What follows belongs to an exercise in optimizing a design on an open flow for small area, a short achievable clock period and few clock cycles per item; a production flow would make more cautious choices.
Where RTL was checked, it was by simulation tests only, not by an equivalence proof against the original.
Some runs may be left out. An edit can pass the tests and still lose a function that they never use.
The RTL of runs 2 to 6 was laid out without a check of its function.
With no activity given, the tool overestimates toggling in this design, so its power and IR-drop figures are unreliable.

Fig. 1: run 1, signal wires by layer
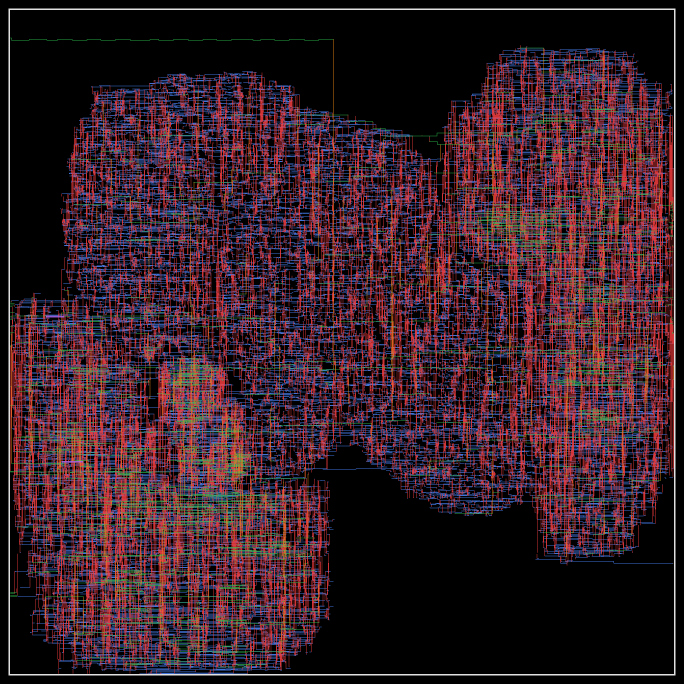
Fig. 2: run 1, wiring heat map
The die is cut into 31 by 31 equal tiles; white is low, dark blue is high, scaled to the fullest tile. Values are wire area over tile area, all layers added.
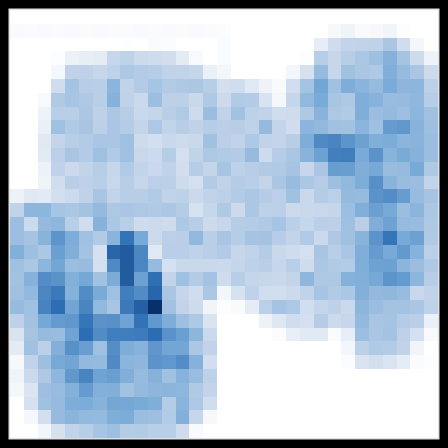
Fig. 3: run 1, a small window of the routed layout
Window x 136 to 176, y 136 to 176 um. Cells in grey, sequential cells in the stronger grey; small squares are vias.
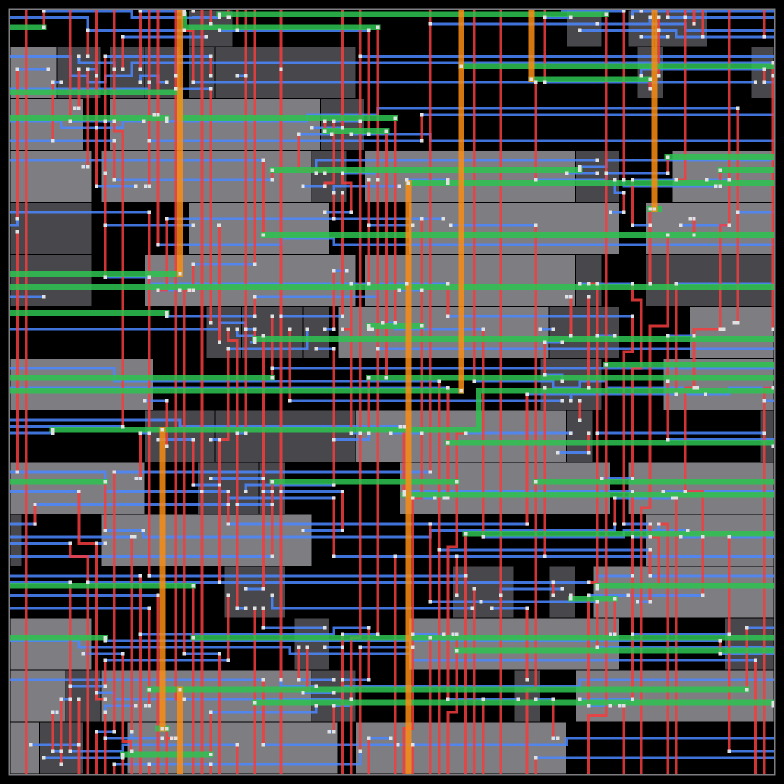
Fig. 4: run 1, metal 1
Bar = 200 um.
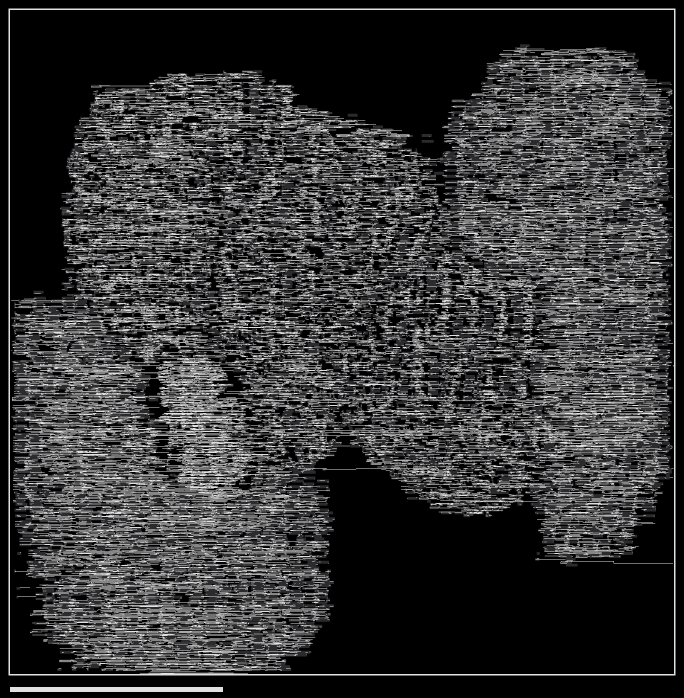
### design/flow/config.mk
export PLATFORM = sky130hd
export DESIGN_NAME = cordic_top
export DESIGN_NICKNAME = cordic_top
export VERILOG_FILES = /design/flow/design.v
export SDC_FILE = /design/flow/constraint.sdc
export NUM_CORES = 4
export LEC_CHECK = 0
export CAP_MARGIN = 20
export CORE_MARGIN = 2
export CORE_UTILIZATION = 40
export PLACE_DENSITY = 0.6
export SLEW_MARGIN = 20
### design/flow/constraint.sdc
create_clock -name core_clock -period 6.0 [get_ports {clk}]
set_input_delay 1.2000 -clock core_clock [delete_from_list [all_inputs] [get_ports {clk}]]
set_output_delay 1.2000 -clock core_clock [all_outputs]
set_load 0.01 [all_outputs]
### design/flow/design.v
module fifo #(
	parameter FIFO_DATA_WIDTH = 32,
	parameter FIFO_BUFFER_SIZE = 1024) 
(
	input  logic reset,
	input  logic wr_clk,
	input  logic wr_en,
	input  logic [FIFO_DATA_WIDTH-1:0] din,
	output logic full,
	input  logic rd_clk,
	input  logic rd_en,
	output logic [FIFO_DATA_WIDTH-1:0] dout,
	output logic empty
);
	function automatic logic [FIFO_DATA_WIDTH-1:0] to01( input logic [FIFO_DATA_WIDTH-1:0] data );
		logic [FIFO_DATA_WIDTH-1:0] result;
		for ( int i=0; i < $bits(data); i++ ) begin
			case ( data[i] )  
				0: result[i] = 1'b0;
				1: result[i] = 1'b1;
				default: result[i] = 1'b0;
			endcase
		end
		to01 = result;
	endfunction
	localparam FIFO_ADDR_WIDTH = $clog2(FIFO_BUFFER_SIZE) + 1;
	logic [FIFO_DATA_WIDTH-1:0] fifo_buf [FIFO_BUFFER_SIZE-1:0];
	logic [FIFO_ADDR_WIDTH-1:0] wr_addr, wr_addr_c;
	logic [FIFO_ADDR_WIDTH-1:0] rd_addr, rd_addr_c;
	logic full_c, empty_c;
	always_ff @(posedge wr_clk) 
	begin : p_write_buffer
		if ( (wr_en == 1'b1) && (full_c == 1'b0) ) begin
			fifo_buf[$unsigned(wr_addr[FIFO_ADDR_WIDTH-2:0])] <= din;
		end
	end
	always_ff @(posedge wr_clk, posedge reset) 
	begin : p_wr_addr
		if ( reset == 1'b1 ) 
			wr_addr <= '0;
		else
			wr_addr <= wr_addr_c;
	end
	always_ff @(posedge rd_clk) 
	begin : p_rd_buffer
		dout <= to01(fifo_buf[$unsigned(rd_addr_c[FIFO_ADDR_WIDTH-2:0])]);
	end
	always_ff @(posedge rd_clk, posedge reset) 
	begin : p_rd_addr
		if ( reset == 1'b1 ) 
			rd_addr <= '0;
		else
			rd_addr <= rd_addr_c;
	end
	always_ff @(posedge rd_clk, posedge reset) 
	begin : p_empty
		if ( reset == 1'b1 ) 
			empty <= '1;
		else
			empty <= (wr_addr == rd_addr_c) ? 1'b1 : 1'b0;
	end
	assign rd_addr_c = (rd_en == 1'b1 && empty_c == 1'b0) ? ($unsigned(rd_addr) + 'h1) : rd_addr;
	assign wr_addr_c = (wr_en == 1'b1 && full_c == 1'b0) ? ($unsigned(wr_addr) + 'h1) : wr_addr;
	assign empty_c = (wr_addr == rd_addr) ? 1'b1 : 1'b0;
	assign full_c = (wr_addr[FIFO_ADDR_WIDTH-2:0] == rd_addr[FIFO_ADDR_WIDTH-2:0]) &&
		(wr_addr[FIFO_ADDR_WIDTH-1] != rd_addr[FIFO_ADDR_WIDTH-1]) ? 1'b1 : 1'b0;
	assign full = full_c;
endmodule
module cordic_stage
(
	input logic clk,
	input logic rst,
	input logic sh_en,
	input logic signed [ 15:0 ] x_in,
	input logic signed [ 15:0 ] y_in,
	input logic signed [ 15:0 ] z_in,
	input logic signed [ 15:0 ] k,
	input logic signed [ 15:0 ] c,
	output logic signed [ 15:0 ] x_out,
	output logic signed [ 15:0 ] y_out,
	output logic signed [ 15:0 ] z_out
);
	logic signed [ 15:0 ] x_c, y_c, z_c;
	logic sgn;
	logic signed [ 15:0 ] xtanc, ytanc;
	logic [ 15:0 ] sgnmsk;
	always_ff @ ( posedge clk, posedge rst )
	begin
		if ( rst )
		begin
			x_out <= 'h0;
			y_out <= 'h0;
			z_out <= 'h0;
		end
		else if ( sh_en )
		begin
			x_out <= x_c;
			y_out <= y_c;
			z_out <= z_c;
		end
	end
	always_comb
	begin
		sgn = z_in[ 15 ];
		sgnmsk = { 16{ sgn } };
		xtanc = x_in >>> k;
		ytanc = y_in >>> k;
		x_c = x_in - ( ( ytanc ^ sgnmsk ) + ( sgn ) );
		y_c = y_in + ( ( xtanc ^ sgnmsk ) + ( sgn ) ) ;
		z_c = z_in - ( ( c     ^ sgnmsk ) + ( sgn ) ) ;
	end
endmodule
module cordic #(
	parameter FRAC_WIDTH = 16'd14,
	parameter PI = 32'sd51472,  
	parameter K  = 32'sd26981   
)
(
	input clk,
	input rst,
	input logic signed [ 31:0 ] in_dout,
	input logic in_empty,
	input logic out_full,
	output logic in_re,
	output logic signed [ 1:0 ] [ 15:0 ] out_din,
	output logic out_we
);
	localparam STAGE_CNT = 16;
	localparam I_SIN = 0;
	localparam I_COS = 1;
	localparam logic signed [ 31:0 ]
		TWO_PI  = PI << 1,
		HALF_PI = PI >> 1,
		K_INV   = ( ( 32'sd01<<FRAC_WIDTH ) << FRAC_WIDTH ) / K;
	typedef enum logic { FALSE = 1'b0, TRUE = 1'b1 } bool_t;
	logic [ 0:STAGE_CNT-1 ] [ 15:0 ] CORDIC_TABLE;
	assign CORDIC_TABLE =
		{
			16'h3243, 16'h1DAC, 16'h0FAD, 16'h07F5,
			16'h03FE, 16'h01FF, 16'h00FF, 16'h007F, 
			16'h003F, 16'h001F, 16'h000F, 16'h0007,
			16'h0003, 16'h0001, 16'h0000, 16'h0000
		};
	bool_t sh_en;
	logic signed [ 31:0 ] rad, rad_c;
	bool_t rad_large, rad_small;
	logic signed [ STAGE_CNT-1:0 ] [ 15:0 ] x_out, y_out, z_out;
	logic signed [ 15:0 ] 
		x_in, x_in_c,
		y_in;
	logic signed [ STAGE_CNT-1:0 ] [ 15:0 ] x_stg_in, y_stg_in, z_stg_in;
	genvar i;
	generate
		for ( i=0; i<STAGE_CNT; i=i+1 )
		begin : g_stage
			localparam logic signed [ 15:0 ] STG_K = i;
			logic signed [ 15:0 ] stg_c;
			assign stg_c = CORDIC_TABLE[i];
			if ( i==0 )
			begin : g_first
				assign x_stg_in[i] = x_in;
				assign y_stg_in[i] = y_in;
				assign z_stg_in[i] = rad[ 15:0 ];
			end
			else
			begin : g_rest
				assign x_stg_in[i] = x_out[i-1];
				assign y_stg_in[i] = y_out[i-1];
				assign z_stg_in[i] = z_out[i-1];
			end
			cordic_stage
			cordic_stage_inst (
				.clk( clk ),
				.rst( rst ),
				.sh_en( sh_en ),
				.x_in( x_stg_in[i] ),
				.y_in( y_stg_in[i] ),
				.z_in( z_stg_in[i] ),
				.k( STG_K ),
				.c( stg_c ),
				.x_out( x_out[i] ),
				.y_out( y_out[i] ),
				.z_out( z_out[i] )
			);
		end
	endgenerate
	always_ff @ ( posedge clk, posedge rst )
	begin
		if ( rst )
		begin
			rad <= 'h0;
			x_in <= K_INV;
		end
		else
		begin
			rad <= rad_c;
			x_in <= x_in_c;
		end
	end
	always_comb
	begin
		out_din[ I_COS ] = x_out[ STAGE_CNT-1 ];
		out_din[ I_SIN ] = y_out[ STAGE_CNT-1 ];
		in_re = FALSE;
		out_we = FALSE;
		x_in_c = x_in;
		y_in = 'h0;
		rad_c = rad;
		rad_large = rad > HALF_PI ? TRUE : FALSE;
		rad_small = rad < -HALF_PI ? TRUE : FALSE;
		sh_en = ( | { rad_large, rad_small, in_empty, out_full } ) ? FALSE : TRUE;
		if ( sh_en )
		begin
			rad_c = in_dout;
			x_in_c = K_INV;
			in_re = TRUE;
			out_we = TRUE;
		end
		if ( rad_c > PI )
		begin
			rad_c -= TWO_PI;
		end
		else if ( rad_c < -PI )
		begin
			rad_c += TWO_PI;
		end
		else if ( rad_c > HALF_PI )
		begin
			rad_c -= PI;
			x_in_c = -x_in_c;
		end
		else if ( rad_c < -HALF_PI )
		begin
			rad_c += PI;
			x_in_c = -x_in_c;
		end
	end
endmodule
module cordic_top (
	input logic clk,
	input logic rst,
	input logic signed [ 31:0 ] in_din,
	input logic in_we,
	input logic out_re,
	output logic in_full,
	output logic signed [ 1:0 ] [ 15:0 ] out_dout,
	output logic out_empty
);
	logic signed [ 31:0 ] in_dout;
	logic in_empty;
	logic out_full;
	logic in_re;
	logic signed [ 1:0 ] [ 15:0 ] out_din;
	logic out_we;
	localparam FIFO_DEPTH = 32;
	cordic
	cordic_inst(
		.clk( clk ),
		.rst( rst ),
		.in_dout( in_dout ),
		.in_empty( in_empty ),
		.out_full( out_full ),
		.in_re( in_re ),
		.out_din( out_din ),
		.out_we( out_we )
	);
	fifo #(
		.FIFO_DATA_WIDTH( 32 ),
		.FIFO_BUFFER_SIZE( FIFO_DEPTH )
	)
	rad_fifo_inst(
		.reset( rst ),
		.wr_clk( clk ),
		.wr_en( in_we ),
		.din( in_din ),
		.full( in_full ),
		.rd_clk( clk ),
		.rd_en( in_re ),
		.dout( in_dout ),
		.empty( in_empty )
	);
	fifo #(
		.FIFO_DATA_WIDTH( 32 ),
		.FIFO_BUFFER_SIZE( FIFO_DEPTH )
	)
	sincos_fifo_inst(
		.reset( rst ),
		.wr_clk( clk ),
		.wr_en( out_we ),
		.din( out_din ),
		.full( out_full ),
		.rd_clk( clk ),
		.rd_en( out_re ),
		.dout( out_dout ),
		.empty( out_empty )
	);
endmodule
### design/flow/run.sh
#!/bin/bash
# synth_recipe.tcl (not shown) runs the flow's synth.tcl, then flattens the netlist and writes it again
# the make line also repeats each setting of config.mk as NAME=value (left out here)
make -C /OpenROAD-flow-scripts/flow DESIGN_CONFIG=/design/flow/config.mk WORK_HOME=/design/flow/orfs CLKGATE_MAP_FILE= SYNTH_SCRIPT=/design/flow/synth_recipe.tcl finish
==> summary.txt, run 1 <==
CTS
  – Post-CTS Setup Inserts: 0
  – Clock-pin slew on the worst setup and hold paths: 0.06 ns
  – CTS Buffer Depth: 4
  – Insertion delay to the later sink of the worst-skew pair: 0.95 ns
  – Num CTS Buffers: 322
  – TritonCTS clock tree: done
  – CTS Hold Bufs: 0

Timing
  – Final Skew: 0.103 ns
  – Fmax: 0.178 GHz
  – Worst-Margin Slew: 1.19 ns
  – Final setup margin: 0.393 ns
  – Final Hold Fails: 0
  – Final slew viol count: 0
  – Fin crit share: 93.5%
  – # setup viols final: 0
  – WHS: 0.475 ns

Critical path
  – Setup crit start: cordic_inst.rad[20]
  – R2r setup slk: 0.39 ns
  – CP startpoint kind: register
  – RR Startpoint: cordic_inst.rad[20]
  – Critical-path maximum fanout: 8
  – CP Class: reg -> reg
  – Required time of the worst setup path: 6.76 ns
  – Crit path capture type: register
  – FF-to-FF path depth: 18
  – R2R Path End: cordic_inst.rad[24]

Logic synthesis
  – Synth top area share: 40.2%
  – Avg Cell Area, Syn: 10.7 sq um
  – Multiplexer share of the synthesized area: 2.67%
  – Register area share after synthesis: 54.3%
  – Synth Net Count: 15,400
  – Synth Area in XOR/XNOR: 4.87%
  – Synth unique cells: 95
  – Top FF cell, synth: edfxtp_1
  – Syn Inst Count: 14,200
  – Synth Area in Compound Gates: 11.8%
  – EDFF count, synth: 2,048
  – Synth Warn #: 3
  – Combinational family with the most area after synthesis: compound AO/OA/AOI/OAI gates
  – Synth top area cells: edfxtp_1, dfrtp_1, ha_1

Global routing
  – Largest net degree at the start of global routing: 235
  – First-pass GRT wire length: 595 mm
  – Vias in the first global route: 101,000
  – Antenna violations before repair: 10

Detailed routing
  – Iteration-0 DRC Markers: 8,420
  – Via count: 104,000
  – Residual DRC: 0
  – Via/cell ratio: 5.34
  – First-pass iteration count of the detailed router: 5

Run status
  – Status: complete, no violations

Die
  – Die X: 622 um
  – IO Count: 70
  – Initial core utilization: 40.1%
  – Std cell rows: 227
  – Core area: 381,000 sq um

Final layout
  – P&R area growth vs syn: 12.2%
  – Final cell count without fillers: 19,500

Placement
  – DP Worst Slack: 0.640 ns
  – Placed cells: 18,900
  – IO buf count: 69
  – Gpl congestion: 0.905

Run
  – Max-cap violations: 0
Testbench counts for the RTL of run 1, summed over its fixed seeds: cycles 10,279, items 8,192.
-- Fig. 1 (at the start) --
Red shows met2, wire length 188 mm. Green shows met3, wire length 21.8 mm. Orange shows met4, wire length 10,300 um. Blue shows met1, wire length 166 mm. Purple shows met5, wire length 34.0 um.
final WL: 386 mm
DR WL/cell: 19.8 um

-- Fig. 2 (at the start) --
The mean over all tiles is 0.16. 22% of the tiles are nearly empty. 10% of the tiles are over half the peak.

-- Fig. 3 (at the start) --
Orange shows met4. Red shows met2. Green shows met3. Blue shows met1.
59 logic cells have their middle in the window. Most frequent: edfxtp_1 (22), nand2_1 (8), o22ai_1 (6). Sequential cells in the window: 23. Netlist names of flops here include `rad_fifo_inst.fifo_buf` (22), `rad_fifo_inst.dout` (1).

-- Fig. 4 (at the start) --
14,731 nets have wire on it. The layer carries 166 mm of wire. The wires run mostly horizontal. The layer holds 43% of the routed length. The longest straight run is 80.0 um.

run 1: placed cells by master (no fill, tap or decap), types with 353 or more instances in the layout:
| cell type | n |
|---|---|
| a21oi_1 | 454 |
| a31oi_1 | 372 |
| and3_1 | 353 |
| dfrtp_1 | 788 |
| edfxtp_1 | 2048 |
| ha_1 | 1093 |
| inv_1 | 1404 |
| nand2_1 | 2334 |
| nor2_1 | 405 |
| o21ai_0 | 946 |
| xnor2_1 | 364 |
| xor2_1 | 483 |
run 1: worst max path at each step:
| stage | end | slack (ns) |
|---|---|---|
| after floorplan | async pin | -6.30 |
| after CTS | cordic_inst.rad[24] | 0.58 |
| after detailed placement | cordic_inst.rad[15] | 0.64 |
| after global routing | cordic_inst.x_in[4] | 0.12 |
| after global placement | cordic_inst.rad[15] | 0.60 |
| final | cordic_inst.rad[24] | 0.39 |
run 1: critical path, cell delays in order, from the launching register on:
cell     delay (ns)
dfrtp_1        0.46
or4_4          0.55
or3_1          0.40
a211o_1        0.31
o21ai_2        0.18
a21oi_1        0.08
a21oi_1        0.39
inv_1          0.13
ha_1           0.32
a31oi_1        0.18
or3_1          0.12
a21oi_1        0.08
o31ai_1        0.49
o31ai_1        0.17
mux2i_1        0.58
buf_4          0.31
nor2_1         0.11
o32a_1         0.40
xor2_1         0.15
run 1: cell usage after synthesis (128+ instances only):
cell and count:
xnor2_1 364, o22ai_1 272, o21ai_0 946, mux2i_1 184, a21oi_1 454, nor2_1 470
dfrtp_1 798, edfxtp_1 2048, ha_1 1093, xor2_1 485, nand3_1 203, a21o_1 128
and3_1 353, nand2_1 2334, a31oi_1 376, clkbuf_1 448, a32oi_1 189, nor3_1 274
inv_1 1407
run 1: cell type report:
| type | count | area [sq um] |
|---|---|---|
| Antenna cell | 5 | 12.5 |
| Clock buffer | 448 | 9130 |
| Fill cell | 35300 | 210000 |
| Sequential cell | 2921 | 83100 |
| Inverter | 1411 | 5320 |
| Timing Repair Buffer | 288 | 3340 |
| Multi-Input combinational cell | 9274 | 62700 |
| Clock inverter | 144 | 1700 |
| Tap cell | 5038 | 6300 |
run 1: metal layers:
metal	up-vias	track usage [%]	share of wire, %
li1	50500	-	-
met1	50500	25.7	43
met2	2706	33.7	49
met3	649	2.41	5.7
met4	4	5.26	2.7
met5	-	0	0.0088
run 1: metrics by stage:
stage	util, %	instance area (sq um)
after floorplan	-	153000
after global placement	42.2	161000
after detailed placement	42.2	161000
after CTS	45.0	172000
after global routing	45.0	172000
final	45.0	172000
run 1: flip-flops by register name, indices dropped and copies added (netlist names), 32 cells and up:
register and cells:
sincos_fifo_inst.fifo_buf 1024, rad_fifo_inst.fifo_buf 1024, cordic_inst.rad 32, cordic_inst.g_stage.cordic_stage_inst.z_out 223, sincos_fifo_inst.dout 32, cordic_inst.g_stage.cordic_stage_inst.y_out 256
cordic_inst.g_stage.cordic_stage_inst.x_out 256, rad_fifo_inst.dout 32
run 1: kinds of logic after synthesis:
kind of cell,count (synthesis)
AO/OA/AOI/OAI,2913
AND/OR/NAND/NOR,4058
XOR/XNOR,850
adder cells (fa/ha/maj),1134
flip-flops,2921
multiplexers,319
buffers and inverters,2031
Fig. 5: run 1, IR drop map
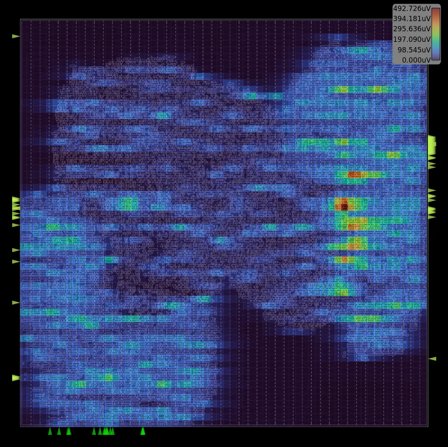

--- run 2 (changed files replaced; the others as in run 1) ---
==> design/flow/design.v <==
module fifo (
	input  logic clk,
	input  logic rst,
	input  logic put,           
	input  logic take,          
	input  logic [ 16:0 ] din,
	output logic [ 16:0 ] dout,
	output logic full,
	output logic full_c         
);
	always_ff @( posedge clk ) begin
		if ( put )
			dout <= din;
	end
	assign full_c = put | ( full & ~take );
	always_ff @( posedge clk, posedge rst ) begin
		if ( rst )
			full <= 1'b0;
		else
			full <= full_c;
	end
endmodule
module cordic_xy #( parameter SH = 0 ) (
	input  logic sgn, input  logic [ 15:0 ] x_in, input  logic [ 15:0 ] y_in,
	output logic [ 15:0 ] x_out, output logic [ 15:0 ] y_out);
	logic signed [ 15:0 ] xt, yt;
	logic [ 16:0 ] xs, ys;
	assign xt = $signed( x_in ) >>> SH;
	assign yt = $signed( y_in ) >>> SH;
	assign xs = { x_in, 1'b1 } + { yt ^ { 16{ ~sgn } }, ~sgn };
	assign ys = { y_in, 1'b1 } + { xt ^ { 16{ sgn } }, sgn };
	assign x_out = xs[ 16:1 ];
	assign y_out = ys[ 16:1 ];
endmodule
module cordic (
	input  logic clk,
	input  logic adv,
	input  logic in_f,
	input  logic [ 15:0 ] in_z,
	output logic [ 31:0 ] res
);
	logic [0:0] p1_f;
	logic [15:0] p1_z;
	logic c1_s0;
	logic [14:0] c1_z1;
	logic [0:0] p2_f;
	logic [0:0] p2_s0;
	logic [14:0] p2_z;
	logic c2_s1;
	logic [13:0] c2_z2;
	logic [0:0] p3_f;
	logic [0:0] p3_s0;
	logic [0:0] p3_s1;
	logic [13:0] p3_z;
	logic c3_s2;
	logic [12:0] c3_z3;
	logic [0:0] p4_f;
	logic [0:0] p4_s0;
	logic [0:0] p4_s1;
	logic [0:0] p4_s2;
	logic [12:0] p4_z;
	logic c4_s3;
	logic [11:0] c4_z4;
	logic [0:0] p5_f;
	logic [0:0] p5_s0;
	logic [0:0] p5_s1;
	logic [0:0] p5_s2;
	logic [0:0] p5_s3;
	logic [11:0] p5_z;
	logic c5_s4;
	logic [10:0] c5_z5;
	logic [0:0] p6_f;
	logic [0:0] p6_s0;
	logic [0:0] p6_s1;
	logic [0:0] p6_s2;
	logic [0:0] p6_s3;
	logic [0:0] p6_s4;
	logic [10:0] p6_z;
	logic c6_s5;
	logic [9:0] c6_z6;
	logic [6:0] c6_rom_a;
	logic [31:0] c6_rom_d;
	logic [9:0] p7_z;
	logic [15:0] p7_x;
	logic [15:0] p7_y;
	logic c7_s6;
	logic [8:0] c7_z7;
	logic [15:0] c7_x7, c7_y7;
	logic [8:0] p8_z;
	logic [15:0] p8_x;
	logic [15:0] p8_y;
	logic c8_s7;
	logic [8:0] c8_z8;
	logic [15:0] c8_x8, c8_y8;
	logic [8:0] p9_z;
	logic [15:0] p9_x;
	logic [15:0] p9_y;
	logic c9_s8;
	logic [7:0] c9_z9;
	logic [15:0] c9_x9, c9_y9;
	logic [7:0] p10_z;
	logic [15:0] p10_x;
	logic [15:0] p10_y;
	logic c10_s9;
	logic [6:0] c10_z10;
	logic [15:0] c10_x10, c10_y10;
	logic [6:0] p11_z;
	logic [15:0] p11_x;
	logic [15:0] p11_y;
	logic c11_s10;
	logic [5:0] c11_z11;
	logic [15:0] c11_x11, c11_y11;
	logic [5:0] p12_z;
	logic [15:0] p12_x;
	logic [15:0] p12_y;
	logic c12_s11;
	logic [4:0] c12_z12;
	logic [15:0] c12_x12, c12_y12;
	logic [4:0] p13_z;
	logic [15:0] p13_x;
	logic [15:0] p13_y;
	logic c13_s12;
	logic [4:0] c13_z13;
	logic [15:0] c13_x13, c13_y13;
	logic [4:0] p14_z;
	logic [15:0] p14_x;
	logic [15:0] p14_y;
	logic c14_s13;
	logic [4:0] c14_z14;
	logic c14_s14;
	logic [15:0] c14_x14, c14_y14;
	logic [0:0] p15_s14;
	logic [15:0] p15_x;
	logic [15:0] p15_y;
	logic [15:0] c15_x15, c15_y15;
	logic [0:0] p16_s14;
	logic [15:0] p16_x;
	logic [15:0] p16_y;
	logic [15:0] c16_x16, c16_y16;
	always_ff @( posedge clk ) if ( adv ) begin p1_f <= in_f; p1_z <= in_z; end
	assign c1_s0 = p1_z[15];
	assign c1_z1 = c1_s0 ? p1_z[14:0] + 15'd12867 : p1_z[14:0] - 15'd12867;
	always_ff @( posedge clk ) if ( adv ) begin p2_f <= p1_f; p2_s0 <= c1_s0; p2_z <= c1_z1[14:0]; end
	assign c2_s1 = p2_z[14];
	assign c2_z2 = c2_s1 ? p2_z[13:0] + 14'd7596 : p2_z[13:0] - 14'd7596;
	always_ff @( posedge clk ) if ( adv ) begin p3_f <= p2_f; p3_s0 <= p2_s0; p3_s1 <= c2_s1; p3_z <= c2_z2[13:0]; end
	assign c3_s2 = p3_z[13];
	assign c3_z3 = c3_s2 ? p3_z[12:0] + 13'd4013 : p3_z[12:0] - 13'd4013;
	always_ff @( posedge clk ) if ( adv ) begin p4_f <= p3_f; p4_s0 <= p3_s0; p4_s1 <= p3_s1; p4_s2 <= c3_s2; p4_z <= c3_z3[12:0]; end
	assign c4_s3 = p4_z[12];
	assign c4_z4 = c4_s3 ? p4_z[11:0] + 12'd2037 : p4_z[11:0] - 12'd2037;
	always_ff @( posedge clk ) if ( adv ) begin p5_f <= p4_f; p5_s0 <= p4_s0; p5_s1 <= p4_s1; p5_s2 <= p4_s2; p5_s3 <= c4_s3; p5_z <= c4_z4[11:0]; end
	assign c5_s4 = p5_z[11];
	assign c5_z5 = c5_s4 ? p5_z[10:0] + 11'd1022 : p5_z[10:0] - 11'd1022;
	always_ff @( posedge clk ) if ( adv ) begin p6_f <= p5_f; p6_s0 <= p5_s0; p6_s1 <= p5_s1; p6_s2 <= p5_s2; p6_s3 <= p5_s3; p6_s4 <= c5_s4; p6_z <= c5_z5[10:0]; end
	assign c6_s5 = p6_z[10];
	assign c6_z6 = c6_s5 ? p6_z[9:0] + 10'd511 : p6_z[9:0] - 10'd511;
	assign c6_rom_a = { c6_s5, p6_s4, p6_s3, p6_s2, p6_s1, p6_s0, p6_f };
	localparam logic [ 4095:0 ] C6_ROM_TAB = {
		32'h09013f5c, 32'hf6fcc0a9, 32'hc0a40904, 32'h3f57f701,
		32'hd2b82d38, 32'h2d45d2c9, 32'hd2c8d2bb, 32'h2d372d48,
		32'hea223c25, 32'h15dcc3de, 32'hc3dbea25, 32'h3c2215dd,
		32'hc2c61297, 32'h3d39ed6a, 32'hed69c2c6, 32'h12963d3a,
		32'hf9213fa0, 32'h06dcc063, 32'hc061f924, 32'h3f9d06df,
		32'hc8fc20ae, 32'h3703df52, 32'hdf51c8fd, 32'h20ad3704,
		32'hdbff34e7, 32'h23fecb1a, 32'hcb19dc02, 32'h34e623ff,
		32'hc01502f3, 32'h3fecfd0e, 32'hfd0dc014, 32'h02f43feb,
		32'h010c3ffc, 32'hfef3c007, 32'hc004010d, 32'h3ff9fef6,
		32'hcd72273a, 32'h328dd8c5, 32'hd8c6cd73, 32'h2739328e,
		32'he2d038f3, 32'h1d2ec70e, 32'hc70de2d1, 32'h38f21d2f,
		32'hc0ef0ad2, 32'h3f12f52d, 32'hf52ec0ef, 32'h0ad33f11,
		32'hf1443e45, 32'h0ebbc1bc, 32'hc1baf145, 32'h3e440ebc,
		32'hc5581994, 32'h3aa9e66c, 32'he66dc557, 32'h19933aa8,
		32'hd5b33003, 32'h2a4ccffc, 32'hcffdd5b4, 32'h30042a4d,
		32'hc037faf6, 32'h3fcc0509, 32'h050ac034, 32'hfaf93fc9,
		32'h05093fcc, 32'hfaf6c037, 32'hc034050a, 32'h3fc9faf9,
		32'hcffc2a4c, 32'h3003d5b3, 32'hd5b4cffd, 32'h2a4d3004,
		32'he66c3aa9, 32'h1994c558, 32'hc557e66d, 32'h3aa81993,
		32'hc1bc0ebb, 32'h3e45f144, 32'hf145c1ba, 32'h0ebc3e44,
		32'hf52d3f12, 32'h0ad2c0ef, 32'hc0eff52e, 32'h3f110ad3,
		32'hc70e1d2e, 32'h38f3e2d0, 32'he2d1c70d, 32'h1d2f38f2,
		32'hd8c5328d, 32'h273acd72, 32'hcd73d8c6, 32'h328e2739,
		32'hc007fef3, 32'h3ffc010c, 32'h010dc004, 32'hfef63ff9,
		32'hfd0e3fec, 32'h02f3c015, 32'hc014fd0d, 32'h3feb02f4,
		32'hcb1a23fe, 32'h34e7dbff, 32'hdc02cb19, 32'h23ff34e6,
		32'hdf523703, 32'h20aec8fc, 32'hc8fddf51, 32'h370420ad,
		32'hc06306dc, 32'h3fa0f921, 32'hf924c061, 32'h06df3f9d,
		32'hed6a3d39, 32'h1297c2c6, 32'hc2c6ed69, 32'h3d3a1296,
		32'hc3de15dc, 32'h3c25ea22, 32'hea25c3db, 32'h15dd3c22,
		32'hd2c92d45, 32'h2d38d2b8, 32'hd2bbd2c8, 32'h2d482d37,
		32'hc0a9f6fc, 32'h3f5c0901, 32'h0904c0a4, 32'hf7013f57
	};
	assign c6_rom_d = C6_ROM_TAB[ c6_rom_a * 32 +: 32 ];
	always_ff @( posedge clk ) if ( adv ) begin p7_z <= c6_z6[9:0]; p7_x <= c6_rom_d[31:16]; p7_y <= c6_rom_d[15:0]; end
	assign c7_s6 = p7_z[9];
	assign c7_z7 = c7_s6 ? p7_z[8:0] + 9'd255 : p7_z[8:0] - 9'd255;
	cordic_xy #( .SH( 6 ) ) u_c7_xy6 ( .sgn( c7_s6 ), .x_in( p7_x ), .y_in( p7_y ), .x_out( c7_x7 ), .y_out( c7_y7 ) );
	always_ff @( posedge clk ) if ( adv ) begin p8_z <= c7_z7[8:0]; p8_x <= c7_x7; p8_y <= c7_y7; end
	assign c8_s7 = p8_z[8];
	assign c8_z8 = c8_s7 ? p8_z[8:0] + 9'd127 : p8_z[8:0] - 9'd127;
	cordic_xy #( .SH( 7 ) ) u_c8_xy7 ( .sgn( c8_s7 ), .x_in( p8_x ), .y_in( p8_y ), .x_out( c8_x8 ), .y_out( c8_y8 ) );
	always_ff @( posedge clk ) if ( adv ) begin p9_z <= c8_z8[8:0]; p9_x <= c8_x8; p9_y <= c8_y8; end
	assign c9_s8 = p9_z[8];
	assign c9_z9 = c9_s8 ? p9_z[7:0] + 8'd63 : p9_z[7:0] - 8'd63;
	cordic_xy #( .SH( 8 ) ) u_c9_xy8 ( .sgn( c9_s8 ), .x_in( p9_x ), .y_in( p9_y ), .x_out( c9_x9 ), .y_out( c9_y9 ) );
	always_ff @( posedge clk ) if ( adv ) begin p10_z <= c9_z9[7:0]; p10_x <= c9_x9; p10_y <= c9_y9; end
	assign c10_s9 = p10_z[7];
	assign c10_z10 = c10_s9 ? p10_z[6:0] + 7'd31 : p10_z[6:0] - 7'd31;
	cordic_xy #( .SH( 9 ) ) u_c10_xy9 ( .sgn( c10_s9 ), .x_in( p10_x ), .y_in( p10_y ), .x_out( c10_x10 ), .y_out( c10_y10 ) );
	always_ff @( posedge clk ) if ( adv ) begin p11_z <= c10_z10[6:0]; p11_x <= c10_x10; p11_y <= c10_y10; end
	assign c11_s10 = p11_z[6];
	assign c11_z11 = c11_s10 ? p11_z[5:0] + 6'd15 : p11_z[5:0] - 6'd15;
	cordic_xy #( .SH( 10 ) ) u_c11_xy10 ( .sgn( c11_s10 ), .x_in( p11_x ), .y_in( p11_y ), .x_out( c11_x11 ), .y_out( c11_y11 ) );
	always_ff @( posedge clk ) if ( adv ) begin p12_z <= c11_z11[5:0]; p12_x <= c11_x11; p12_y <= c11_y11; end
	assign c12_s11 = p12_z[5];
	assign c12_z12 = c12_s11 ? p12_z[4:0] + 5'd7 : p12_z[4:0] - 5'd7;
	cordic_xy #( .SH( 11 ) ) u_c12_xy11 ( .sgn( c12_s11 ), .x_in( p12_x ), .y_in( p12_y ), .x_out( c12_x12 ), .y_out( c12_y12 ) );
	always_ff @( posedge clk ) if ( adv ) begin p13_z <= c12_z12[4:0]; p13_x <= c12_x12; p13_y <= c12_y12; end
	assign c13_s12 = p13_z[4];
	assign c13_z13 = c13_s12 ? p13_z[4:0] + 5'd3 : p13_z[4:0] - 5'd3;
	cordic_xy #( .SH( 12 ) ) u_c13_xy12 ( .sgn( c13_s12 ), .x_in( p13_x ), .y_in( p13_y ), .x_out( c13_x13 ), .y_out( c13_y13 ) );
	always_ff @( posedge clk ) if ( adv ) begin p14_z <= c13_z13[4:0]; p14_x <= c13_x13; p14_y <= c13_y13; end
	assign c14_s13 = p14_z[4];
	assign c14_z14 = c14_s13 ? p14_z[4:0] + 5'd1 : p14_z[4:0] - 5'd1;
	assign c14_s14 = c14_z14[4];
	cordic_xy #( .SH( 13 ) ) u_c14_xy13 ( .sgn( c14_s13 ), .x_in( p14_x ), .y_in( p14_y ), .x_out( c14_x14 ), .y_out( c14_y14 ) );
	always_ff @( posedge clk ) if ( adv ) begin p15_s14 <= c14_s14; p15_x <= c14_x14; p15_y <= c14_y14; end
	cordic_xy #( .SH( 14 ) ) u_c15_xy14 ( .sgn( p15_s14 ), .x_in( p15_x ), .y_in( p15_y ), .x_out( c15_x15 ), .y_out( c15_y15 ) );
	always_ff @( posedge clk ) if ( adv ) begin p16_s14 <= p15_s14; p16_x <= c15_x15; p16_y <= c15_y15; end
	cordic_xy #( .SH( 15 ) ) u_c16_xy15 ( .sgn( p16_s14 ), .x_in( p16_x ), .y_in( p16_y ), .x_out( c16_x16 ), .y_out( c16_y16 ) );
	assign res = { c16_x16, c16_y16 };
endmodule
module cordic_top (
	input logic clk,
	input logic rst,
	input logic signed [ 31:0 ] in_din,
	input logic in_we,
	input logic out_re,
	output logic in_full,
	output logic signed [ 1:0 ] [ 15:0 ] out_dout,
	output logic out_empty
);
	localparam logic signed [ 31:0 ]
		PI       = 32'sd51472,
		TWO_PI   = 32'sd102944,
		HALF_PI  = 32'sd25736,
		THREE_HALF_PI = 32'sd77208;
	localparam logic [ 15:0 ] PI_LO = 16'd51472, TWO_PI_LO = 16'd37408;  
	localparam logic [ 31:0 ] RES_ZERO = { 16'sd16383, 16'sd2 };
	logic accept, adv, stuck;
	logic signed [ 31:0 ] r, r_step;
	logic busy, busy_c, far_in, far_step;
	assign r_step = r[ 31 ] ? r + TWO_PI : r - TWO_PI;
	assign far_in = ( in_din > TWO_PI ) || ( in_din < -TWO_PI );
	assign far_step = ( r_step > TWO_PI ) || ( r_step < -TWO_PI );
	always_ff @( posedge clk ) begin
		if ( accept )
			r <= in_din;
		else if ( busy )
			r <= r_step;
	end
	assign busy_c = accept ? far_in : ( busy & far_step );
	logic signed [ 17:0 ] rs;
	logic gt_h, lt_h, ge_3h, le_3h;
	logic [ 15:0 ] z_red;
	logic f_red;
	assign rs = r[ 17:0 ];
	assign gt_h  = rs > HALF_PI;
	assign lt_h  = rs < -HALF_PI;
	assign ge_3h = rs >= THREE_HALF_PI;
	assign le_3h = rs <= -THREE_HALF_PI;
	always_comb begin
		if ( ge_3h )
			z_red = r[ 15:0 ] - TWO_PI_LO;
		else if ( gt_h )
			z_red = r[ 15:0 ] - PI_LO;
		else if ( le_3h )
			z_red = r[ 15:0 ] + TWO_PI_LO;
		else if ( lt_h )
			z_red = r[ 15:0 ] + PI_LO;
		else
			z_red = r[ 15:0 ];
	end
	assign f_red = ( gt_h & ~ge_3h ) | ( lt_h & ~le_3h );
	logic [ 16:0 ] e_dout;
	logic e_full, e_full_c;
	logic p_f;
	logic [ 15:0 ] p_z;
	logic [ 31:0 ] res;
	assign stuck = ~out_empty & ~out_re;
	assign accept = in_we & ~in_full;
	assign adv = ( accept | e_full ) & ~stuck;
	fifo
	hold_inst (
		.clk( clk ),
		.rst( rst ),
		.put( accept & stuck ),
		.take( adv ),
		.din( { f_red, z_red } ),
		.dout( e_dout ),
		.full( e_full ),
		.full_c( e_full_c )
	);
	assign { p_f, p_z } = e_full ? e_dout : { f_red, z_red };
	cordic
	cordic_inst (
		.clk( clk ),
		.adv( adv ),
		.in_f( p_f ),
		.in_z( p_z ),
		.res( res )
	);
	logic [ 4:0 ] cnt;       
	logic word_zero, word_res0;
	always_ff @( posedge clk, posedge rst ) begin
		if ( rst )
			cnt <= 5'd0;
		else if ( adv && cnt != 5'd17 )
			cnt <= cnt + 5'd1;
	end
	assign word_zero = cnt < 5'd16;
	assign word_res0 = cnt == 5'd16;
	always_ff @( posedge clk ) begin
		if ( adv ) begin
			if ( word_zero )
				out_dout <= 32'h0;
			else if ( word_res0 )
				out_dout <= RES_ZERO;
			else
				out_dout <= res;
		end
	end
	always_ff @( posedge clk, posedge rst ) begin
		if ( rst ) begin
			out_empty <= 1'b1;
			busy <= 1'b0;
			in_full <= 1'b0;
		end
		else begin
			if ( adv )
				out_empty <= 1'b0;
			else if ( out_re )
				out_empty <= 1'b1;
			busy <= busy_c;
			in_full <= busy_c | e_full_c;
		end
	end
endmodule
==> design/flow/config.mk <==
export PLATFORM = sky130hd
export DESIGN_NAME = cordic_top
export DESIGN_NICKNAME = cordic_top
export VERILOG_FILES = /design/flow/design.v
export SDC_FILE = /design/flow/constraint.sdc
export NUM_CORES = 4
export LEC_CHECK = 0
export CAP_MARGIN = 20
export CORE_MARGIN = 2
export CORE_UTILIZATION = 40
export PLACE_DENSITY = 0.6
export SETUP_SLACK_MARGIN = 3.0
export SLEW_MARGIN = 20
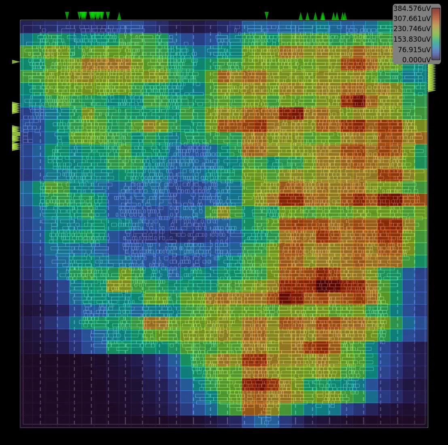
Fig. 6. IR drop map (run 2).

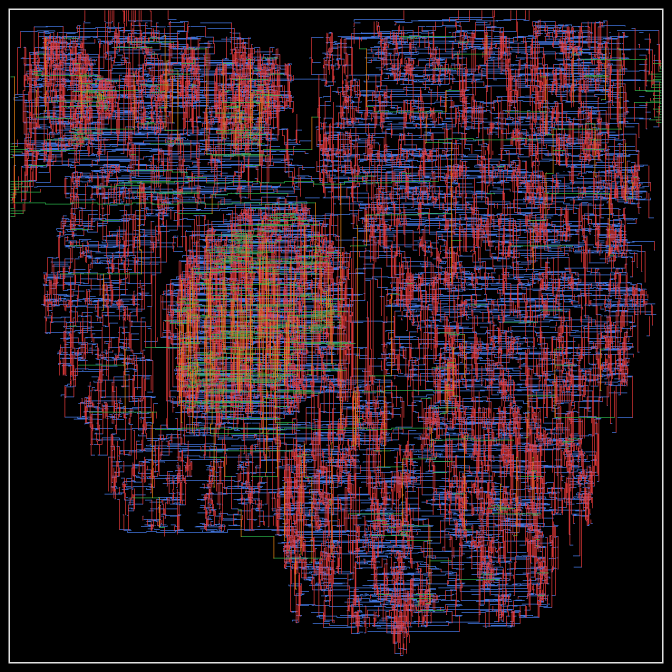
Fig. 7. Signal wires by layer (run 2).
Blue shows met1, wire length 53.3 mm. Green shows met3, wire length 5,720 um. Orange shows met4, wire length 4,330 um. Red shows met2, wire length 56.6 mm.

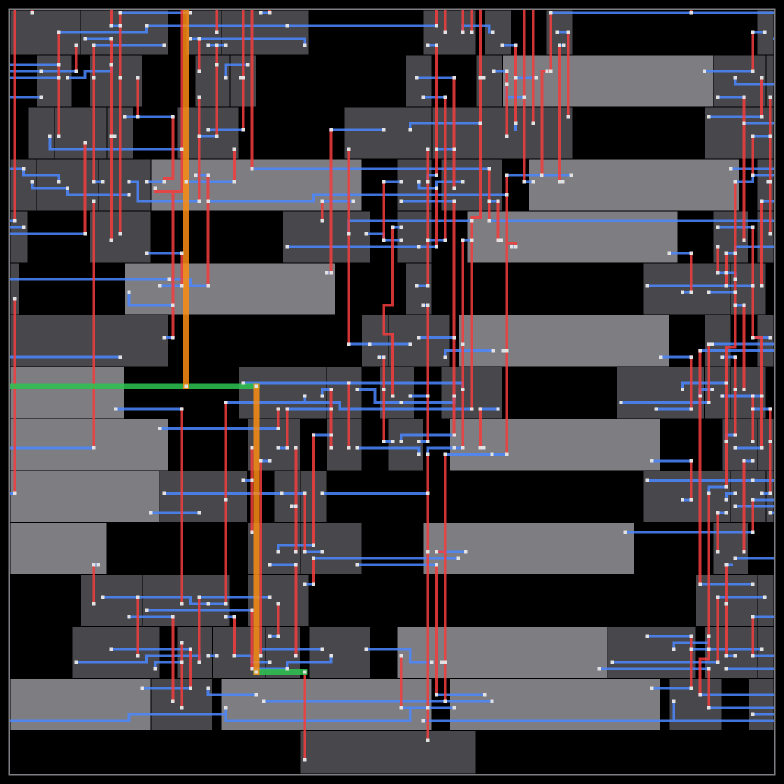
Fig. 8. A small window of the routed layout (run 2).
Window x 63 to 103, y 63 to 103 um. Cells in grey, sequential cells in the stronger grey; small squares are vias.
Red shows met2. Blue shows met1. Green shows met3. Orange shows met4.
88 logic cells have their middle in the window. Netlist names of flops here include `cordic_inst.p8_z` (9), `cordic_inst.p7_z` (6). Sequential cells in the window: 15. Most frequent: edfxtp_1 (15), inv_1 (14), ha_1 (14).

==> run 2 against run 1 <==
Design area fell by 68%. Via count fell by 66%. First-iteration DRC count fell by 64%. Critical endpoint is now in_full. Highest routed layer is now met4.
==> summary.txt, run 2 <==
CTS
  – CTS Buffer Depth: 3 (-1)
  – TritonCTS clock tree: done
  – Clock-pin slew on the worst setup and hold paths: 0.06 ns (about the same)
  – Root buffer cell: clkbuf_16
  – Insertion delay to the later sink of the worst-skew pair: 0.65 ns (-0.30 ns)
  – Num CTS Buffers: 71 (-78%)
  – H-tree depth: 3
  – Clock sinks: 571

Final layout
  – Fin nets: 5,278
  – Most frequent cells in the layout: edfxtp_1, ha_1, buf_4
  – Most common cell after layout, fill and taps aside: edfxtp_1
  – Final Util: 52.1% (+7.2 points)
  – ANT cells: 0 (-5)
  – P&R area growth vs syn: 28.9%
  – # fillers: 9,146 (-74%)
  – Register Area: 17,100 sq um (-79%)
  – Multi-input logic area: 28,000 sq um (-55%)

Critical path
  – FF-to-FF path depth: 14 (-4)
  – Required time of the worst setup path: 6.52 ns (-0.24 ns)
  – Critical-path maximum fanout: 9 (+1)
  – Max incr delay on CP: 0.43 ns (-0.15 ns)
  – Crit path max-delay cell type: edfxtp_1
  – Crit path capture type: register
  – Crit path buf inv count: 3 (+1)
  – CP startpoint kind: register
  – CP Class: reg -> reg
  – R2r setup slk: 2.45 ns (+2.06 ns)
  – R2R Path End: in_full
  – Worst path most repeated cell: o211ai_1
  – Worst path top cell family by delay: compound AO/OA/AOI/OAI gates
  – Crit-path cells: clkinvlp_4 -> buf_6 -> ha_4 -> o211ai_1 -> o211ai_1 -> a211oi_2 -> buf_4 -> nor3_2 -> o211ai_1 -> a311oi_2 -> nor3_2 -> and4_1 -> o31ai_2 -> or2_1
  – RR Startpoint: r[31]

Global routing
  – Largest net degree at the start of global routing: 101 (-57%)
  – Met1 Use GR: 28.0% (+2.3 points)
  – GR Overflow Total: 0
  – Antenna violations before repair: 0 (-10)
  – GRT Util Overall: 20.8%
  – Met2 GRT Util: 34.2% (+0.50 points)
  – Vias in the first global route: 34,100 (-66%)
  – GR met3 Demand/Resource: 2.99% (+0.58 points)
  – First-pass GRT wire length: 184 mm (-69%)
  – Grt peak-use layer: met2

Logic synthesis
  – Synth Cell Area: 42,700 sq um
  – Register area share after synthesis: 40.0% (-14 points)
  – Area leader, netlist: edfxtp_1
  – EDFF count, synth: 562 (-73%)
  – Avg Cell Area, Syn: 9.92 sq um (-7.7%)
  – Syn Inst Count: 4,305 (-70%)
  – Most frequent cells after synthesis: edfxtp_1, ha_1, xnor2_1
  – Synth top area cells: edfxtp_1, ha_1, xnor2_1
  – Synth Net Count: 4,795 (-69%)
  – #FFs+latches synth: 571
  – Synth top area share: 39.5% (-0.71 points)
  – Synth Warn #: 3 (unchanged)
  – Count leader, synth: edfxtp_1
  – Top FF cell, synth: edfxtp_1
  – Synth unique cells: 96 (+1.1%)

Detailed routing
  – First-pass iteration count of the detailed router: 6 (+1)
  – DR WL/cell: 19.3 um (-2.5%)
  – Via count: 35,200 (-66%)
  – Via/cell ratio: 5.65 (+5.7%)
  – Final WL: 120 mm (-69%)
  – Final ANT Viol Nets: 0
  – Iteration-0 DRC Markers: 3,017 (-64%)
  – Residual DRC: 0 (unchanged)

Die
  – Die Outline Area: 109,000 sq um
  – Die X: 331 um (-47%)
  – Initial core utilization: 40.5% (+0.38 points)
  – IO Count: 70 (unchanged)
  – Die H: 331 um
  – Core area: 106,000 sq um (-72%)
  – Std cell rows: 119 (-48%)

Placement
  – Gpl congestion: 0.949 (+4.8%)
  – Post-DP HPWL: 78.5 mm
  – IO buf count: 69 (unchanged)

Timing
  – Rel. slew slack: 40.3%
  – Final Hold Fails: 0 (unchanged)
  – Worst-Margin Slew: 0.892 ns (-0.296 ns)
  – Fmax: 0.282 GHz (+58%)
  – # setup viols final: 0 (unchanged)
  – Final Skew: 0.0391 ns (-0.0634 ns)
  – RSZ-0062 raised after global routing: true
  – Fin crit share: 59.1% (-34 points)
  – Final slew viol count: 0 (unchanged)
  – Final worst path period need: 3.55 ns
  – Fin Setup TNS: 0 ns

Hold path
  – Hold path startpoint: cordic_inst.p1_f
  – Hold path endpoint: cordic_inst.p2_f
  – Worst Hold Class: reg -> reg

Run status
  – Status: complete, no violations

Run
  – Max-cap violations: 0 (unchanged)
==> run 2: changes by cell type in the layout (fill, tap and decap cells not counted), sizes merged, moves of 356 or more <==
cell	previous run	this run
clkbuf	449	93
dfrtp	798	8
edfxtp	2048	562
ha	1093	440
inv	1416	181
nand2	2337	283
o21ai	948	253
==> run 2: through the flow <==
stage          instance area (sq um)  std cells  hold WS (ns)  worst slack [ns]
6_report                       55000       6231         0.416              2.45
5_1_grt                        55000       6231         0.422              2.36
4_1_cts                        51700       6073         0.418              2.61
3_5_place_dp                   45200       5676         0.405              1.77
3_3_place_gp                   45200       5676         0.401              1.77
2_1_floorplan                  43000       4305         0.400             -4.03
==> run 2: worst register-to-register path: cells and delay by family (launching register included) <==
kind | cells | cell delay, ns
AO/OA/AOI/OAI | 6 | 1.35
buffers and inverters | 3 | 0.52
adder cells (fa/ha/maj) | 1 | 0.24
flip-flops | 1 | 0.43
AND/OR/NAND/NOR | 4 | 0.88
==> run 2: cell type report <==
class	instances	share of cell area [%]
clock buffer	88	3.34
multi-input combinational	3406	50.9
inverter	181	1.29
timing repair inverter	2	0.0273
sequential	571	31.1
clock inverter	37	0.809
timing repair buffer	555	9.43
tap	1391	3.16
==> run 2: timing repair <==
| action | in CTS | in global routing |
|---|---|---|
| buffers inserted | 268 | 150 |
| endpoints found under the setup margin | 727 | 396 |
| hold buffers | 0 | 0 |
| cloned | 4 | 8 |
| pin swaps | 237 | 248 |
| gates resized for setup | 415 | 409 |
==> run 2: cell families (layout without fill, tap and decap cells) <==
group,after synthesis,in the layout,synth area share [%]
XOR/XNOR,525,525,10.8
AO/OA/AOI/OAI,1217,1217,18.7
buffers and inverters,329,863,2.96
adder cells (fa/ha/maj),456,456,13.6
AND/OR/NAND/NOR,1164,1165,12.7
flip-flops,571,571,40.0
multiplexers,43,43,1.27
==> run 2: worst max-delay path by stage <==
stage               startpoint                   end  slack (ns)  cells after the start
detailed placement       in_we  cordic_inst.p2_z[11]        1.77                      8
global placement         in_we  cordic_inst.p2_z[11]        1.77                      8
floorplan                in_we                cnt[1]       -4.03                      6
finish                   r[31]               in_full        2.45                     14
global route             r[31]               in_full        2.36                     14
CTS                      r[13]               in_full        2.61                     11
==> run 2: routing by layer <==
layer | vias to the layer above | part of all wire (%)
met2 | 1017 | 47
li1 | 17000 | -
met4 | 0 | 3.6
met3 | 315 | 4.8
met5 | - | 0
met1 | 16800 | 44
Fig. 9: run 2, metal 1
Bar = 100 um.
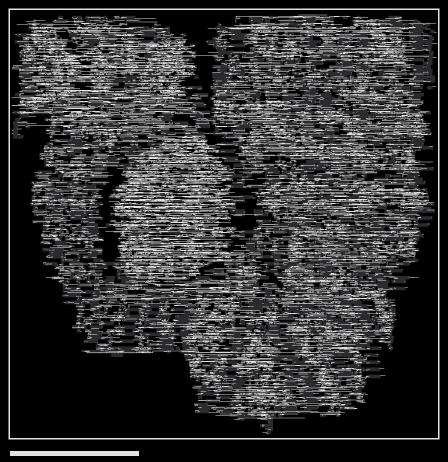

==> run 3, diff against run 2 <==
--- a/design/flow/config.mk
+++ b/design/flow/config.mk
@@ -11,3 +11,2 @@
 export PLACE_DENSITY = 0.6
-export SETUP_SLACK_MARGIN = 3.0
 export SLEW_MARGIN = 20
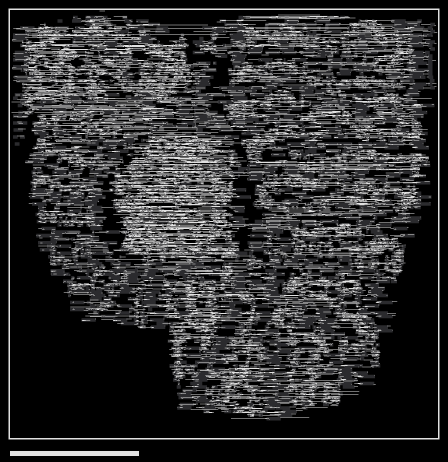
Fig. 10. Metal 1 (run 3).
Bar = 100 um.
The wires run mostly horizontal. The longest straight run is 52.7 um.

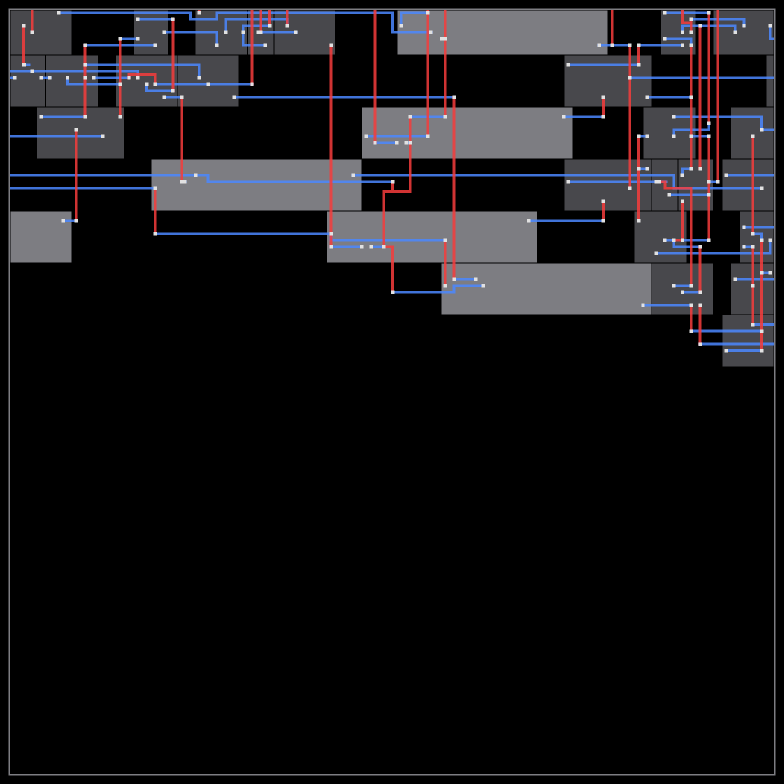
Fig. 11. A small window of the routed layout (run 3).
Window x 63 to 103, y 63 to 103 um. Cells in grey, sequential cells in the stronger grey; small squares are vias.
Blue shows met1. Red shows met2.
29 logic cells have their middle in the window. Sequential cells in the window: 5. Most frequent: a21oi_1 (5), ha_1 (5), edfxtp_1 (5). Netlist names of flops here include `cordic_inst.p8_z` (5).

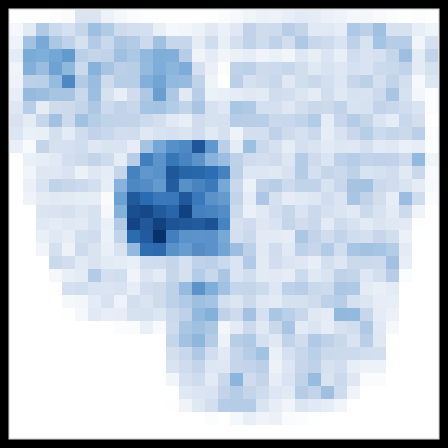
Fig. 12. Wiring heat map (run 3).
The die is cut into 33 by 33 equal tiles; white is low, dark blue is high, scaled to the fullest tile. Values are wire area over tile area, all layers added.
The emptiest ninth of the die: south-west. 22% of the tiles are nearly empty. The fullest tile reaches 0.80. The mean over all tiles is 0.16. The densest ninth of the die: centre. 6.8% of the tiles are over half the peak.

==> run 3 against run 2 <==
Synthesized cell count unchanged. Design area fell by 14%. Wire length decreased by 12%. Sequential share of layout area grew 5.1 points. Final cell count is 7.0% lower. First-iteration DRC count fell by 6.0%. Register-to-register slack worse by 0.99 ns. Critical path depth shrank 6. Maximum frequency shrank 22%. Worst hold slack lost 0.0048 ns. Critical path type unchanged.
==> summary.txt, run 3 <==
Run status
  – Status: complete, no violations

Logic synthesis
  – #FFs+latches synth: 571 (unchanged)
  – Most frequent cells after synthesis: edfxtp_1, ha_1, xnor2_1
  – Avg Cell Area, Syn: 9.92 sq um (unchanged)
  – Register area share after synthesis: 40.0% (unchanged)
  – Synth top area share: 39.5% (unchanged)
  – Synth top area cells: edfxtp_1, ha_1, xnor2_1
  – Syn Inst Count: 4,305 (unchanged)
  – Synth Warn #: 3 (unchanged)
  – Count leader, synth: edfxtp_1
  – Synth unique cells: 96 (unchanged)
  – Top FF cell, synth: edfxtp_1
  – Area leader, netlist: edfxtp_1
  – EDFF count, synth: 562 (unchanged)
  – Synth Cell Area: 42,700 sq um (unchanged)
  – FFs w/ async S/R, synth: 1.58%
  – Synth Net Count: 4,795 (unchanged)

CTS
  – Cts repair resizes: 0 (-100%)
  – CTS Hold Bufs: 0 (unchanged)
  – CTS Buffer Depth: 3 (unchanged)
  – Clock sinks: 571 (unchanged)
  – Root buffer cell: clkbuf_16
  – Post-CTS Setup Inserts: 0 (-100%)
  – Insertion delay to the later sink of the worst-skew pair: 0.64 ns (about the same)
  – TritonCTS clock tree: done
  – Clock-pin slew on the worst setup and hold paths: 0.06 ns (about the same)
  – H-tree depth: 3 (unchanged)
  – Num CTS Buffers: 71 (unchanged)

Detailed routing
  – Final WL: 105 mm (-12%)
  – Final ANT Viol Nets: 0 (unchanged)
  – DR WL/cell: 18.2 um (-5.5%)
  – Residual DRC: 0 (unchanged)
  – First-pass iteration count of the detailed router: 7 (+1)
  – Iteration-0 DRC Markers: 2,837 (-6.0%)
  – Via count: 32,700 (-7.2%)
  – Via/cell ratio: 5.64 (-0.16%)

Critical path
  – Crit path capture type: register
  – Required time of the worst setup path: 6.35 ns (-0.17 ns)
  – CP startpoint kind: register
  – Setup crit start: cordic_inst.p6_f
  – RR Startpoint: cordic_inst.p6_f
  – Critical-path maximum fanout: 36 (+27)
  – FF-to-FF path depth: 8 (-6)
  – CP Class: reg -> reg
  – WP data arrival: 4.89 ns

Final layout
  – Most frequent cells in the layout: edfxtp_1, ha_1, xnor2_1
  – P&R area growth vs syn: 10.8%
  – ANT cells: 0 (unchanged)
  – Most common cell after layout, fill and taps aside: edfxtp_1
  – Final cell count without fillers: 5,794 (-7.0%)
  – Layout cell share with drive strength beyond 1: 5.50%
  – Fin nets: 4,837 (-8.4%)
  – Final Util: 44.8% (-7.3 points)

Die
  – Die Outline Area: 109,000 sq um (unchanged)
  – Die H: 331 um (unchanged)
  – Core area: 106,000 sq um (unchanged)
  – Die X: 331 um (unchanged)
  – Std cell rows: 119 (unchanged)
  – IO Count: 70 (unchanged)
  – Initial core utilization: 40.5% (unchanged)

Global routing
  – Largest net degree at the start of global routing: 122 (+21%)
  – Antenna violations before repair: 1 (+1)
  – First-pass GRT wire length: 168 mm (-8.5%)
  – GR Overflow Total: 0 (unchanged)
  – GRT Util Overall: 19.0% (-1.8 points)
  – Vias in the first global route: 30,900 (-9.4%)

Hold path
  – Worst Hold Class: reg -> reg
  – Worst hold stages: 0
  – Hold path startpoint: cordic_inst.p1_f

Timing
  – Final Skew: 0.0290 ns (-0.0101 ns)
  – Final worst path period need: 4.54 ns (+0.990 ns)
  – Final Hold Fails: 0 (unchanged)
  – Final setup margin: 1.46 ns (-0.990 ns)
  – WHS: 0.411 ns (-0.00479 ns)
  – RSZ-0062 raised after global routing: false
  – Fin crit share: 75.6% (+17 points)
  – Fmax: 0.220 GHz (-22%)
  – # setup viols final: 0 (unchanged)
  – Final slew viol count: 0 (unchanged)
  – Worst-Margin Slew: 1.06 ns (+0.164 ns)
  – Rel. slew slack: 29.4% (-11 points)

Placement
  – IO buf count: 69 (unchanged)
  – Post-DP HPWL: 76.4 mm (-2.7%)
  – Gpl congestion: 0.984 (+3.7%)
  – DP Worst Slack: 1.74 ns (-0.0268 ns)
  – Placed cells: 5,665 (-0.19%)

Run
  – Max-cap violations: 0 (unchanged)
run 3: changes by cell type in the layout (fill, tap and decap cells not counted), sizes merged:
cell,previous run,this run
buf,478,48
bufbuf,2,0
bufinv,8,3
clkbuf,93,83
clkdlybuf4s15,1,0
clkdlybuf4s50,68,69
clkinv,25,32
clkinvlp,6,8
dlygate4sd2,1,0
inv,181,184
nand2b,50,49
run 3: logic make-up after synthesis:
kind of cell	count (synthesis)	synth area share, %
AO/OA/AOI/OAI	1217	18.7
AND/OR/NAND/NOR	1164	12.7
flip-flops	571	40.0
XOR/XNOR	525	10.8
adder cells (fa/ha/maj)	456	13.6
buffers and inverters	329	2.96
multiplexers	43	1.27
run 3: worst max-delay path, cell delays in order, from the launching register on:
cell and delay [ns]:
edfxtp_1 1.05, inv_1 0.53, ha_2 0.95, and2_0 0.66, nor2_1 0.37, a211oi_1 0.33
a211oi_1 0.09, a31oi_1 0.18, o21ai_0 0.09
run 3: layout make-up:
cell class	count	area, sq um
Clock buffer	83	1880
Clock inverter	46	423
Fill cell	9925	58300
Inverter	181	679
Multi-Input combinational cell	3405	24400
Sequential cell	571	17100
Tap cell	1391	1740
Timing Repair Buffer	117	1110
run 3: per-stage QoR:
stage,area [sq um],TNS (ns)
final,47300,0
after global routing,47300,0
after CTS,47300,0
after detailed placement,45000,0
after global placement,45000,0
after floorplan,42700,-1742.42
run 3: worst paths after layout:
| check | end | slack (ns) |
|---|---|---|
| max in group asynchronous | out_empty | 4.77 |
| setup reg to reg | cordic_inst.p7_x[10] | 1.46 |
| setup / recovery | cordic_inst.p7_x[10] | 1.46 |
| min in group asynchronous | cnt[3] | 0.88 |
| hold / removal | cordic_inst.p2_f | 0.41 |
| hold reg to reg | cordic_inst.p2_f | 0.41 |
run 3: per-layer routing:
| layer | part of all wire [%] | global-route usage [%] | wire (um) |
|---|---|---|---|
| met1 | 46 | 26.5 | 48600 |
| met2 | 45 | 30.3 | 47400 |
| met3 | 5.7 | 2.92 | 6040 |
| met4 | 3.2 | 6.15 | 3350 |
| met5 | 0.011 | 0 | 12 |
Fig. 13: run 3, IR drop map
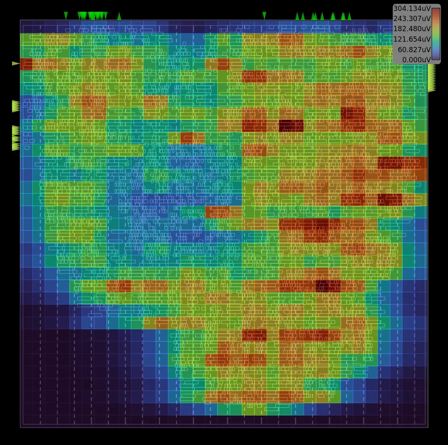

==> run 4, diff against run 3 <==
--- a/design/flow/design.v
+++ b/design/flow/design.v
@@ -250,3 +250,3 @@
 	logic accept, adv, stuck;
-	logic signed [ 31:0 ] r, r_step;
+	logic signed [ 31:0 ] r, r_step, src;
 	logic busy, busy_c, far_in, far_step;
@@ -254,3 +254,3 @@
 	assign far_in = ( in_din > TWO_PI ) || ( in_din < -TWO_PI );
-	assign far_step = ( r_step > TWO_PI ) || ( r_step < -TWO_PI );
+	assign far_step = r[ 31 ] ? ( r < -( TWO_PI <<< 1 ) ) : ( r > ( TWO_PI <<< 1 ) );
 	always_ff @( posedge clk ) begin
@@ -263,23 +263,17 @@
 	logic signed [ 17:0 ] rs;
-	logic gt_h, lt_h, ge_3h, le_3h;
-	logic [ 15:0 ] z_red;
+	logic sub2, sub1, add2, add1;
+	logic [ 15:0 ] z_k, z_red;
 	logic f_red;
-	assign rs = r[ 17:0 ];
-	assign gt_h  = rs > HALF_PI;
-	assign lt_h  = rs < -HALF_PI;
-	assign ge_3h = rs >= THREE_HALF_PI;
-	assign le_3h = rs <= -THREE_HALF_PI;
-	always_comb begin
-		if ( ge_3h )
-			z_red = r[ 15:0 ] - TWO_PI_LO;
-		else if ( gt_h )
-			z_red = r[ 15:0 ] - PI_LO;
-		else if ( le_3h )
-			z_red = r[ 15:0 ] + TWO_PI_LO;
-		else if ( lt_h )
-			z_red = r[ 15:0 ] + PI_LO;
-		else
-			z_red = r[ 15:0 ];
+	assign src = accept ? in_din : r;
+	assign rs = src[ 17:0 ];
+	always_ff @( posedge clk ) begin
+		sub2 <= rs >= THREE_HALF_PI;
+		sub1 <= ( rs > HALF_PI ) && ( rs < THREE_HALF_PI );
+		add2 <= rs <= -THREE_HALF_PI;
+		add1 <= ( rs < -HALF_PI ) && ( rs > -THREE_HALF_PI );
 	end
-	assign f_red = ( gt_h & ~ge_3h ) | ( lt_h & ~le_3h );
+	assign z_k = ( { 16{ sub2 } } & ( -TWO_PI_LO ) ) | ( { 16{ sub1 } } & ( -PI_LO ) ) |
+		( { 16{ add2 } } & TWO_PI_LO ) | ( { 16{ add1 } } & PI_LO );
+	assign z_red = r[ 15:0 ] + z_k;
+	assign f_red = sub1 | add1;
 	logic [ 16:0 ] e_dout;
@@ -344,3 +338,3 @@
 			busy <= busy_c;
-			in_full <= busy_c | e_full_c;
+			in_full <= busy_c | busy | e_full_c;
 		end
--- a/design/flow/config.mk
+++ b/design/flow/config.mk
@@ -11,2 +11,3 @@
 export PLACE_DENSITY = 0.6
+export SETUP_SLACK_MARGIN = 3.5
 export SLEW_MARGIN = 20
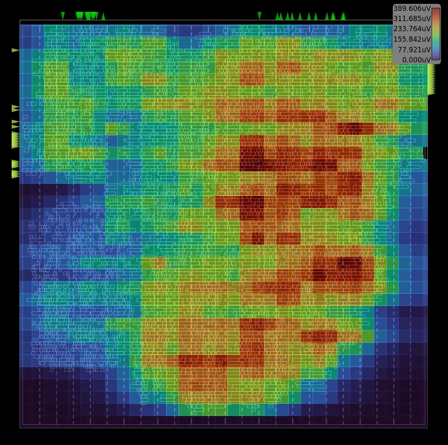
Fig. 14. IR drop map (run 4).

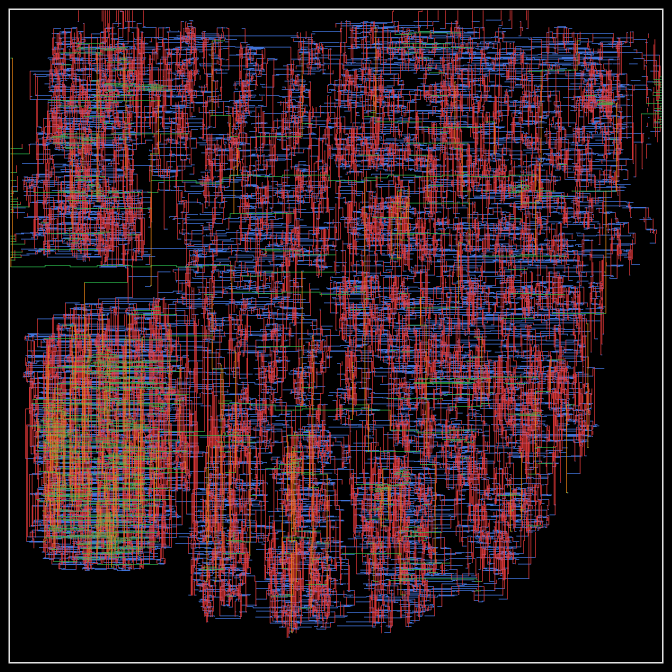
Fig. 15. Signal wires by layer (run 4).
Blue shows met1, wire length 54.8 mm. Red shows met2, wire length 65.0 mm. Orange shows met4, wire length 5,300 um. Green shows met3, wire length 6,540 um.

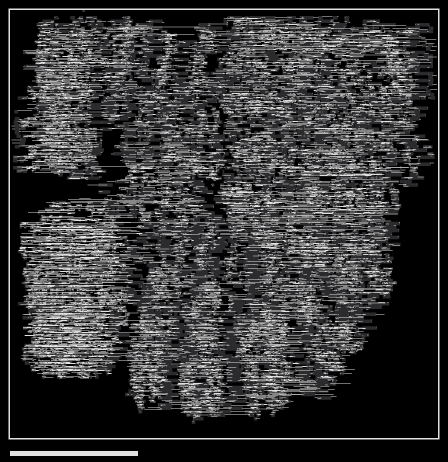
Fig. 16. Metal 1 (run 4).
Bar = 100 um.
5,484 nets have wire on it. The wires run mostly horizontal.
met1 Use GR: 27.7%
via count: 38,000
final WL: 132 mm

==> run 4 against run 3 <==
Register-to-register slack better by 1.5 ns. Utilization is 13 points higher. First-iteration DRC count grew 10%. Still clean on timing, DRC and antenna. Via count is 16% higher. Critical path depth rose by 5. Global-route usage up 2.6 points. Synthesized cell count up 2.4%. Maximum frequency up 50%.
==> summary.txt, run 4 <==
Final layout
  – Most common cell after layout, fill and taps aside: edfxtp_1
  – P&R area growth vs syn: 41.9%
  – # fillers: 8,685 (-12%)
  – Fin nets: 5,698 (+18%)

Global routing
  – First-pass GRT wire length: 196 mm (+17%)
  – Antenna violations before repair: 0 (-1)
  – GR Overflow Total: 0 (unchanged)
  – GRT Util Overall: 21.6% (+2.6 points)
  – Largest net degree at the start of global routing: 92 (-25%)

Detailed routing
  – DR WL/cell: 19.8 um (+8.8%)
  – M1 wire length: 54.8 mm (+13%)
  – Residual DRC: 0 (unchanged)
  – Top layer in use: met4
  – Via/cell ratio: 5.71 (+1.2%)
  – Wire length on met2: 65.0 mm (+37%)

Run status
  – Status: complete, no violations

Logic synthesis
  – Top FF cell, synth: edfxtp_1
  – Register area share after synthesis: 39.5% (-0.53 points)
  – Synth Net Count: 4,911 (+2.4%)
  – EDFF count, synth: 562 (unchanged)
  – Synth top area share: 38.8% (-0.71 points)
  – Most frequent cells after synthesis: edfxtp_1, ha_1, a21oi_1
  – #FFs+latches synth: 575 (+0.70%)
  – Synth top area cells: edfxtp_1, ha_1, xnor2_1
  – Synth unique cells: 94 (-2.1%)
  – Area leader, netlist: edfxtp_1
  – Synth Warn #: 3 (unchanged)

Critical path
  – WP data arrival: 3.39 ns (-1.50 ns)
  – CP Class: reg -> reg
  – RR Startpoint: cordic_inst.p8_z[8]
  – Critical-path maximum fanout: 6 (-83%)
  – CP startpoint kind: register
  – Required time of the worst setup path: 6.36 ns (about the same)
  – Crit path capture type: register
  – FF-to-FF path depth: 13 (+5)
  – R2r setup slk: 2.97 ns (+1.51 ns)

CTS
  – Root buffer cell: clkbuf_16
  – Num CTS Buffers: 72 (+1.4%)
  – CTS Hold Bufs: 0 (unchanged)
  – Insertion delay to the later sink of the worst-skew pair: 0.63 ns (about the same)
  – Clock-pin slew on the worst setup and hold paths: 0.06 ns (about the same)
  – Clock sinks: 575 (+0.70%)
  – H-tree depth: 3 (unchanged)
  – TritonCTS clock tree: done
  – CTS Buffer Depth: 3 (unchanged)

Die
  – Core area: 108,000 sq um (+1.8%)
  – Die X: 334 um (+0.90%)
  – Std cell rows: 120 (+0.84%)
  – IO Count: 70 (unchanged)
  – Die Outline Area: 111,000 sq um (+1.8%)

Timing
  – Worst-Margin Slew: 0.948 ns (-0.108 ns)
  – # setup viols final: 0 (unchanged)
  – RSZ-0062 raised after global routing: true
  – Final setup margin: 2.97 ns (+1.51 ns)
  – Final worst path period need: 3.03 ns (-1.51 ns)
  – Fmax: 0.330 GHz (+50%)
  – Final Skew: 0.0279 ns (-0.00104 ns)

Placement
  – Gpl congestion: 0.958 (-2.6%)
  – DP Worst Slack: 1.91 ns (+0.175 ns)
  – Post-DP HPWL: 79.8 mm (+4.4%)
  – IO buf count: 69 (unchanged)

Run
  – Max-cap violations: 0 (unchanged)

Hold path
  – Hold path endpoint: cordic_inst.p6_z[0]
  – Hold path startpoint: cordic_inst.p5_z[0]
[run 4: layer usage]
layer,global-route usage (%),up-vias
met5,0,-
met4,7.78,0
met1,27.7,18300
met2,37.3,1196
li1,-,18200
met3,2.67,349
[run 4: cell type report]
cell class	count	area, sq um	area share (%)
clock inverter	45	457	0.740
tap	1403	1760	2.84
timing repair inverter	1	5.00	0.00811
multi-input combinational	3514	31300	50.8
timing repair buffer	838	8280	13.4
inverter	193	769	1.25
clock buffer	83	1930	3.12
sequential	575	17200	27.9
[run 4: timing repair]
| action | in CTS | in global routing |
|---|---|---|
| endpoints found under the setup margin | 877 | 277 |
| buffers inserted | 422 | 262 |
| pin swaps | 396 | 488 |
| cloned | 17 | 7 |
| gates resized for setup | 874 | 648 |
[run 4: worst max-delay path by stage]
stage,from,endpoint,cells past startpoint
floorplan,in_we,cnt[1],8
global placement,in_we,cordic_inst.p8_x[8],7
detailed placement,in_we,cordic_inst.p8_x[8],7
CTS,cordic_inst.p10_z[7],cordic_inst.p11_y[12],11
global route,cordic_inst.p13_z[4],cordic_inst.p14_y[15],13
finish,cordic_inst.p8_z[8],cordic_inst.p9_x[15],13
[run 4: cell families after synthesis]
logic type | count (synthesis) | share of synthesized area (%)
AO/OA/AOI/OAI | 1334 | 19.8
XOR/XNOR | 485 | 9.77
adder cells (fa/ha/maj) | 467 | 13.7
buffers and inverters | 321 | 2.84
flip-flops | 575 | 39.5
multiplexers | 53 | 1.48
AND/OR/NAND/NOR | 1173 | 12.9
[run 4: worst max-delay path, cell delays in order (launching register included)]
cell and delay (ns):
edfxtp_1 0.39, buf_6 0.17, buf_6 0.12, buf_6 0.11, xnor2_4 0.17, ha_4 0.22, o21a_1 0.18, o21ai_2 0.23
a31oi_4 0.07, o31ai_4 0.30, a21oi_2 0.11, a41o_1 0.26, o41ai_4 0.30, xnor2_1 0.12
[run 4: per-stage QoR]
stage | cells | utilization [%] | setup TNS [ns] | hold WS (ns) | instance area, sq um
floorplan | 4408 | - | -1884.03 | 0.400 | 44200
global placement | 5816 | 43.4 | 0 | 0.403 | 46600
detailed placement | 5816 | 43.4 | 0 | 0.407 | 46600
CTS | 6383 | 52.4 | 0 | 0.416 | 56400
global route | 6652 | 57.4 | 0 | 0.414 | 61700
finish | 6652 | 57.4 | 0 | 0.416 | 61700
Fig. 17: run 4, a small window of the routed layout
Window x 63 to 103, y 63 to 103 um. Cells in grey, sequential cells in the stronger grey; small squares are vias.
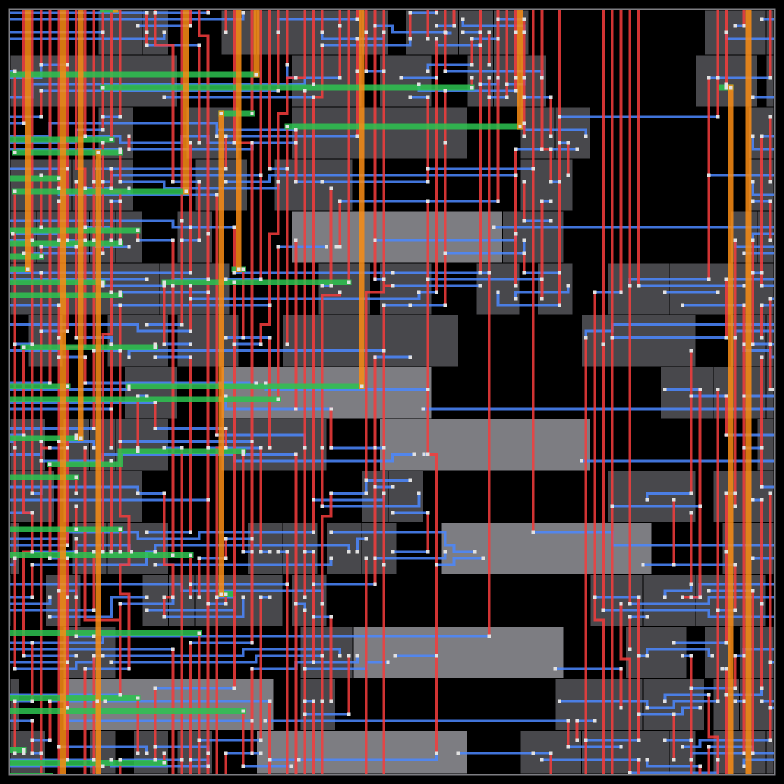

==> run 5, diff against run 4 <==
--- a/design/flow/config.mk
+++ b/design/flow/config.mk
@@ -9,4 +9,4 @@
 export CORE_MARGIN = 2
-export CORE_UTILIZATION = 40
-export PLACE_DENSITY = 0.6
+export CORE_UTILIZATION = 60
+export PLACE_DENSITY = 0.75
 export SETUP_SLACK_MARGIN = 3.5
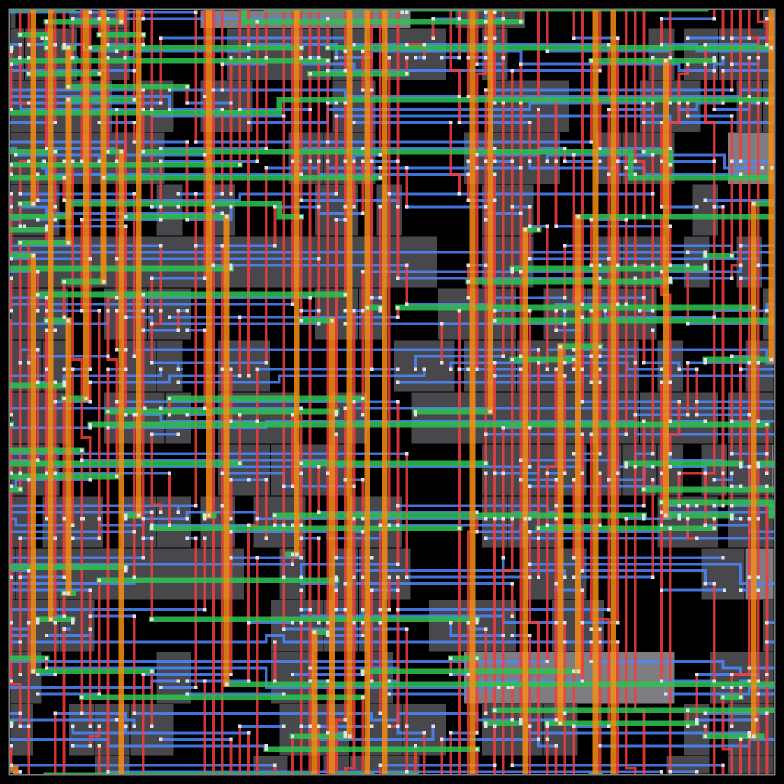
Fig. 18. A small window of the routed layout (run 5).
Window x 48 to 88, y 48 to 88 um. Cells in grey, sequential cells in the stronger grey; small squares are vias.
Blue shows met1. Red shows met2. Orange shows met4. Green shows met3.
Sequential cells in the window: 1. Netlist names of flops here include `cordic_inst.p7_x` (1). 117 logic cells have their middle in the window. Most frequent: nand2_1 (20), nor2_1 (14), o21ai_0 (7).

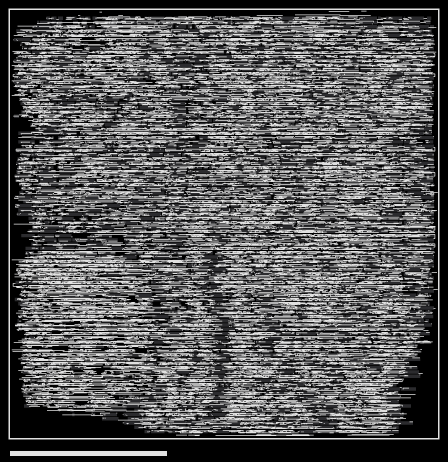
Fig. 19. Metal 1 (run 5).
Bar = 100 um.
5,544 nets have wire on it. The layer carries 62.6 mm of wire. The longest straight run is 62.1 um. The wires run mostly horizontal. The layer holds 34% of the routed length.

==> run 5 against run 4 <==
Final cell count down 6.3%. Highest routed layer is now met5. Maximum frequency down 14%. Clock skew decreased by 0.0018 ns. Critical path depth fell by 3. Die area fell by 33%. Global-route usage increased by 14 points.
==> summary.txt, run 5 <==
Timing
  – Final Hold Fails: 0
  – Final setup margin: 2.46 ns (-0.510 ns)
  – Final slew viol count: 0
  – Rel. slew slack: 25.8%
  – Fmax: 0.283 GHz (-14%)
  – Fin crit share: 59.0%
  – Worst-Margin Slew: 1.11 ns (+0.166 ns)
  – # setup viols final: 0 (unchanged)
  – RSZ-0062 raised after global routing: true
  – Final Skew: 0.0262 ns (-0.00178 ns)
  – Final worst path period need: 3.54 ns (+0.510 ns)

Logic synthesis
  – Syn Inst Count: 4,408
  – Top FF cell, synth: edfxtp_1
  – #FFs+latches synth: 575 (unchanged)
  – FFs w/ async S/R, synth: 1.57%
  – Register area share after synthesis: 39.5% (unchanged)
  – Synth top area share: 38.8% (unchanged)
  – Avg Cell Area, Syn: 9.87 sq um
  – Area leader, netlist: edfxtp_1
  – Synth top area cells: edfxtp_1, ha_1, xnor2_1
  – Most frequent cells after synthesis: edfxtp_1, ha_1, a21oi_1
  – Synth unique cells: 94 (unchanged)
  – Synth Warn #: 3 (unchanged)
  – EDFF count, synth: 562 (unchanged)
  – Count leader, synth: edfxtp_1
  – Synth Net Count: 4,911 (unchanged)
  – Synth Cell Area: 43,500 sq um

Die
  – Initial core utilization: 60.7%
  – Core area: 71,600 sq um (-33%)
  – Die X: 273 um (-18%)
  – Std cell rows: 98 (-18%)
  – IO Count: 70 (unchanged)
  – Die Outline Area: 74,700 sq um (-33%)
  – Die H: 273 um

Global routing
  – Grt peak-use layer: met2
  – Largest net degree at the start of global routing: 75 (-18%)
  – Met2 GRT Util: 58.6% (+21 points)
  – Vias in the first global route: 39,200
  – First-pass GRT wire length: 211 mm (+7.8%)
  – GRT Util Overall: 35.3% (+14 points)
  – GR Overflow Total: 0 (unchanged)
  – Met1 Use GR: 45.8% (+18 points)
  – Antenna violations before repair: 2 (+2)
  – GR met3 Demand/Resource: 5.34% (+2.7 points)

Final layout
  – Layout cell share with drive strength beyond 1: 35.7%
  – Fin nets: 5,731 (+0.58%)
  – Most frequent cells in the layout: edfxtp_1, buf_4, nor2_1
  – # fillers: 2,858 (-67%)
  – Final cell count without fillers: 6,234 (-6.3%)
  – P&R area growth vs syn: 41.6%
  – Most common cell after layout, fill and taps aside: edfxtp_1

CTS
  – TritonCTS clock tree: done
  – CTS Hold Bufs: 0 (unchanged)
  – Root buffer cell: clkbuf_16
  – Insertion delay to the later sink of the worst-skew pair: 0.68 ns (+0.05 ns)
  – CTS Buffer Depth: 3 (unchanged)
  – Clock-pin slew on the worst setup and hold paths: 0.07 ns (about the same)
  – Clock sinks: 575 (unchanged)
  – H-tree depth: 3 (unchanged)
  – Num CTS Buffers: 68 (-5.6%)

Critical path
  – Worst path most repeated cell: buf_12
  – WP data arrival: 3.78 ns (+0.39 ns)
  – Critical-path maximum fanout: 8 (+2)
  – CP startpoint kind: register
  – CP Class: reg -> reg
  – Worst path top cell family by delay: compound AO/OA/AOI/OAI gates
  – Crit path capture type: register
  – Crit path max-delay cell type: o21ai_0
  – Crit path buf inv count: 4 (+1)
  – Crit-path cells: buf_12 -> buf_12 -> xor2_4 -> buf_6 -> buf_4 -> ha_1 -> o21ai_0 -> nor3_1 -> a21oi_1 -> nand4_1
  – Max incr delay on CP: 0.63 ns (+0.24 ns)
  – Required time of the worst setup path: 6.24 ns (-0.12 ns)

Run status
  – Status: complete, no violations

Run
  – Max-cap violations: 0 (unchanged)

Detailed routing
  – Via count: 45,600 (+20%)
  – Final ANT Viol Nets: 0
  – First-pass iteration count of the detailed router: 9
  – Residual DRC: 0 (unchanged)
  – Iteration-0 DRC Markers: 7,481
  – Via/cell ratio: 7.31 (+28%)

Placement
  – DP Worst Slack: 1.96 ns (+0.0462 ns)
  – IO buf count: 69 (unchanged)
  – Post-DP HPWL: 76.7 mm (-3.8%)
  – Gpl congestion: 0.979 (+2.1%)
  – Placed cells: 5,351 (-8.0%)

Hold path
  – Worst Hold Class: reg -> reg
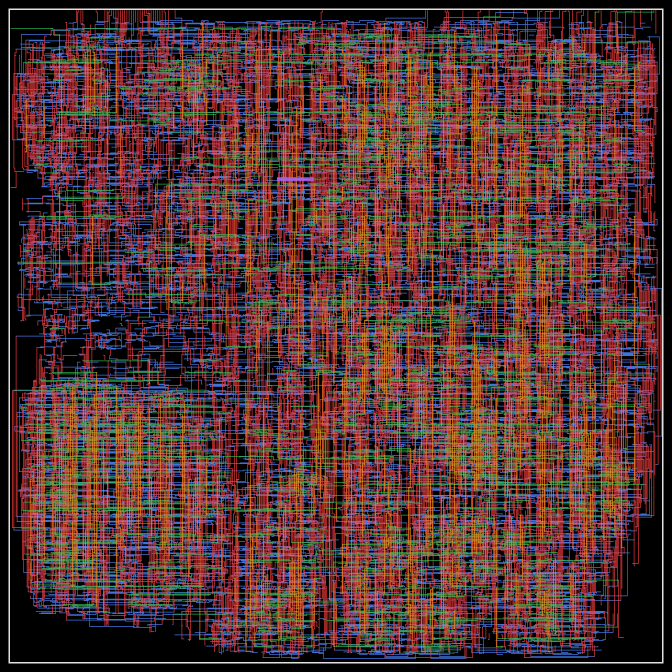
Fig. 20. Signal wires by layer (run 5).
Blue shows met1, wire length 62.6 mm. Orange shows met4, wire length 17,000 um. Red shows met2, wire length 83.3 mm. Purple shows met5, wire length 13.8 um. Green shows met3, wire length 22.6 mm.
final WL: 186 mm
DR WL/cell: 29.8 um

run 5: cell counts after synthesis:
Identical to the previous run, type by type.
run 5: what timing repair did:
action / 4_1_cts / 5_1_grt
endpoints found under the setup margin: 870 / 457
resized for setup: 782 / 771
gates cloned: 24 / 3
pin swaps: 365 / 514
setup buffers: 467 / 263
endpoints found under the hold margin: 0 / 0
run 5: cells by family (layout without fill, tap and decap cells):
kind of cell	after synthesis	after routing	synth area share (%)
muxes	53	53	1.48
other	0	1	0
AOI/OAI and AO/OA	1334	1334	19.8
adders and majority gates	467	467	13.7
buffers and inverters	321	1193	2.84
xor gates and xnor gates	485	486	9.77
DFF	575	575	39.5
and+or+nand+nor	1173	1175	12.9
run 5: final timing paths:
| kind | start | to | slack (ns) | cells past startpoint |
|---|---|---|---|---|
| worst max-delay path | cordic_inst.p13_z[4] | cordic_inst.p14_y[14] | 2.46 | 10 |
| worst min-delay path | cordic_inst.p4_s2 | cordic_inst.p5_s2 | 0.41 | 0 |
| worst max register to register | cordic_inst.p13_z[4] | cordic_inst.p14_y[14] | 2.46 | 10 |
| worst min register to register | cordic_inst.p4_s2 | cordic_inst.p5_s2 | 0.41 | 0 |
| max in group asynchronous | rst | out_empty | 4.78 | 2 |
| min in group asynchronous | rst | cnt[1] | 0.88 | 2 |
run 5: layout make-up:
type	instances	area (sq um)	share of cell area [%]
clock inverters	41	522	0.847
repair buffers	871	8460	13.7
well taps	950	1190	1.93
multi-input cells	3515	31600	51.3
inverters	193	772	1.25
flip-flops and latches	575	17200	27.9
repair inverters	4	28.8	0.0467
clock buffers	84	1800	2.93
diodes	1	2.50	0.00406
run 5: layer usage:
layer / vias to the layer above / wire length (um)
met5: - / 13
met4: 2 / 17000
met3: 1630 / 22600
met2: 4507 / 83300
met1: 21200 / 62600
li1: 18200 / -
run 5: worst register-to-register path, cell delays in order, from the launching register on:
cell,delay (ns)
edfxtp_1,0.44
buf_12,0.20
buf_12,0.15
xor2_4,0.20
buf_6,0.17
buf_4,0.17
ha_1,0.32
o21ai_0,0.63
nor3_1,0.18
a21oi_1,0.22
nand4_1,0.45
run 5: stage by stage:
| step | setup TNS, ns | area, sq um | utilization [%] | hold slack, ns |
|---|---|---|---|---|
| after floorplan | -1884.03 | 44200 | - | 0.400 |
| after global placement | 0 | 46000 | 64.2 | 0.403 |
| after detailed placement | 0 | 46000 | 64.3 | 0.407 |
| after CTS | 0 | 55800 | 77.9 | 0.418 |
| after global routing | 0 | 61600 | 86.0 | 0.430 |
| final | 0 | 61600 | 86.0 | 0.414 |
Fig. 21: run 5, wiring heat map
The die is cut into 27 by 27 equal tiles; white is low, dark blue is high, scaled to the fullest tile. Values are wire area over tile area, all layers added.
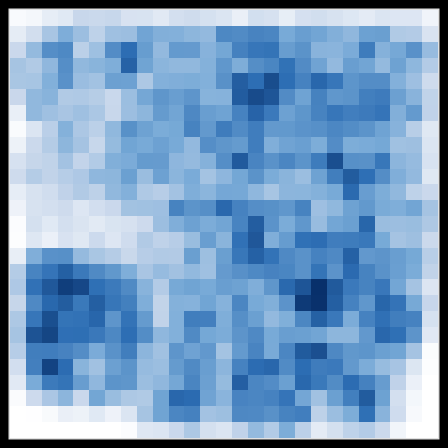

==> run 6: too many edits to list; what changed since run 5 <==
design/flow/design.v: 342 -> 395 lines; modules unchanged: 1
  cordic_xy: edited, 12 -> 17 lines
  cordic_add: new, 38 lines
  cordic: edited, 198 -> 208 lines
  cordic_top: edited, 110 -> 110 lines
==> module cordic_top as of run 6 <==
module cordic_top (
	input logic clk,
	input logic rst,
	input logic signed [ 31:0 ] in_din,
	input logic in_we,
	input logic out_re,
	output logic in_full,
	output logic signed [ 1:0 ] [ 15:0 ] out_dout,
	output logic out_empty
);
	localparam logic signed [ 31:0 ]
		PI       = 32'sd51472,
		TWO_PI   = 32'sd102944,
		HALF_PI  = 32'sd25736,
		THREE_HALF_PI = 32'sd77208;
	localparam logic [ 15:0 ] PI_LO = 16'd51472, TWO_PI_LO = 16'd37408;  
	localparam logic [ 31:0 ] RES_ZERO = { 16'sd16383, 16'sd2 };
	logic accept, adv, stuck;
	logic signed [ 31:0 ] r, r_step, src;
	logic busy, busy_c, far_in, far_step;
	cordic_add #( .W( 32 ) ) u_step ( .a( r ), .b( r[ 31 ] ? TWO_PI : -TWO_PI ), .cin( 1'b0 ), .s( r_step ) );
	assign far_in = ( in_din > TWO_PI ) || ( in_din < -TWO_PI );
	assign far_step = r[ 31 ] ? ( r < -( TWO_PI <<< 1 ) ) : ( r > ( TWO_PI <<< 1 ) );
	always_ff @( posedge clk ) begin
		if ( accept )
			r <= in_din;
		else if ( busy )
			r <= r_step;
	end
	assign busy_c = accept ? far_in : ( busy & far_step );
	logic signed [ 17:0 ] rs;
	logic sub2, sub1, add2, add1;
	logic [ 15:0 ] z_k, z_red;
	logic f_red;
	assign src = accept ? in_din : r;
	assign rs = src[ 17:0 ];
	always_ff @( posedge clk ) begin
		sub2 <= rs >= THREE_HALF_PI;
		sub1 <= ( rs > HALF_PI ) && ( rs < THREE_HALF_PI );
		add2 <= rs <= -THREE_HALF_PI;
		add1 <= ( rs < -HALF_PI ) && ( rs > -THREE_HALF_PI );
	end
	assign z_k = ( { 16{ sub2 } } & ( -TWO_PI_LO ) ) | ( { 16{ sub1 } } & ( -PI_LO ) ) |
		( { 16{ add2 } } & TWO_PI_LO ) | ( { 16{ add1 } } & PI_LO );
	cordic_add #( .W( 16 ) ) u_red ( .a( r[ 15:0 ] ), .b( z_k ), .cin( 1'b0 ), .s( z_red ) );
	assign f_red = sub1 | add1;
	logic [ 16:0 ] e_dout;
	logic e_full, e_full_c;
	logic p_f;
	logic [ 15:0 ] p_z;
	logic [ 31:0 ] res;
	assign stuck = ~out_empty & ~out_re;
	assign accept = in_we & ~in_full;
	assign adv = ( accept | e_full ) & ~stuck;
	fifo
	hold_inst (
		.clk( clk ),
		.rst( rst ),
		.put( accept & stuck ),
		.take( adv ),
		.din( { f_red, z_red } ),
		.dout( e_dout ),
		.full( e_full ),
		.full_c( e_full_c )
	);
	assign { p_f, p_z } = e_full ? e_dout : { f_red, z_red };
	cordic
	cordic_inst (
		.clk( clk ),
		.adv( adv ),
		.in_f( p_f ),
		.in_z( p_z ),
		.res( res )
	);
	logic [ 4:0 ] cnt;       
	logic word_zero, word_res0;
	always_ff @( posedge clk, posedge rst ) begin
		if ( rst )
			cnt <= 5'd0;
		else if ( adv && cnt != 5'd17 )
			cnt <= cnt + 5'd1;
	end
	assign word_zero = cnt < 5'd16;
	assign word_res0 = cnt == 5'd16;
	always_ff @( posedge clk ) begin
		if ( adv ) begin
			if ( word_zero )
				out_dout <= 32'h0;
			else if ( word_res0 )
				out_dout <= RES_ZERO;
			else
				out_dout <= res;
		end
	end
	always_ff @( posedge clk, posedge rst ) begin
		if ( rst ) begin
			out_empty <= 1'b1;
			busy <= 1'b0;
			in_full <= 1'b0;
		end
		else begin
			if ( adv )
				out_empty <= 1'b0;
			else if ( out_re )
				out_empty <= 1'b1;
			busy <= busy_c;
			in_full <= busy_c | busy | e_full_c;
		end
	end
endmodule
==> module cordic_add as of run 6 <==
module cordic_add #(
	parameter W = 16
)
(
	input  logic [ W-1:0 ] a,
	input  logic [ W-1:0 ] b,
	input  logic cin,
	output logic [ W-1:0 ] s
);
	localparam L = $clog2( W );
	logic [ W-1:0 ] g0, p0;
	logic [ W-1:0 ] g [ 0:L ];
	logic [ W-1:0 ] p [ 0:L ];
	assign p0 = a ^ b;
	assign g0 = a & b;
	assign g[ 0 ] = { g0[ W-1:1 ], g0[ 0 ] | ( p0[ 0 ] & cin ) };
	assign p[ 0 ] = p0;
	genvar l, i;
	for ( l = 0; l < L; l = l + 1 ) begin : g_lvl
		for ( i = 0; i < W; i = i + 1 ) begin : g_bit
			if ( i & ( 1 << l ) ) begin : g_op
				localparam int J = ( ( i >> l ) << l ) - 1;
				assign g[ l + 1 ][ i ] = g[ l ][ i ] | ( p[ l ][ i ] & g[ l ][ J ] );
				assign p[ l + 1 ][ i ] = p[ l ][ i ] & p[ l ][ J ];
			end
			else begin : g_pass
				assign g[ l + 1 ][ i ] = g[ l ][ i ];
				assign p[ l + 1 ][ i ] = p[ l ][ i ];
			end
		end
	end
	if ( W > 1 ) begin : g_sum
		assign s = p0 ^ { g[ L ][ W-2:0 ], cin };
	end
	else begin : g_sum1
		assign s = p0 ^ cin;
	end
endmodule
==> module cordic_xy as of run 6 <==
module cordic_xy #(
	parameter SH = 0
)
(
	input  logic sgn,
	input  logic nsgn,
	input  logic [ 15:0 ] x_in,
	input  logic [ 15:0 ] y_in,
	output logic [ 15:0 ] x_out,
	output logic [ 15:0 ] y_out
);
	logic signed [ 15:0 ] xt, yt;
	assign xt = $signed( x_in ) >>> SH;
	assign yt = $signed( y_in ) >>> SH;
	cordic_add #( .W( 16 ) ) u_x ( .a( x_in ), .b( yt ^ { 16{ nsgn } } ), .cin( nsgn ), .s( x_out ) );
	cordic_add #( .W( 16 ) ) u_y ( .a( y_in ), .b( xt ^ { 16{ sgn } } ), .cin( sgn ), .s( y_out ) );
endmodule
--- a/design/flow/config.mk
+++ b/design/flow/config.mk
@@ -8,6 +8,6 @@
 export CAP_MARGIN = 20
 export CORE_MARGIN = 2
-export CORE_UTILIZATION = 60
-export PLACE_DENSITY = 0.75
+export CORE_UTILIZATION = 40
+export PLACE_DENSITY = 0.6
 export SETUP_SLACK_MARGIN = 3.5
 export SLEW_MARGIN = 20
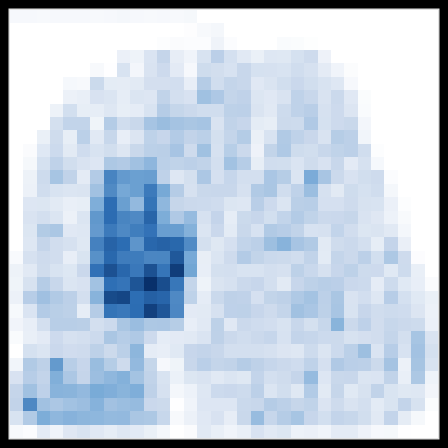
Fig. 22. Wiring heat map (run 6).
The die is cut into 32 by 32 equal tiles; white is low, dark blue is high, scaled to the fullest tile. Values are wire area over tile area, all layers added.
19% of the tiles are nearly empty. 6.6% of the tiles are over half the peak. The fullest tile reaches 0.81.

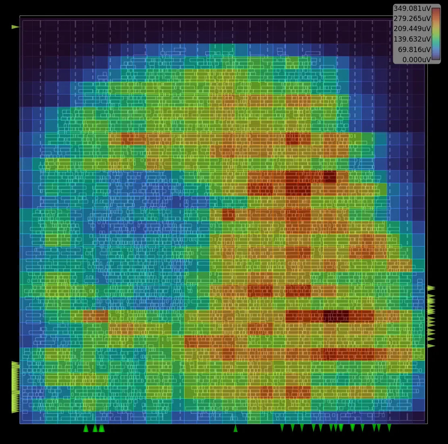
Fig. 23. IR drop map (run 6).

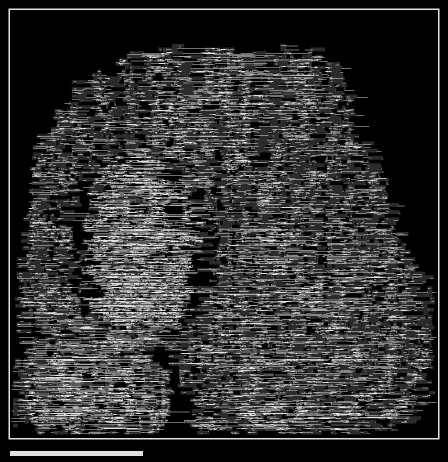
Fig. 24. Metal 1 (run 6).
Bar = 100 um.
The layer carries 45.2 mm of wire. 4,532 nets have wire on it. The wires run mostly horizontal.

==> run 6 against run 5 <==
Critical path depth is 2 higher. Worst hold slack better by 0.0038 ns. Die area is 39% higher.
==> summary.txt, run 6 <==
Run status
  – Status: complete, no violations

CTS
  – CTS Buffer Depth: 3 (unchanged)
  – Num CTS Buffers: 71 (+4.4%)
  – H-tree depth: 3 (unchanged)
  – Clock-pin slew on the worst setup and hold paths: 0.06 ns (about the same)
  – Root buffer cell: clkbuf_16
  – CTS Hold Bufs: 0 (unchanged)
  – TritonCTS clock tree: done
  – Insertion delay to the later sink of the worst-skew pair: 0.64 ns (-0.04 ns)
  – Clock sinks: 585 (+1.7%)

Critical path
  – CP Class: reg -> reg
  – Critical-path maximum fanout: 5 (-3)
  – CP startpoint kind: register
  – Crit path max-delay cell type: edfxtp_1
  – WP data arrival: 3.43 ns (-0.35 ns)
  – Crit path capture type: register
  – Worst path top cell family by delay: simple AND/OR/NAND/NOR gates
  – Max incr delay on CP: 0.47 ns (-0.16 ns)
  – Required time of the worst setup path: 6.36 ns (+0.12 ns)
  – Crit-path cells: clkinvlp_4 -> buf_6 -> buf_4 -> ha_1 -> or2_2 -> a211o_4 -> and3_4 -> or2_4 -> a41oi_4 -> o21bai_1 -> xnor2_1 -> a21oi_1
  – Crit path buf inv count: 3 (-1)

Die
  – Die X: 322 um (+18%)
  – Std cell rows: 116 (+18%)
  – Die Outline Area: 104,000 sq um (+39%)
  – Initial core utilization: 40.4% (-20 points)
  – Core area: 100,000 sq um (+40%)
  – IO Count: 70 (unchanged)
  – Die H: 322 um (+18%)

Logic synthesis
  – Avg Cell Area, Syn: 11.0 sq um (+12%)
  – Most frequent cells after synthesis: edfxtp_1, ha_1, inv_1
  – #FFs+latches synth: 585 (+1.7%)
  – Top FF cell, synth: edfxtp_1
  – Count leader, synth: edfxtp_1
  – Synth top area share: 42.4% (+3.6 points)
  – Synth Cell Area: 40,500 sq um (-7.0%)
  – Synth Net Count: 4,237 (-14%)
  – Register area share after synthesis: 43.2% (+3.7 points)
  – FFs w/ async S/R, synth: 1.54% (-0.027 points)
  – Synth unique cells: 85 (-9.6%)
  – EDFF count, synth: 572 (+1.8%)
  – Synth Warn #: 42 (+39)
  – Syn Inst Count: 3,664 (-17%)
  – Area leader, netlist: edfxtp_1

Final layout
  – Most frequent cells in the layout: edfxtp_1, ha_1, inv_1
  – Fin nets: 4,730 (-17%)
  – Final Util: 53.5% (-32 points)
  – Layout cell share with drive strength beyond 1: 30.6% (-5.1 points)
  – Most common cell after layout, fill and taps aside: edfxtp_1

Global routing
  – GRT Util Overall: 20.1% (-15 points)
  – Antenna violations before repair: 1 (-1)
  – GR Overflow Total: 0 (unchanged)
  – Largest net degree at the start of global routing: 75 (unchanged)
  – First-pass GRT wire length: 164 mm (-23%)
  – Vias in the first global route: 29,400 (-25%)

Detailed routing
  – Iteration-0 DRC Markers: 2,166 (-71%)
  – Residual DRC: 0 (unchanged)
  – DR WL/cell: 19.5 um (-34%)
  – Via/cell ratio: 5.42 (-26%)
  – Via count: 29,900 (-34%)
  – First-pass iteration count of the detailed router: 6 (-3)
  – Final ANT Viol Nets: 0 (unchanged)

Timing
  – Worst-Margin Slew: 0.925 ns (-0.189 ns)
  – # setup viols final: 0 (unchanged)
  – Fin crit share: 51.2% (-7.8 points)
  – Rel. slew slack: 38.3% (+13 points)
  – Final worst path period need: 3.07 ns (-0.467 ns)
  – Final Hold Fails: 0 (unchanged)
  – Final slew viol count: 0 (unchanged)
  – Final Skew: 0.0357 ns (+0.00950 ns)
  – RSZ-0062 raised after global routing: true

Placement
  – Post-DP HPWL: 68.3 mm (-11%)
  – Gpl congestion: 0.917 (-6.3%)

Run
  – Max-cap violations: 0 (unchanged)

Hold path
  – Worst Hold Class: reg -> reg
-- run 6: worst reg2reg max path: cells and delay by family, from the launching register on --
family                     cells  cell delay, ns
DFF                            1            0.47
and+or+nand+nor                3            0.75
buffers and inverters          3            0.45
xor gates and xnor gates       1            0.21
adders and majority gates      1            0.17
AOI/OAI and AO/OA              4            0.75
-- run 6: routing by layer --
metal / vias to the layer above / global-route usage (%) / wire length [um]
met5: - / 0 / 8
met4: 2 / 8.45 / 4560
met3: 274 / 2.90 / 6040
met2: 904 / 33.3 / 51800
met1: 14500 / 26.4 / 45200
li1: 14200 / - / -
-- run 6: per-stage QoR --
stage                      TNS, ns  cell area (sq um)  std cells  hold WS [ns]  setup slack, ns
after CTS                        0              50800       5373         0.419             2.98
after detailed placement         0              43400       4953         0.405             1.65
after floorplan           -2037.91              41300       3664         0.400            -4.74
after global routing             0              53600       5509         0.421             2.87
final                            0              53600       5510         0.417             2.93
after global placement           0              43400       4953         0.401             1.73
-- run 6: worst paths after layout --
| kind | end | depth (start not counted) | startpoint | slack, ns |
|---|---|---|---|---|
| max in group asynchronous | out_empty | 2 | rst | 4.77 |
| min in group asynchronous | cnt[3] | 2 | rst | 0.87 |
| min | cordic_inst.p3_s0 | 0 | cordic_inst.p2_s0 | 0.42 |
| max reg2reg | r[23] | 12 | r[31] | 2.93 |
| max | r[23] | 12 | r[31] | 2.93 |
| min reg2reg | cordic_inst.p3_s0 | 0 | cordic_inst.p2_s0 | 0.42 |
-- run 6: timing repair --
| action | in CTS | in global routing |
|---|---|---|
| resized for setup | 740 | 405 |
| pin swaps | 293 | 310 |
| endpoints found under the setup margin | 945 | 440 |
| gates cloned | 17 | 6 |
| setup buffers | 276 | 130 |
-- run 6: cell type report --
type / instances / area, sq um
well taps: 1298 / 1620
flip-flops and latches: 585 / 17500
repair buffers: 527 / 5430
repair inverters: 4 / 33.8
clock buffers: 90 / 1890
multi-input cells: 2646 / 25400
diodes: 1 / 2.50
fillers: 8513 / 46600
inverters: 322 / 1310
clock inverters: 37 / 393
-- run 6: cell families after synthesis --
family	Yosys count	synth area share [%]
buffers and inverters	435	4.09
and+or+nand+nor	805	9.57
AOI/OAI and AO/OA	799	12.7
xor gates and xnor gates	444	9.61
adders and majority gates	537	18.9
muxes	59	1.86
DFF	585	43.2
==> run 7, diff against run 6 <==
--- a/design/flow/design.v
+++ b/design/flow/design.v
@@ -33,5 +33,7 @@
 );
-	logic signed [ 15:0 ] xt, yt;
-	assign xt = $signed( x_in ) >>> SH;
-	assign yt = $signed( y_in ) >>> SH;
+	logic signed [ 15:0 ] xi, yi, xt, yt;
+	assign xi = x_in;
+	assign yi = y_in;
+	assign xt = xi >>> SH;
+	assign yt = yi >>> SH;
 	cordic_add #( .W( 16 ) ) u_x ( .a( x_in ), .b( yt ^ { 16{ nsgn } } ), .cin( nsgn ), .s( x_out ) );
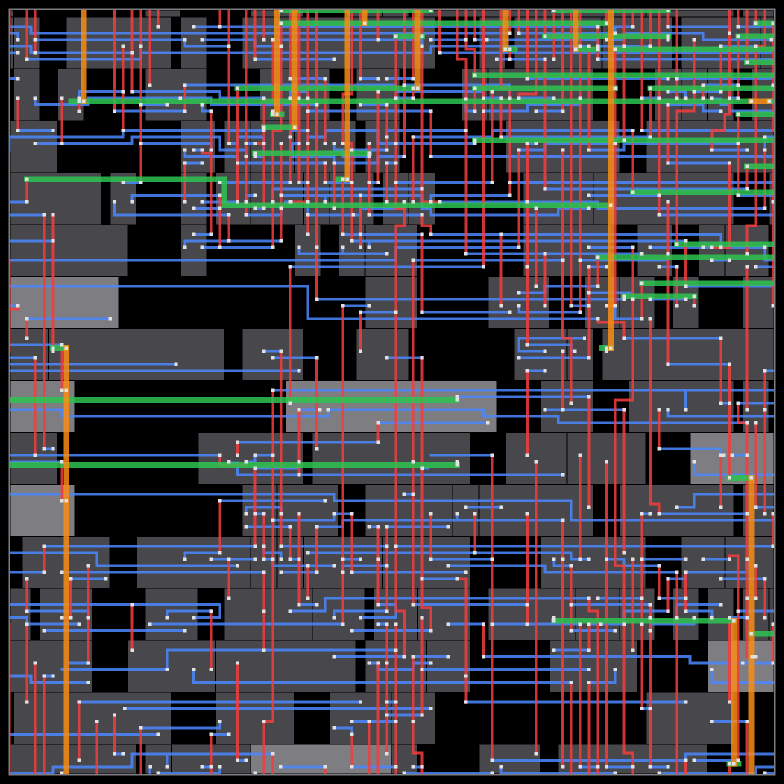
Fig. 25. A small window of the routed layout (run 7).
Window x 61 to 101, y 61 to 101 um. Cells in grey, sequential cells in the stronger grey; small squares are vias.
Green shows met3. Blue shows met1. Red shows met2. Orange shows met4.
113 logic cells have their middle in the window. Netlist names of flops here include `hold_inst.dout` (2), `sub2` (1). Most frequent: nand2_1 (15), nor2_1 (13), ha_1 (11). Sequential cells in the window: 3.

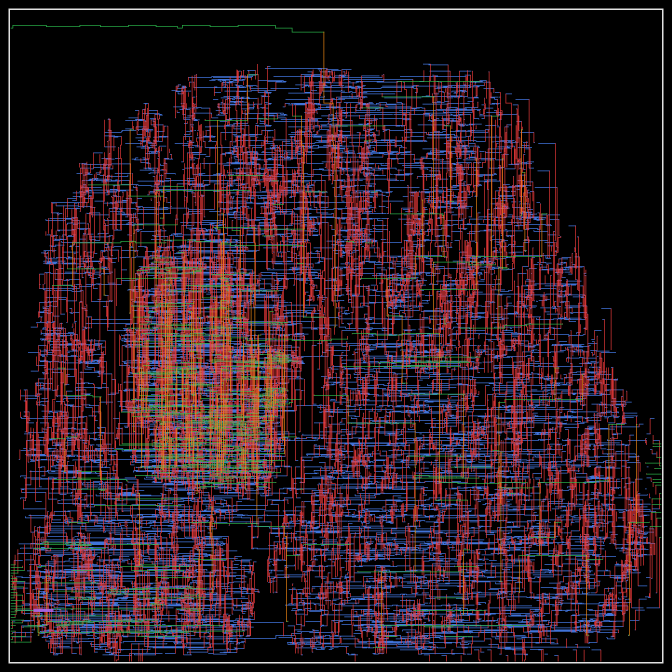
Fig. 26. Signal wires by layer (run 7).
Purple shows met5, wire length 8.30 um. Blue shows met1, wire length 45.2 mm. Red shows met2, wire length 51.8 mm. Orange shows met4, wire length 4,560 um. Green shows met3, wire length 6,040 um.
final WL: 108 mm
GRT Util Overall: 20.1%
DR WL/cell: 19.5 um

==> run 7 against run 6 <==
Setup slack is the same. Still clean on timing, DRC and antenna. Critical path depth did not move. Via count unchanged. Maximum frequency stayed put. First-iteration DRC count is the same. Register-to-register slack is essentially flat.
==> summary.txt, run 7 <==
CTS
  – Insertion delay to the later sink of the worst-skew pair: 0.64 ns (about the same)
  – Num CTS Buffers: 71 (unchanged)
  – CTS Hold Bufs: 0 (unchanged)
  – Root buffer cell: clkbuf_16
  – Clock-pin slew on the worst setup and hold paths: 0.06 ns (about the same)
  – CTS Buffer Depth: 3 (unchanged)
  – H-tree depth: 3 (unchanged)
  – Clock sinks: 585 (unchanged)
  – TritonCTS clock tree: done

Final layout
  – Most common cell after layout, fill and taps aside: edfxtp_1
  – Final Util: 53.5% (unchanged)
  – Final cell count without fillers: 5,510 (unchanged)
  – Fin nets: 4,730 (unchanged)
  – Most frequent cells in the layout: edfxtp_1, ha_1, inv_1

Global routing
  – Largest net degree at the start of global routing: 75 (unchanged)
  – GR Overflow Total: 0 (unchanged)
  – Vias in the first global route: 29,400 (unchanged)
  – GR met3 Demand/Resource: 2.90% (unchanged)
  – Met2 GRT Util: 33.3% (unchanged)
  – Met1 Use GR: 26.4% (unchanged)
  – Grt peak-use layer: met2
  – First-pass GRT wire length: 164 mm (unchanged)

Hold path
  – Worst Hold Class: reg -> reg

Critical path
  – Critical-path maximum fanout: 5 (unchanged)
  – WP data arrival: 3.43 ns (about the same)
  – Required time of the worst setup path: 6.36 ns (about the same)
  – CP Class: reg -> reg
  – Crit path capture type: register
  – CP startpoint kind: register

Logic synthesis
  – Synth top area share: 42.4% (unchanged)
  – Synth Cell Area: 40,500 sq um (unchanged)
  – EDFF count, synth: 572 (unchanged)
  – Synth Net Count: 4,237 (unchanged)
  – Synth Warn #: 42 (unchanged)
  – Synth unique cells: 85 (unchanged)
  – #FFs+latches synth: 585 (unchanged)
  – Register area share after synthesis: 43.2% (unchanged)
  – FFs w/ async S/R, synth: 1.54% (unchanged)
  – Area leader, netlist: edfxtp_1
  – Syn Inst Count: 3,664 (unchanged)
  – Count leader, synth: edfxtp_1
  – Top FF cell, synth: edfxtp_1
  – Most frequent cells after synthesis: edfxtp_1, ha_1, inv_1
  – Avg Cell Area, Syn: 11.0 sq um (unchanged)

Timing
  – Fin crit share: 51.2% (unchanged)
  – Final setup margin: 2.93 ns (unchanged)
  – Final Skew: 0.0357 ns (unchanged)
  – Final worst path period need: 3.07 ns (unchanged)
  – Final slew viol count: 0 (unchanged)
  – RSZ-0062 raised after global routing: true
  – # setup viols final: 0 (unchanged)
  – WHS: 0.417 ns (unchanged)
  – Worst-Margin Slew: 0.925 ns (unchanged)
  – Rel. slew slack: 38.3% (unchanged)
  – Final Hold Fails: 0 (unchanged)

Detailed routing
  – Via/cell ratio: 5.42 (unchanged)
  – Residual DRC: 0 (unchanged)
  – First-pass iteration count of the detailed router: 6 (unchanged)
  – Via count: 29,900 (unchanged)
  – Final ANT Viol Nets: 0 (unchanged)

Placement
  – Placed cells: 4,953 (unchanged)
  – Post-DP HPWL: 68.3 mm (unchanged)
  – Gpl congestion: 0.917 (unchanged)
  – DP Worst Slack: 1.65 ns (unchanged)

Run
  – Max-cap violations: 0 (unchanged)

Die
  – IO Count: 70 (unchanged)
  – Std cell rows: 116 (unchanged)
  – Initial core utilization: 40.4% (unchanged)
  – Die X: 322 um (unchanged)
  – Die H: 322 um (unchanged)
  – Die Outline Area: 104,000 sq um (unchanged)
  – Core area: 100,000 sq um (unchanged)

Run status
  – Status: complete, no violations
Testbench counts for the RTL of run 7, summed over its fixed seeds: cycles 8,192, items 8,192.
[run 7: cell counts in the layout (fill, tap and decap cells not counted)]
Identical to the previous run, type by type.
[run 7: layer usage]
metal,vias up,wire [um],share of wire [%]
met5,-,8,0.0074
met1,14500,45200,42
met3,274,6040,5.6
met2,904,51800,48
li1,14200,-,-
met4,2,4560,4.2
[run 7: what timing repair did]
action	4_1_cts	5_1_grt
gates resized for setup	740	405
endpoints found under the hold margin	0	0
cloned	17	6
setup endpoints to repair	945	440
buffers inserted	276	130
pin swaps	293	310
[run 7: kinds of logic (layout without fill, tap and decap cells)]
family,Yosys count,after routing,share of synthesized area [%]
flip-flops,585,585,43.2
adder cells (fa/ha/maj),537,537,18.9
buffers and inverters,435,980,4.09
XOR/XNOR,444,444,9.61
multiplexers,59,59,1.86
AND/OR/NAND/NOR,805,807,9.57
other,0,1,0
AO/OA/AOI/OAI,799,799,12.7
[run 7: critical path: stages, from the launching register on]
cell and delay [ns]:
edfxtp_1 0.47, clkinvlp_4 0.17, buf_6 0.15, buf_4 0.13
ha_1 0.17, or2_2 0.30, a211o_4 0.30, and3_4 0.19
or2_4 0.26, a41oi_4 0.22, o21bai_1 0.14, xnor2_1 0.21
a21oi_1 0.09
[run 7: layout make-up]
cell class                 count  area (sq um)
clock inverter                37           393
inverter                     322          1310
timing repair inverter         4          33.8
antenna                        1          2.50
fill                        8513         46600
tap                         1298          1620
clock buffer                  90          1890
sequential                   585         17500
multi-input combinational   2646         25400
timing repair buffer         527          5430
[run 7: stage by stage]
step | TNS [ns] | area (sq um)
floorplan | -2037.91 | 41300
global placement | 0 | 43400
detailed placement | 0 | 43400
CTS | 0 | 50800
global route | 0 | 53600
finish | 0 | 53600
[run 7: worst paths after layout]
check / slack (ns) / startpoint / to / depth (start not counted)
max reg2reg: 2.93 / r[31] / r[23] / 12
min reg2reg: 0.42 / cordic_inst.p2_s0 / cordic_inst.p3_s0 / 0
min in group asynchronous: 0.87 / rst / cnt[3] / 2
max in group asynchronous: 4.77 / rst / out_empty / 2
max: 2.93 / r[31] / r[23] / 12
min: 0.42 / cordic_inst.p2_s0 / cordic_inst.p3_s0 / 0

==> afterwards: timing with drivers on the ports <==
Ports are ideal in the flow. The routed layouts listed here were re-timed in OpenROAD.
Step 1: set_driving_cell puts a clkbuf_16 on clk and a buf_2 on each other input, an assumption about the parent block.
Step 2 moves the port delays by t, midway between the first and last clock arrival at a register: inputs arrive t later, outputs are due t later. That takes back most of the time a late clock gives input paths.
Three values: ideal, step 1, step 2; two values: the first two.
run | shift t [ns] | setup slack, ns | hold WS [ns]
run 1 | 1.018 | 0.393 / 0.393 / 0.393 | 0.475 / 0.475 / 0.475
run 2 | 0.707 | 2.455 / 2.455 / 2.400 | 0.416 / 0.416 / 0.416
run 3 | 0.704 | 1.465 / 1.465 / 1.465 | 0.411 / 0.411 / 0.411
run 4 | 0.679 | 2.971 / 2.971 / 2.882 | 0.416 / 0.416 / 0.416
run 5 | 0.735 | 2.461 / 2.461 / 2.461 | 0.414 / 0.414 / 0.414
run 6 | 0.686 | 2.928 / 2.928 / 2.905 | 0.417 / 0.417 / 0.417
run 7 | 0.686 | 2.928 / 2.928 / 2.905 | 0.417 / 0.417 / 0.417
After both steps setup and hold are still met in every run listed. The setup slack of run 4, which loses most, moves by 0.000 ns with the drivers and by -0.089 ns with both steps.
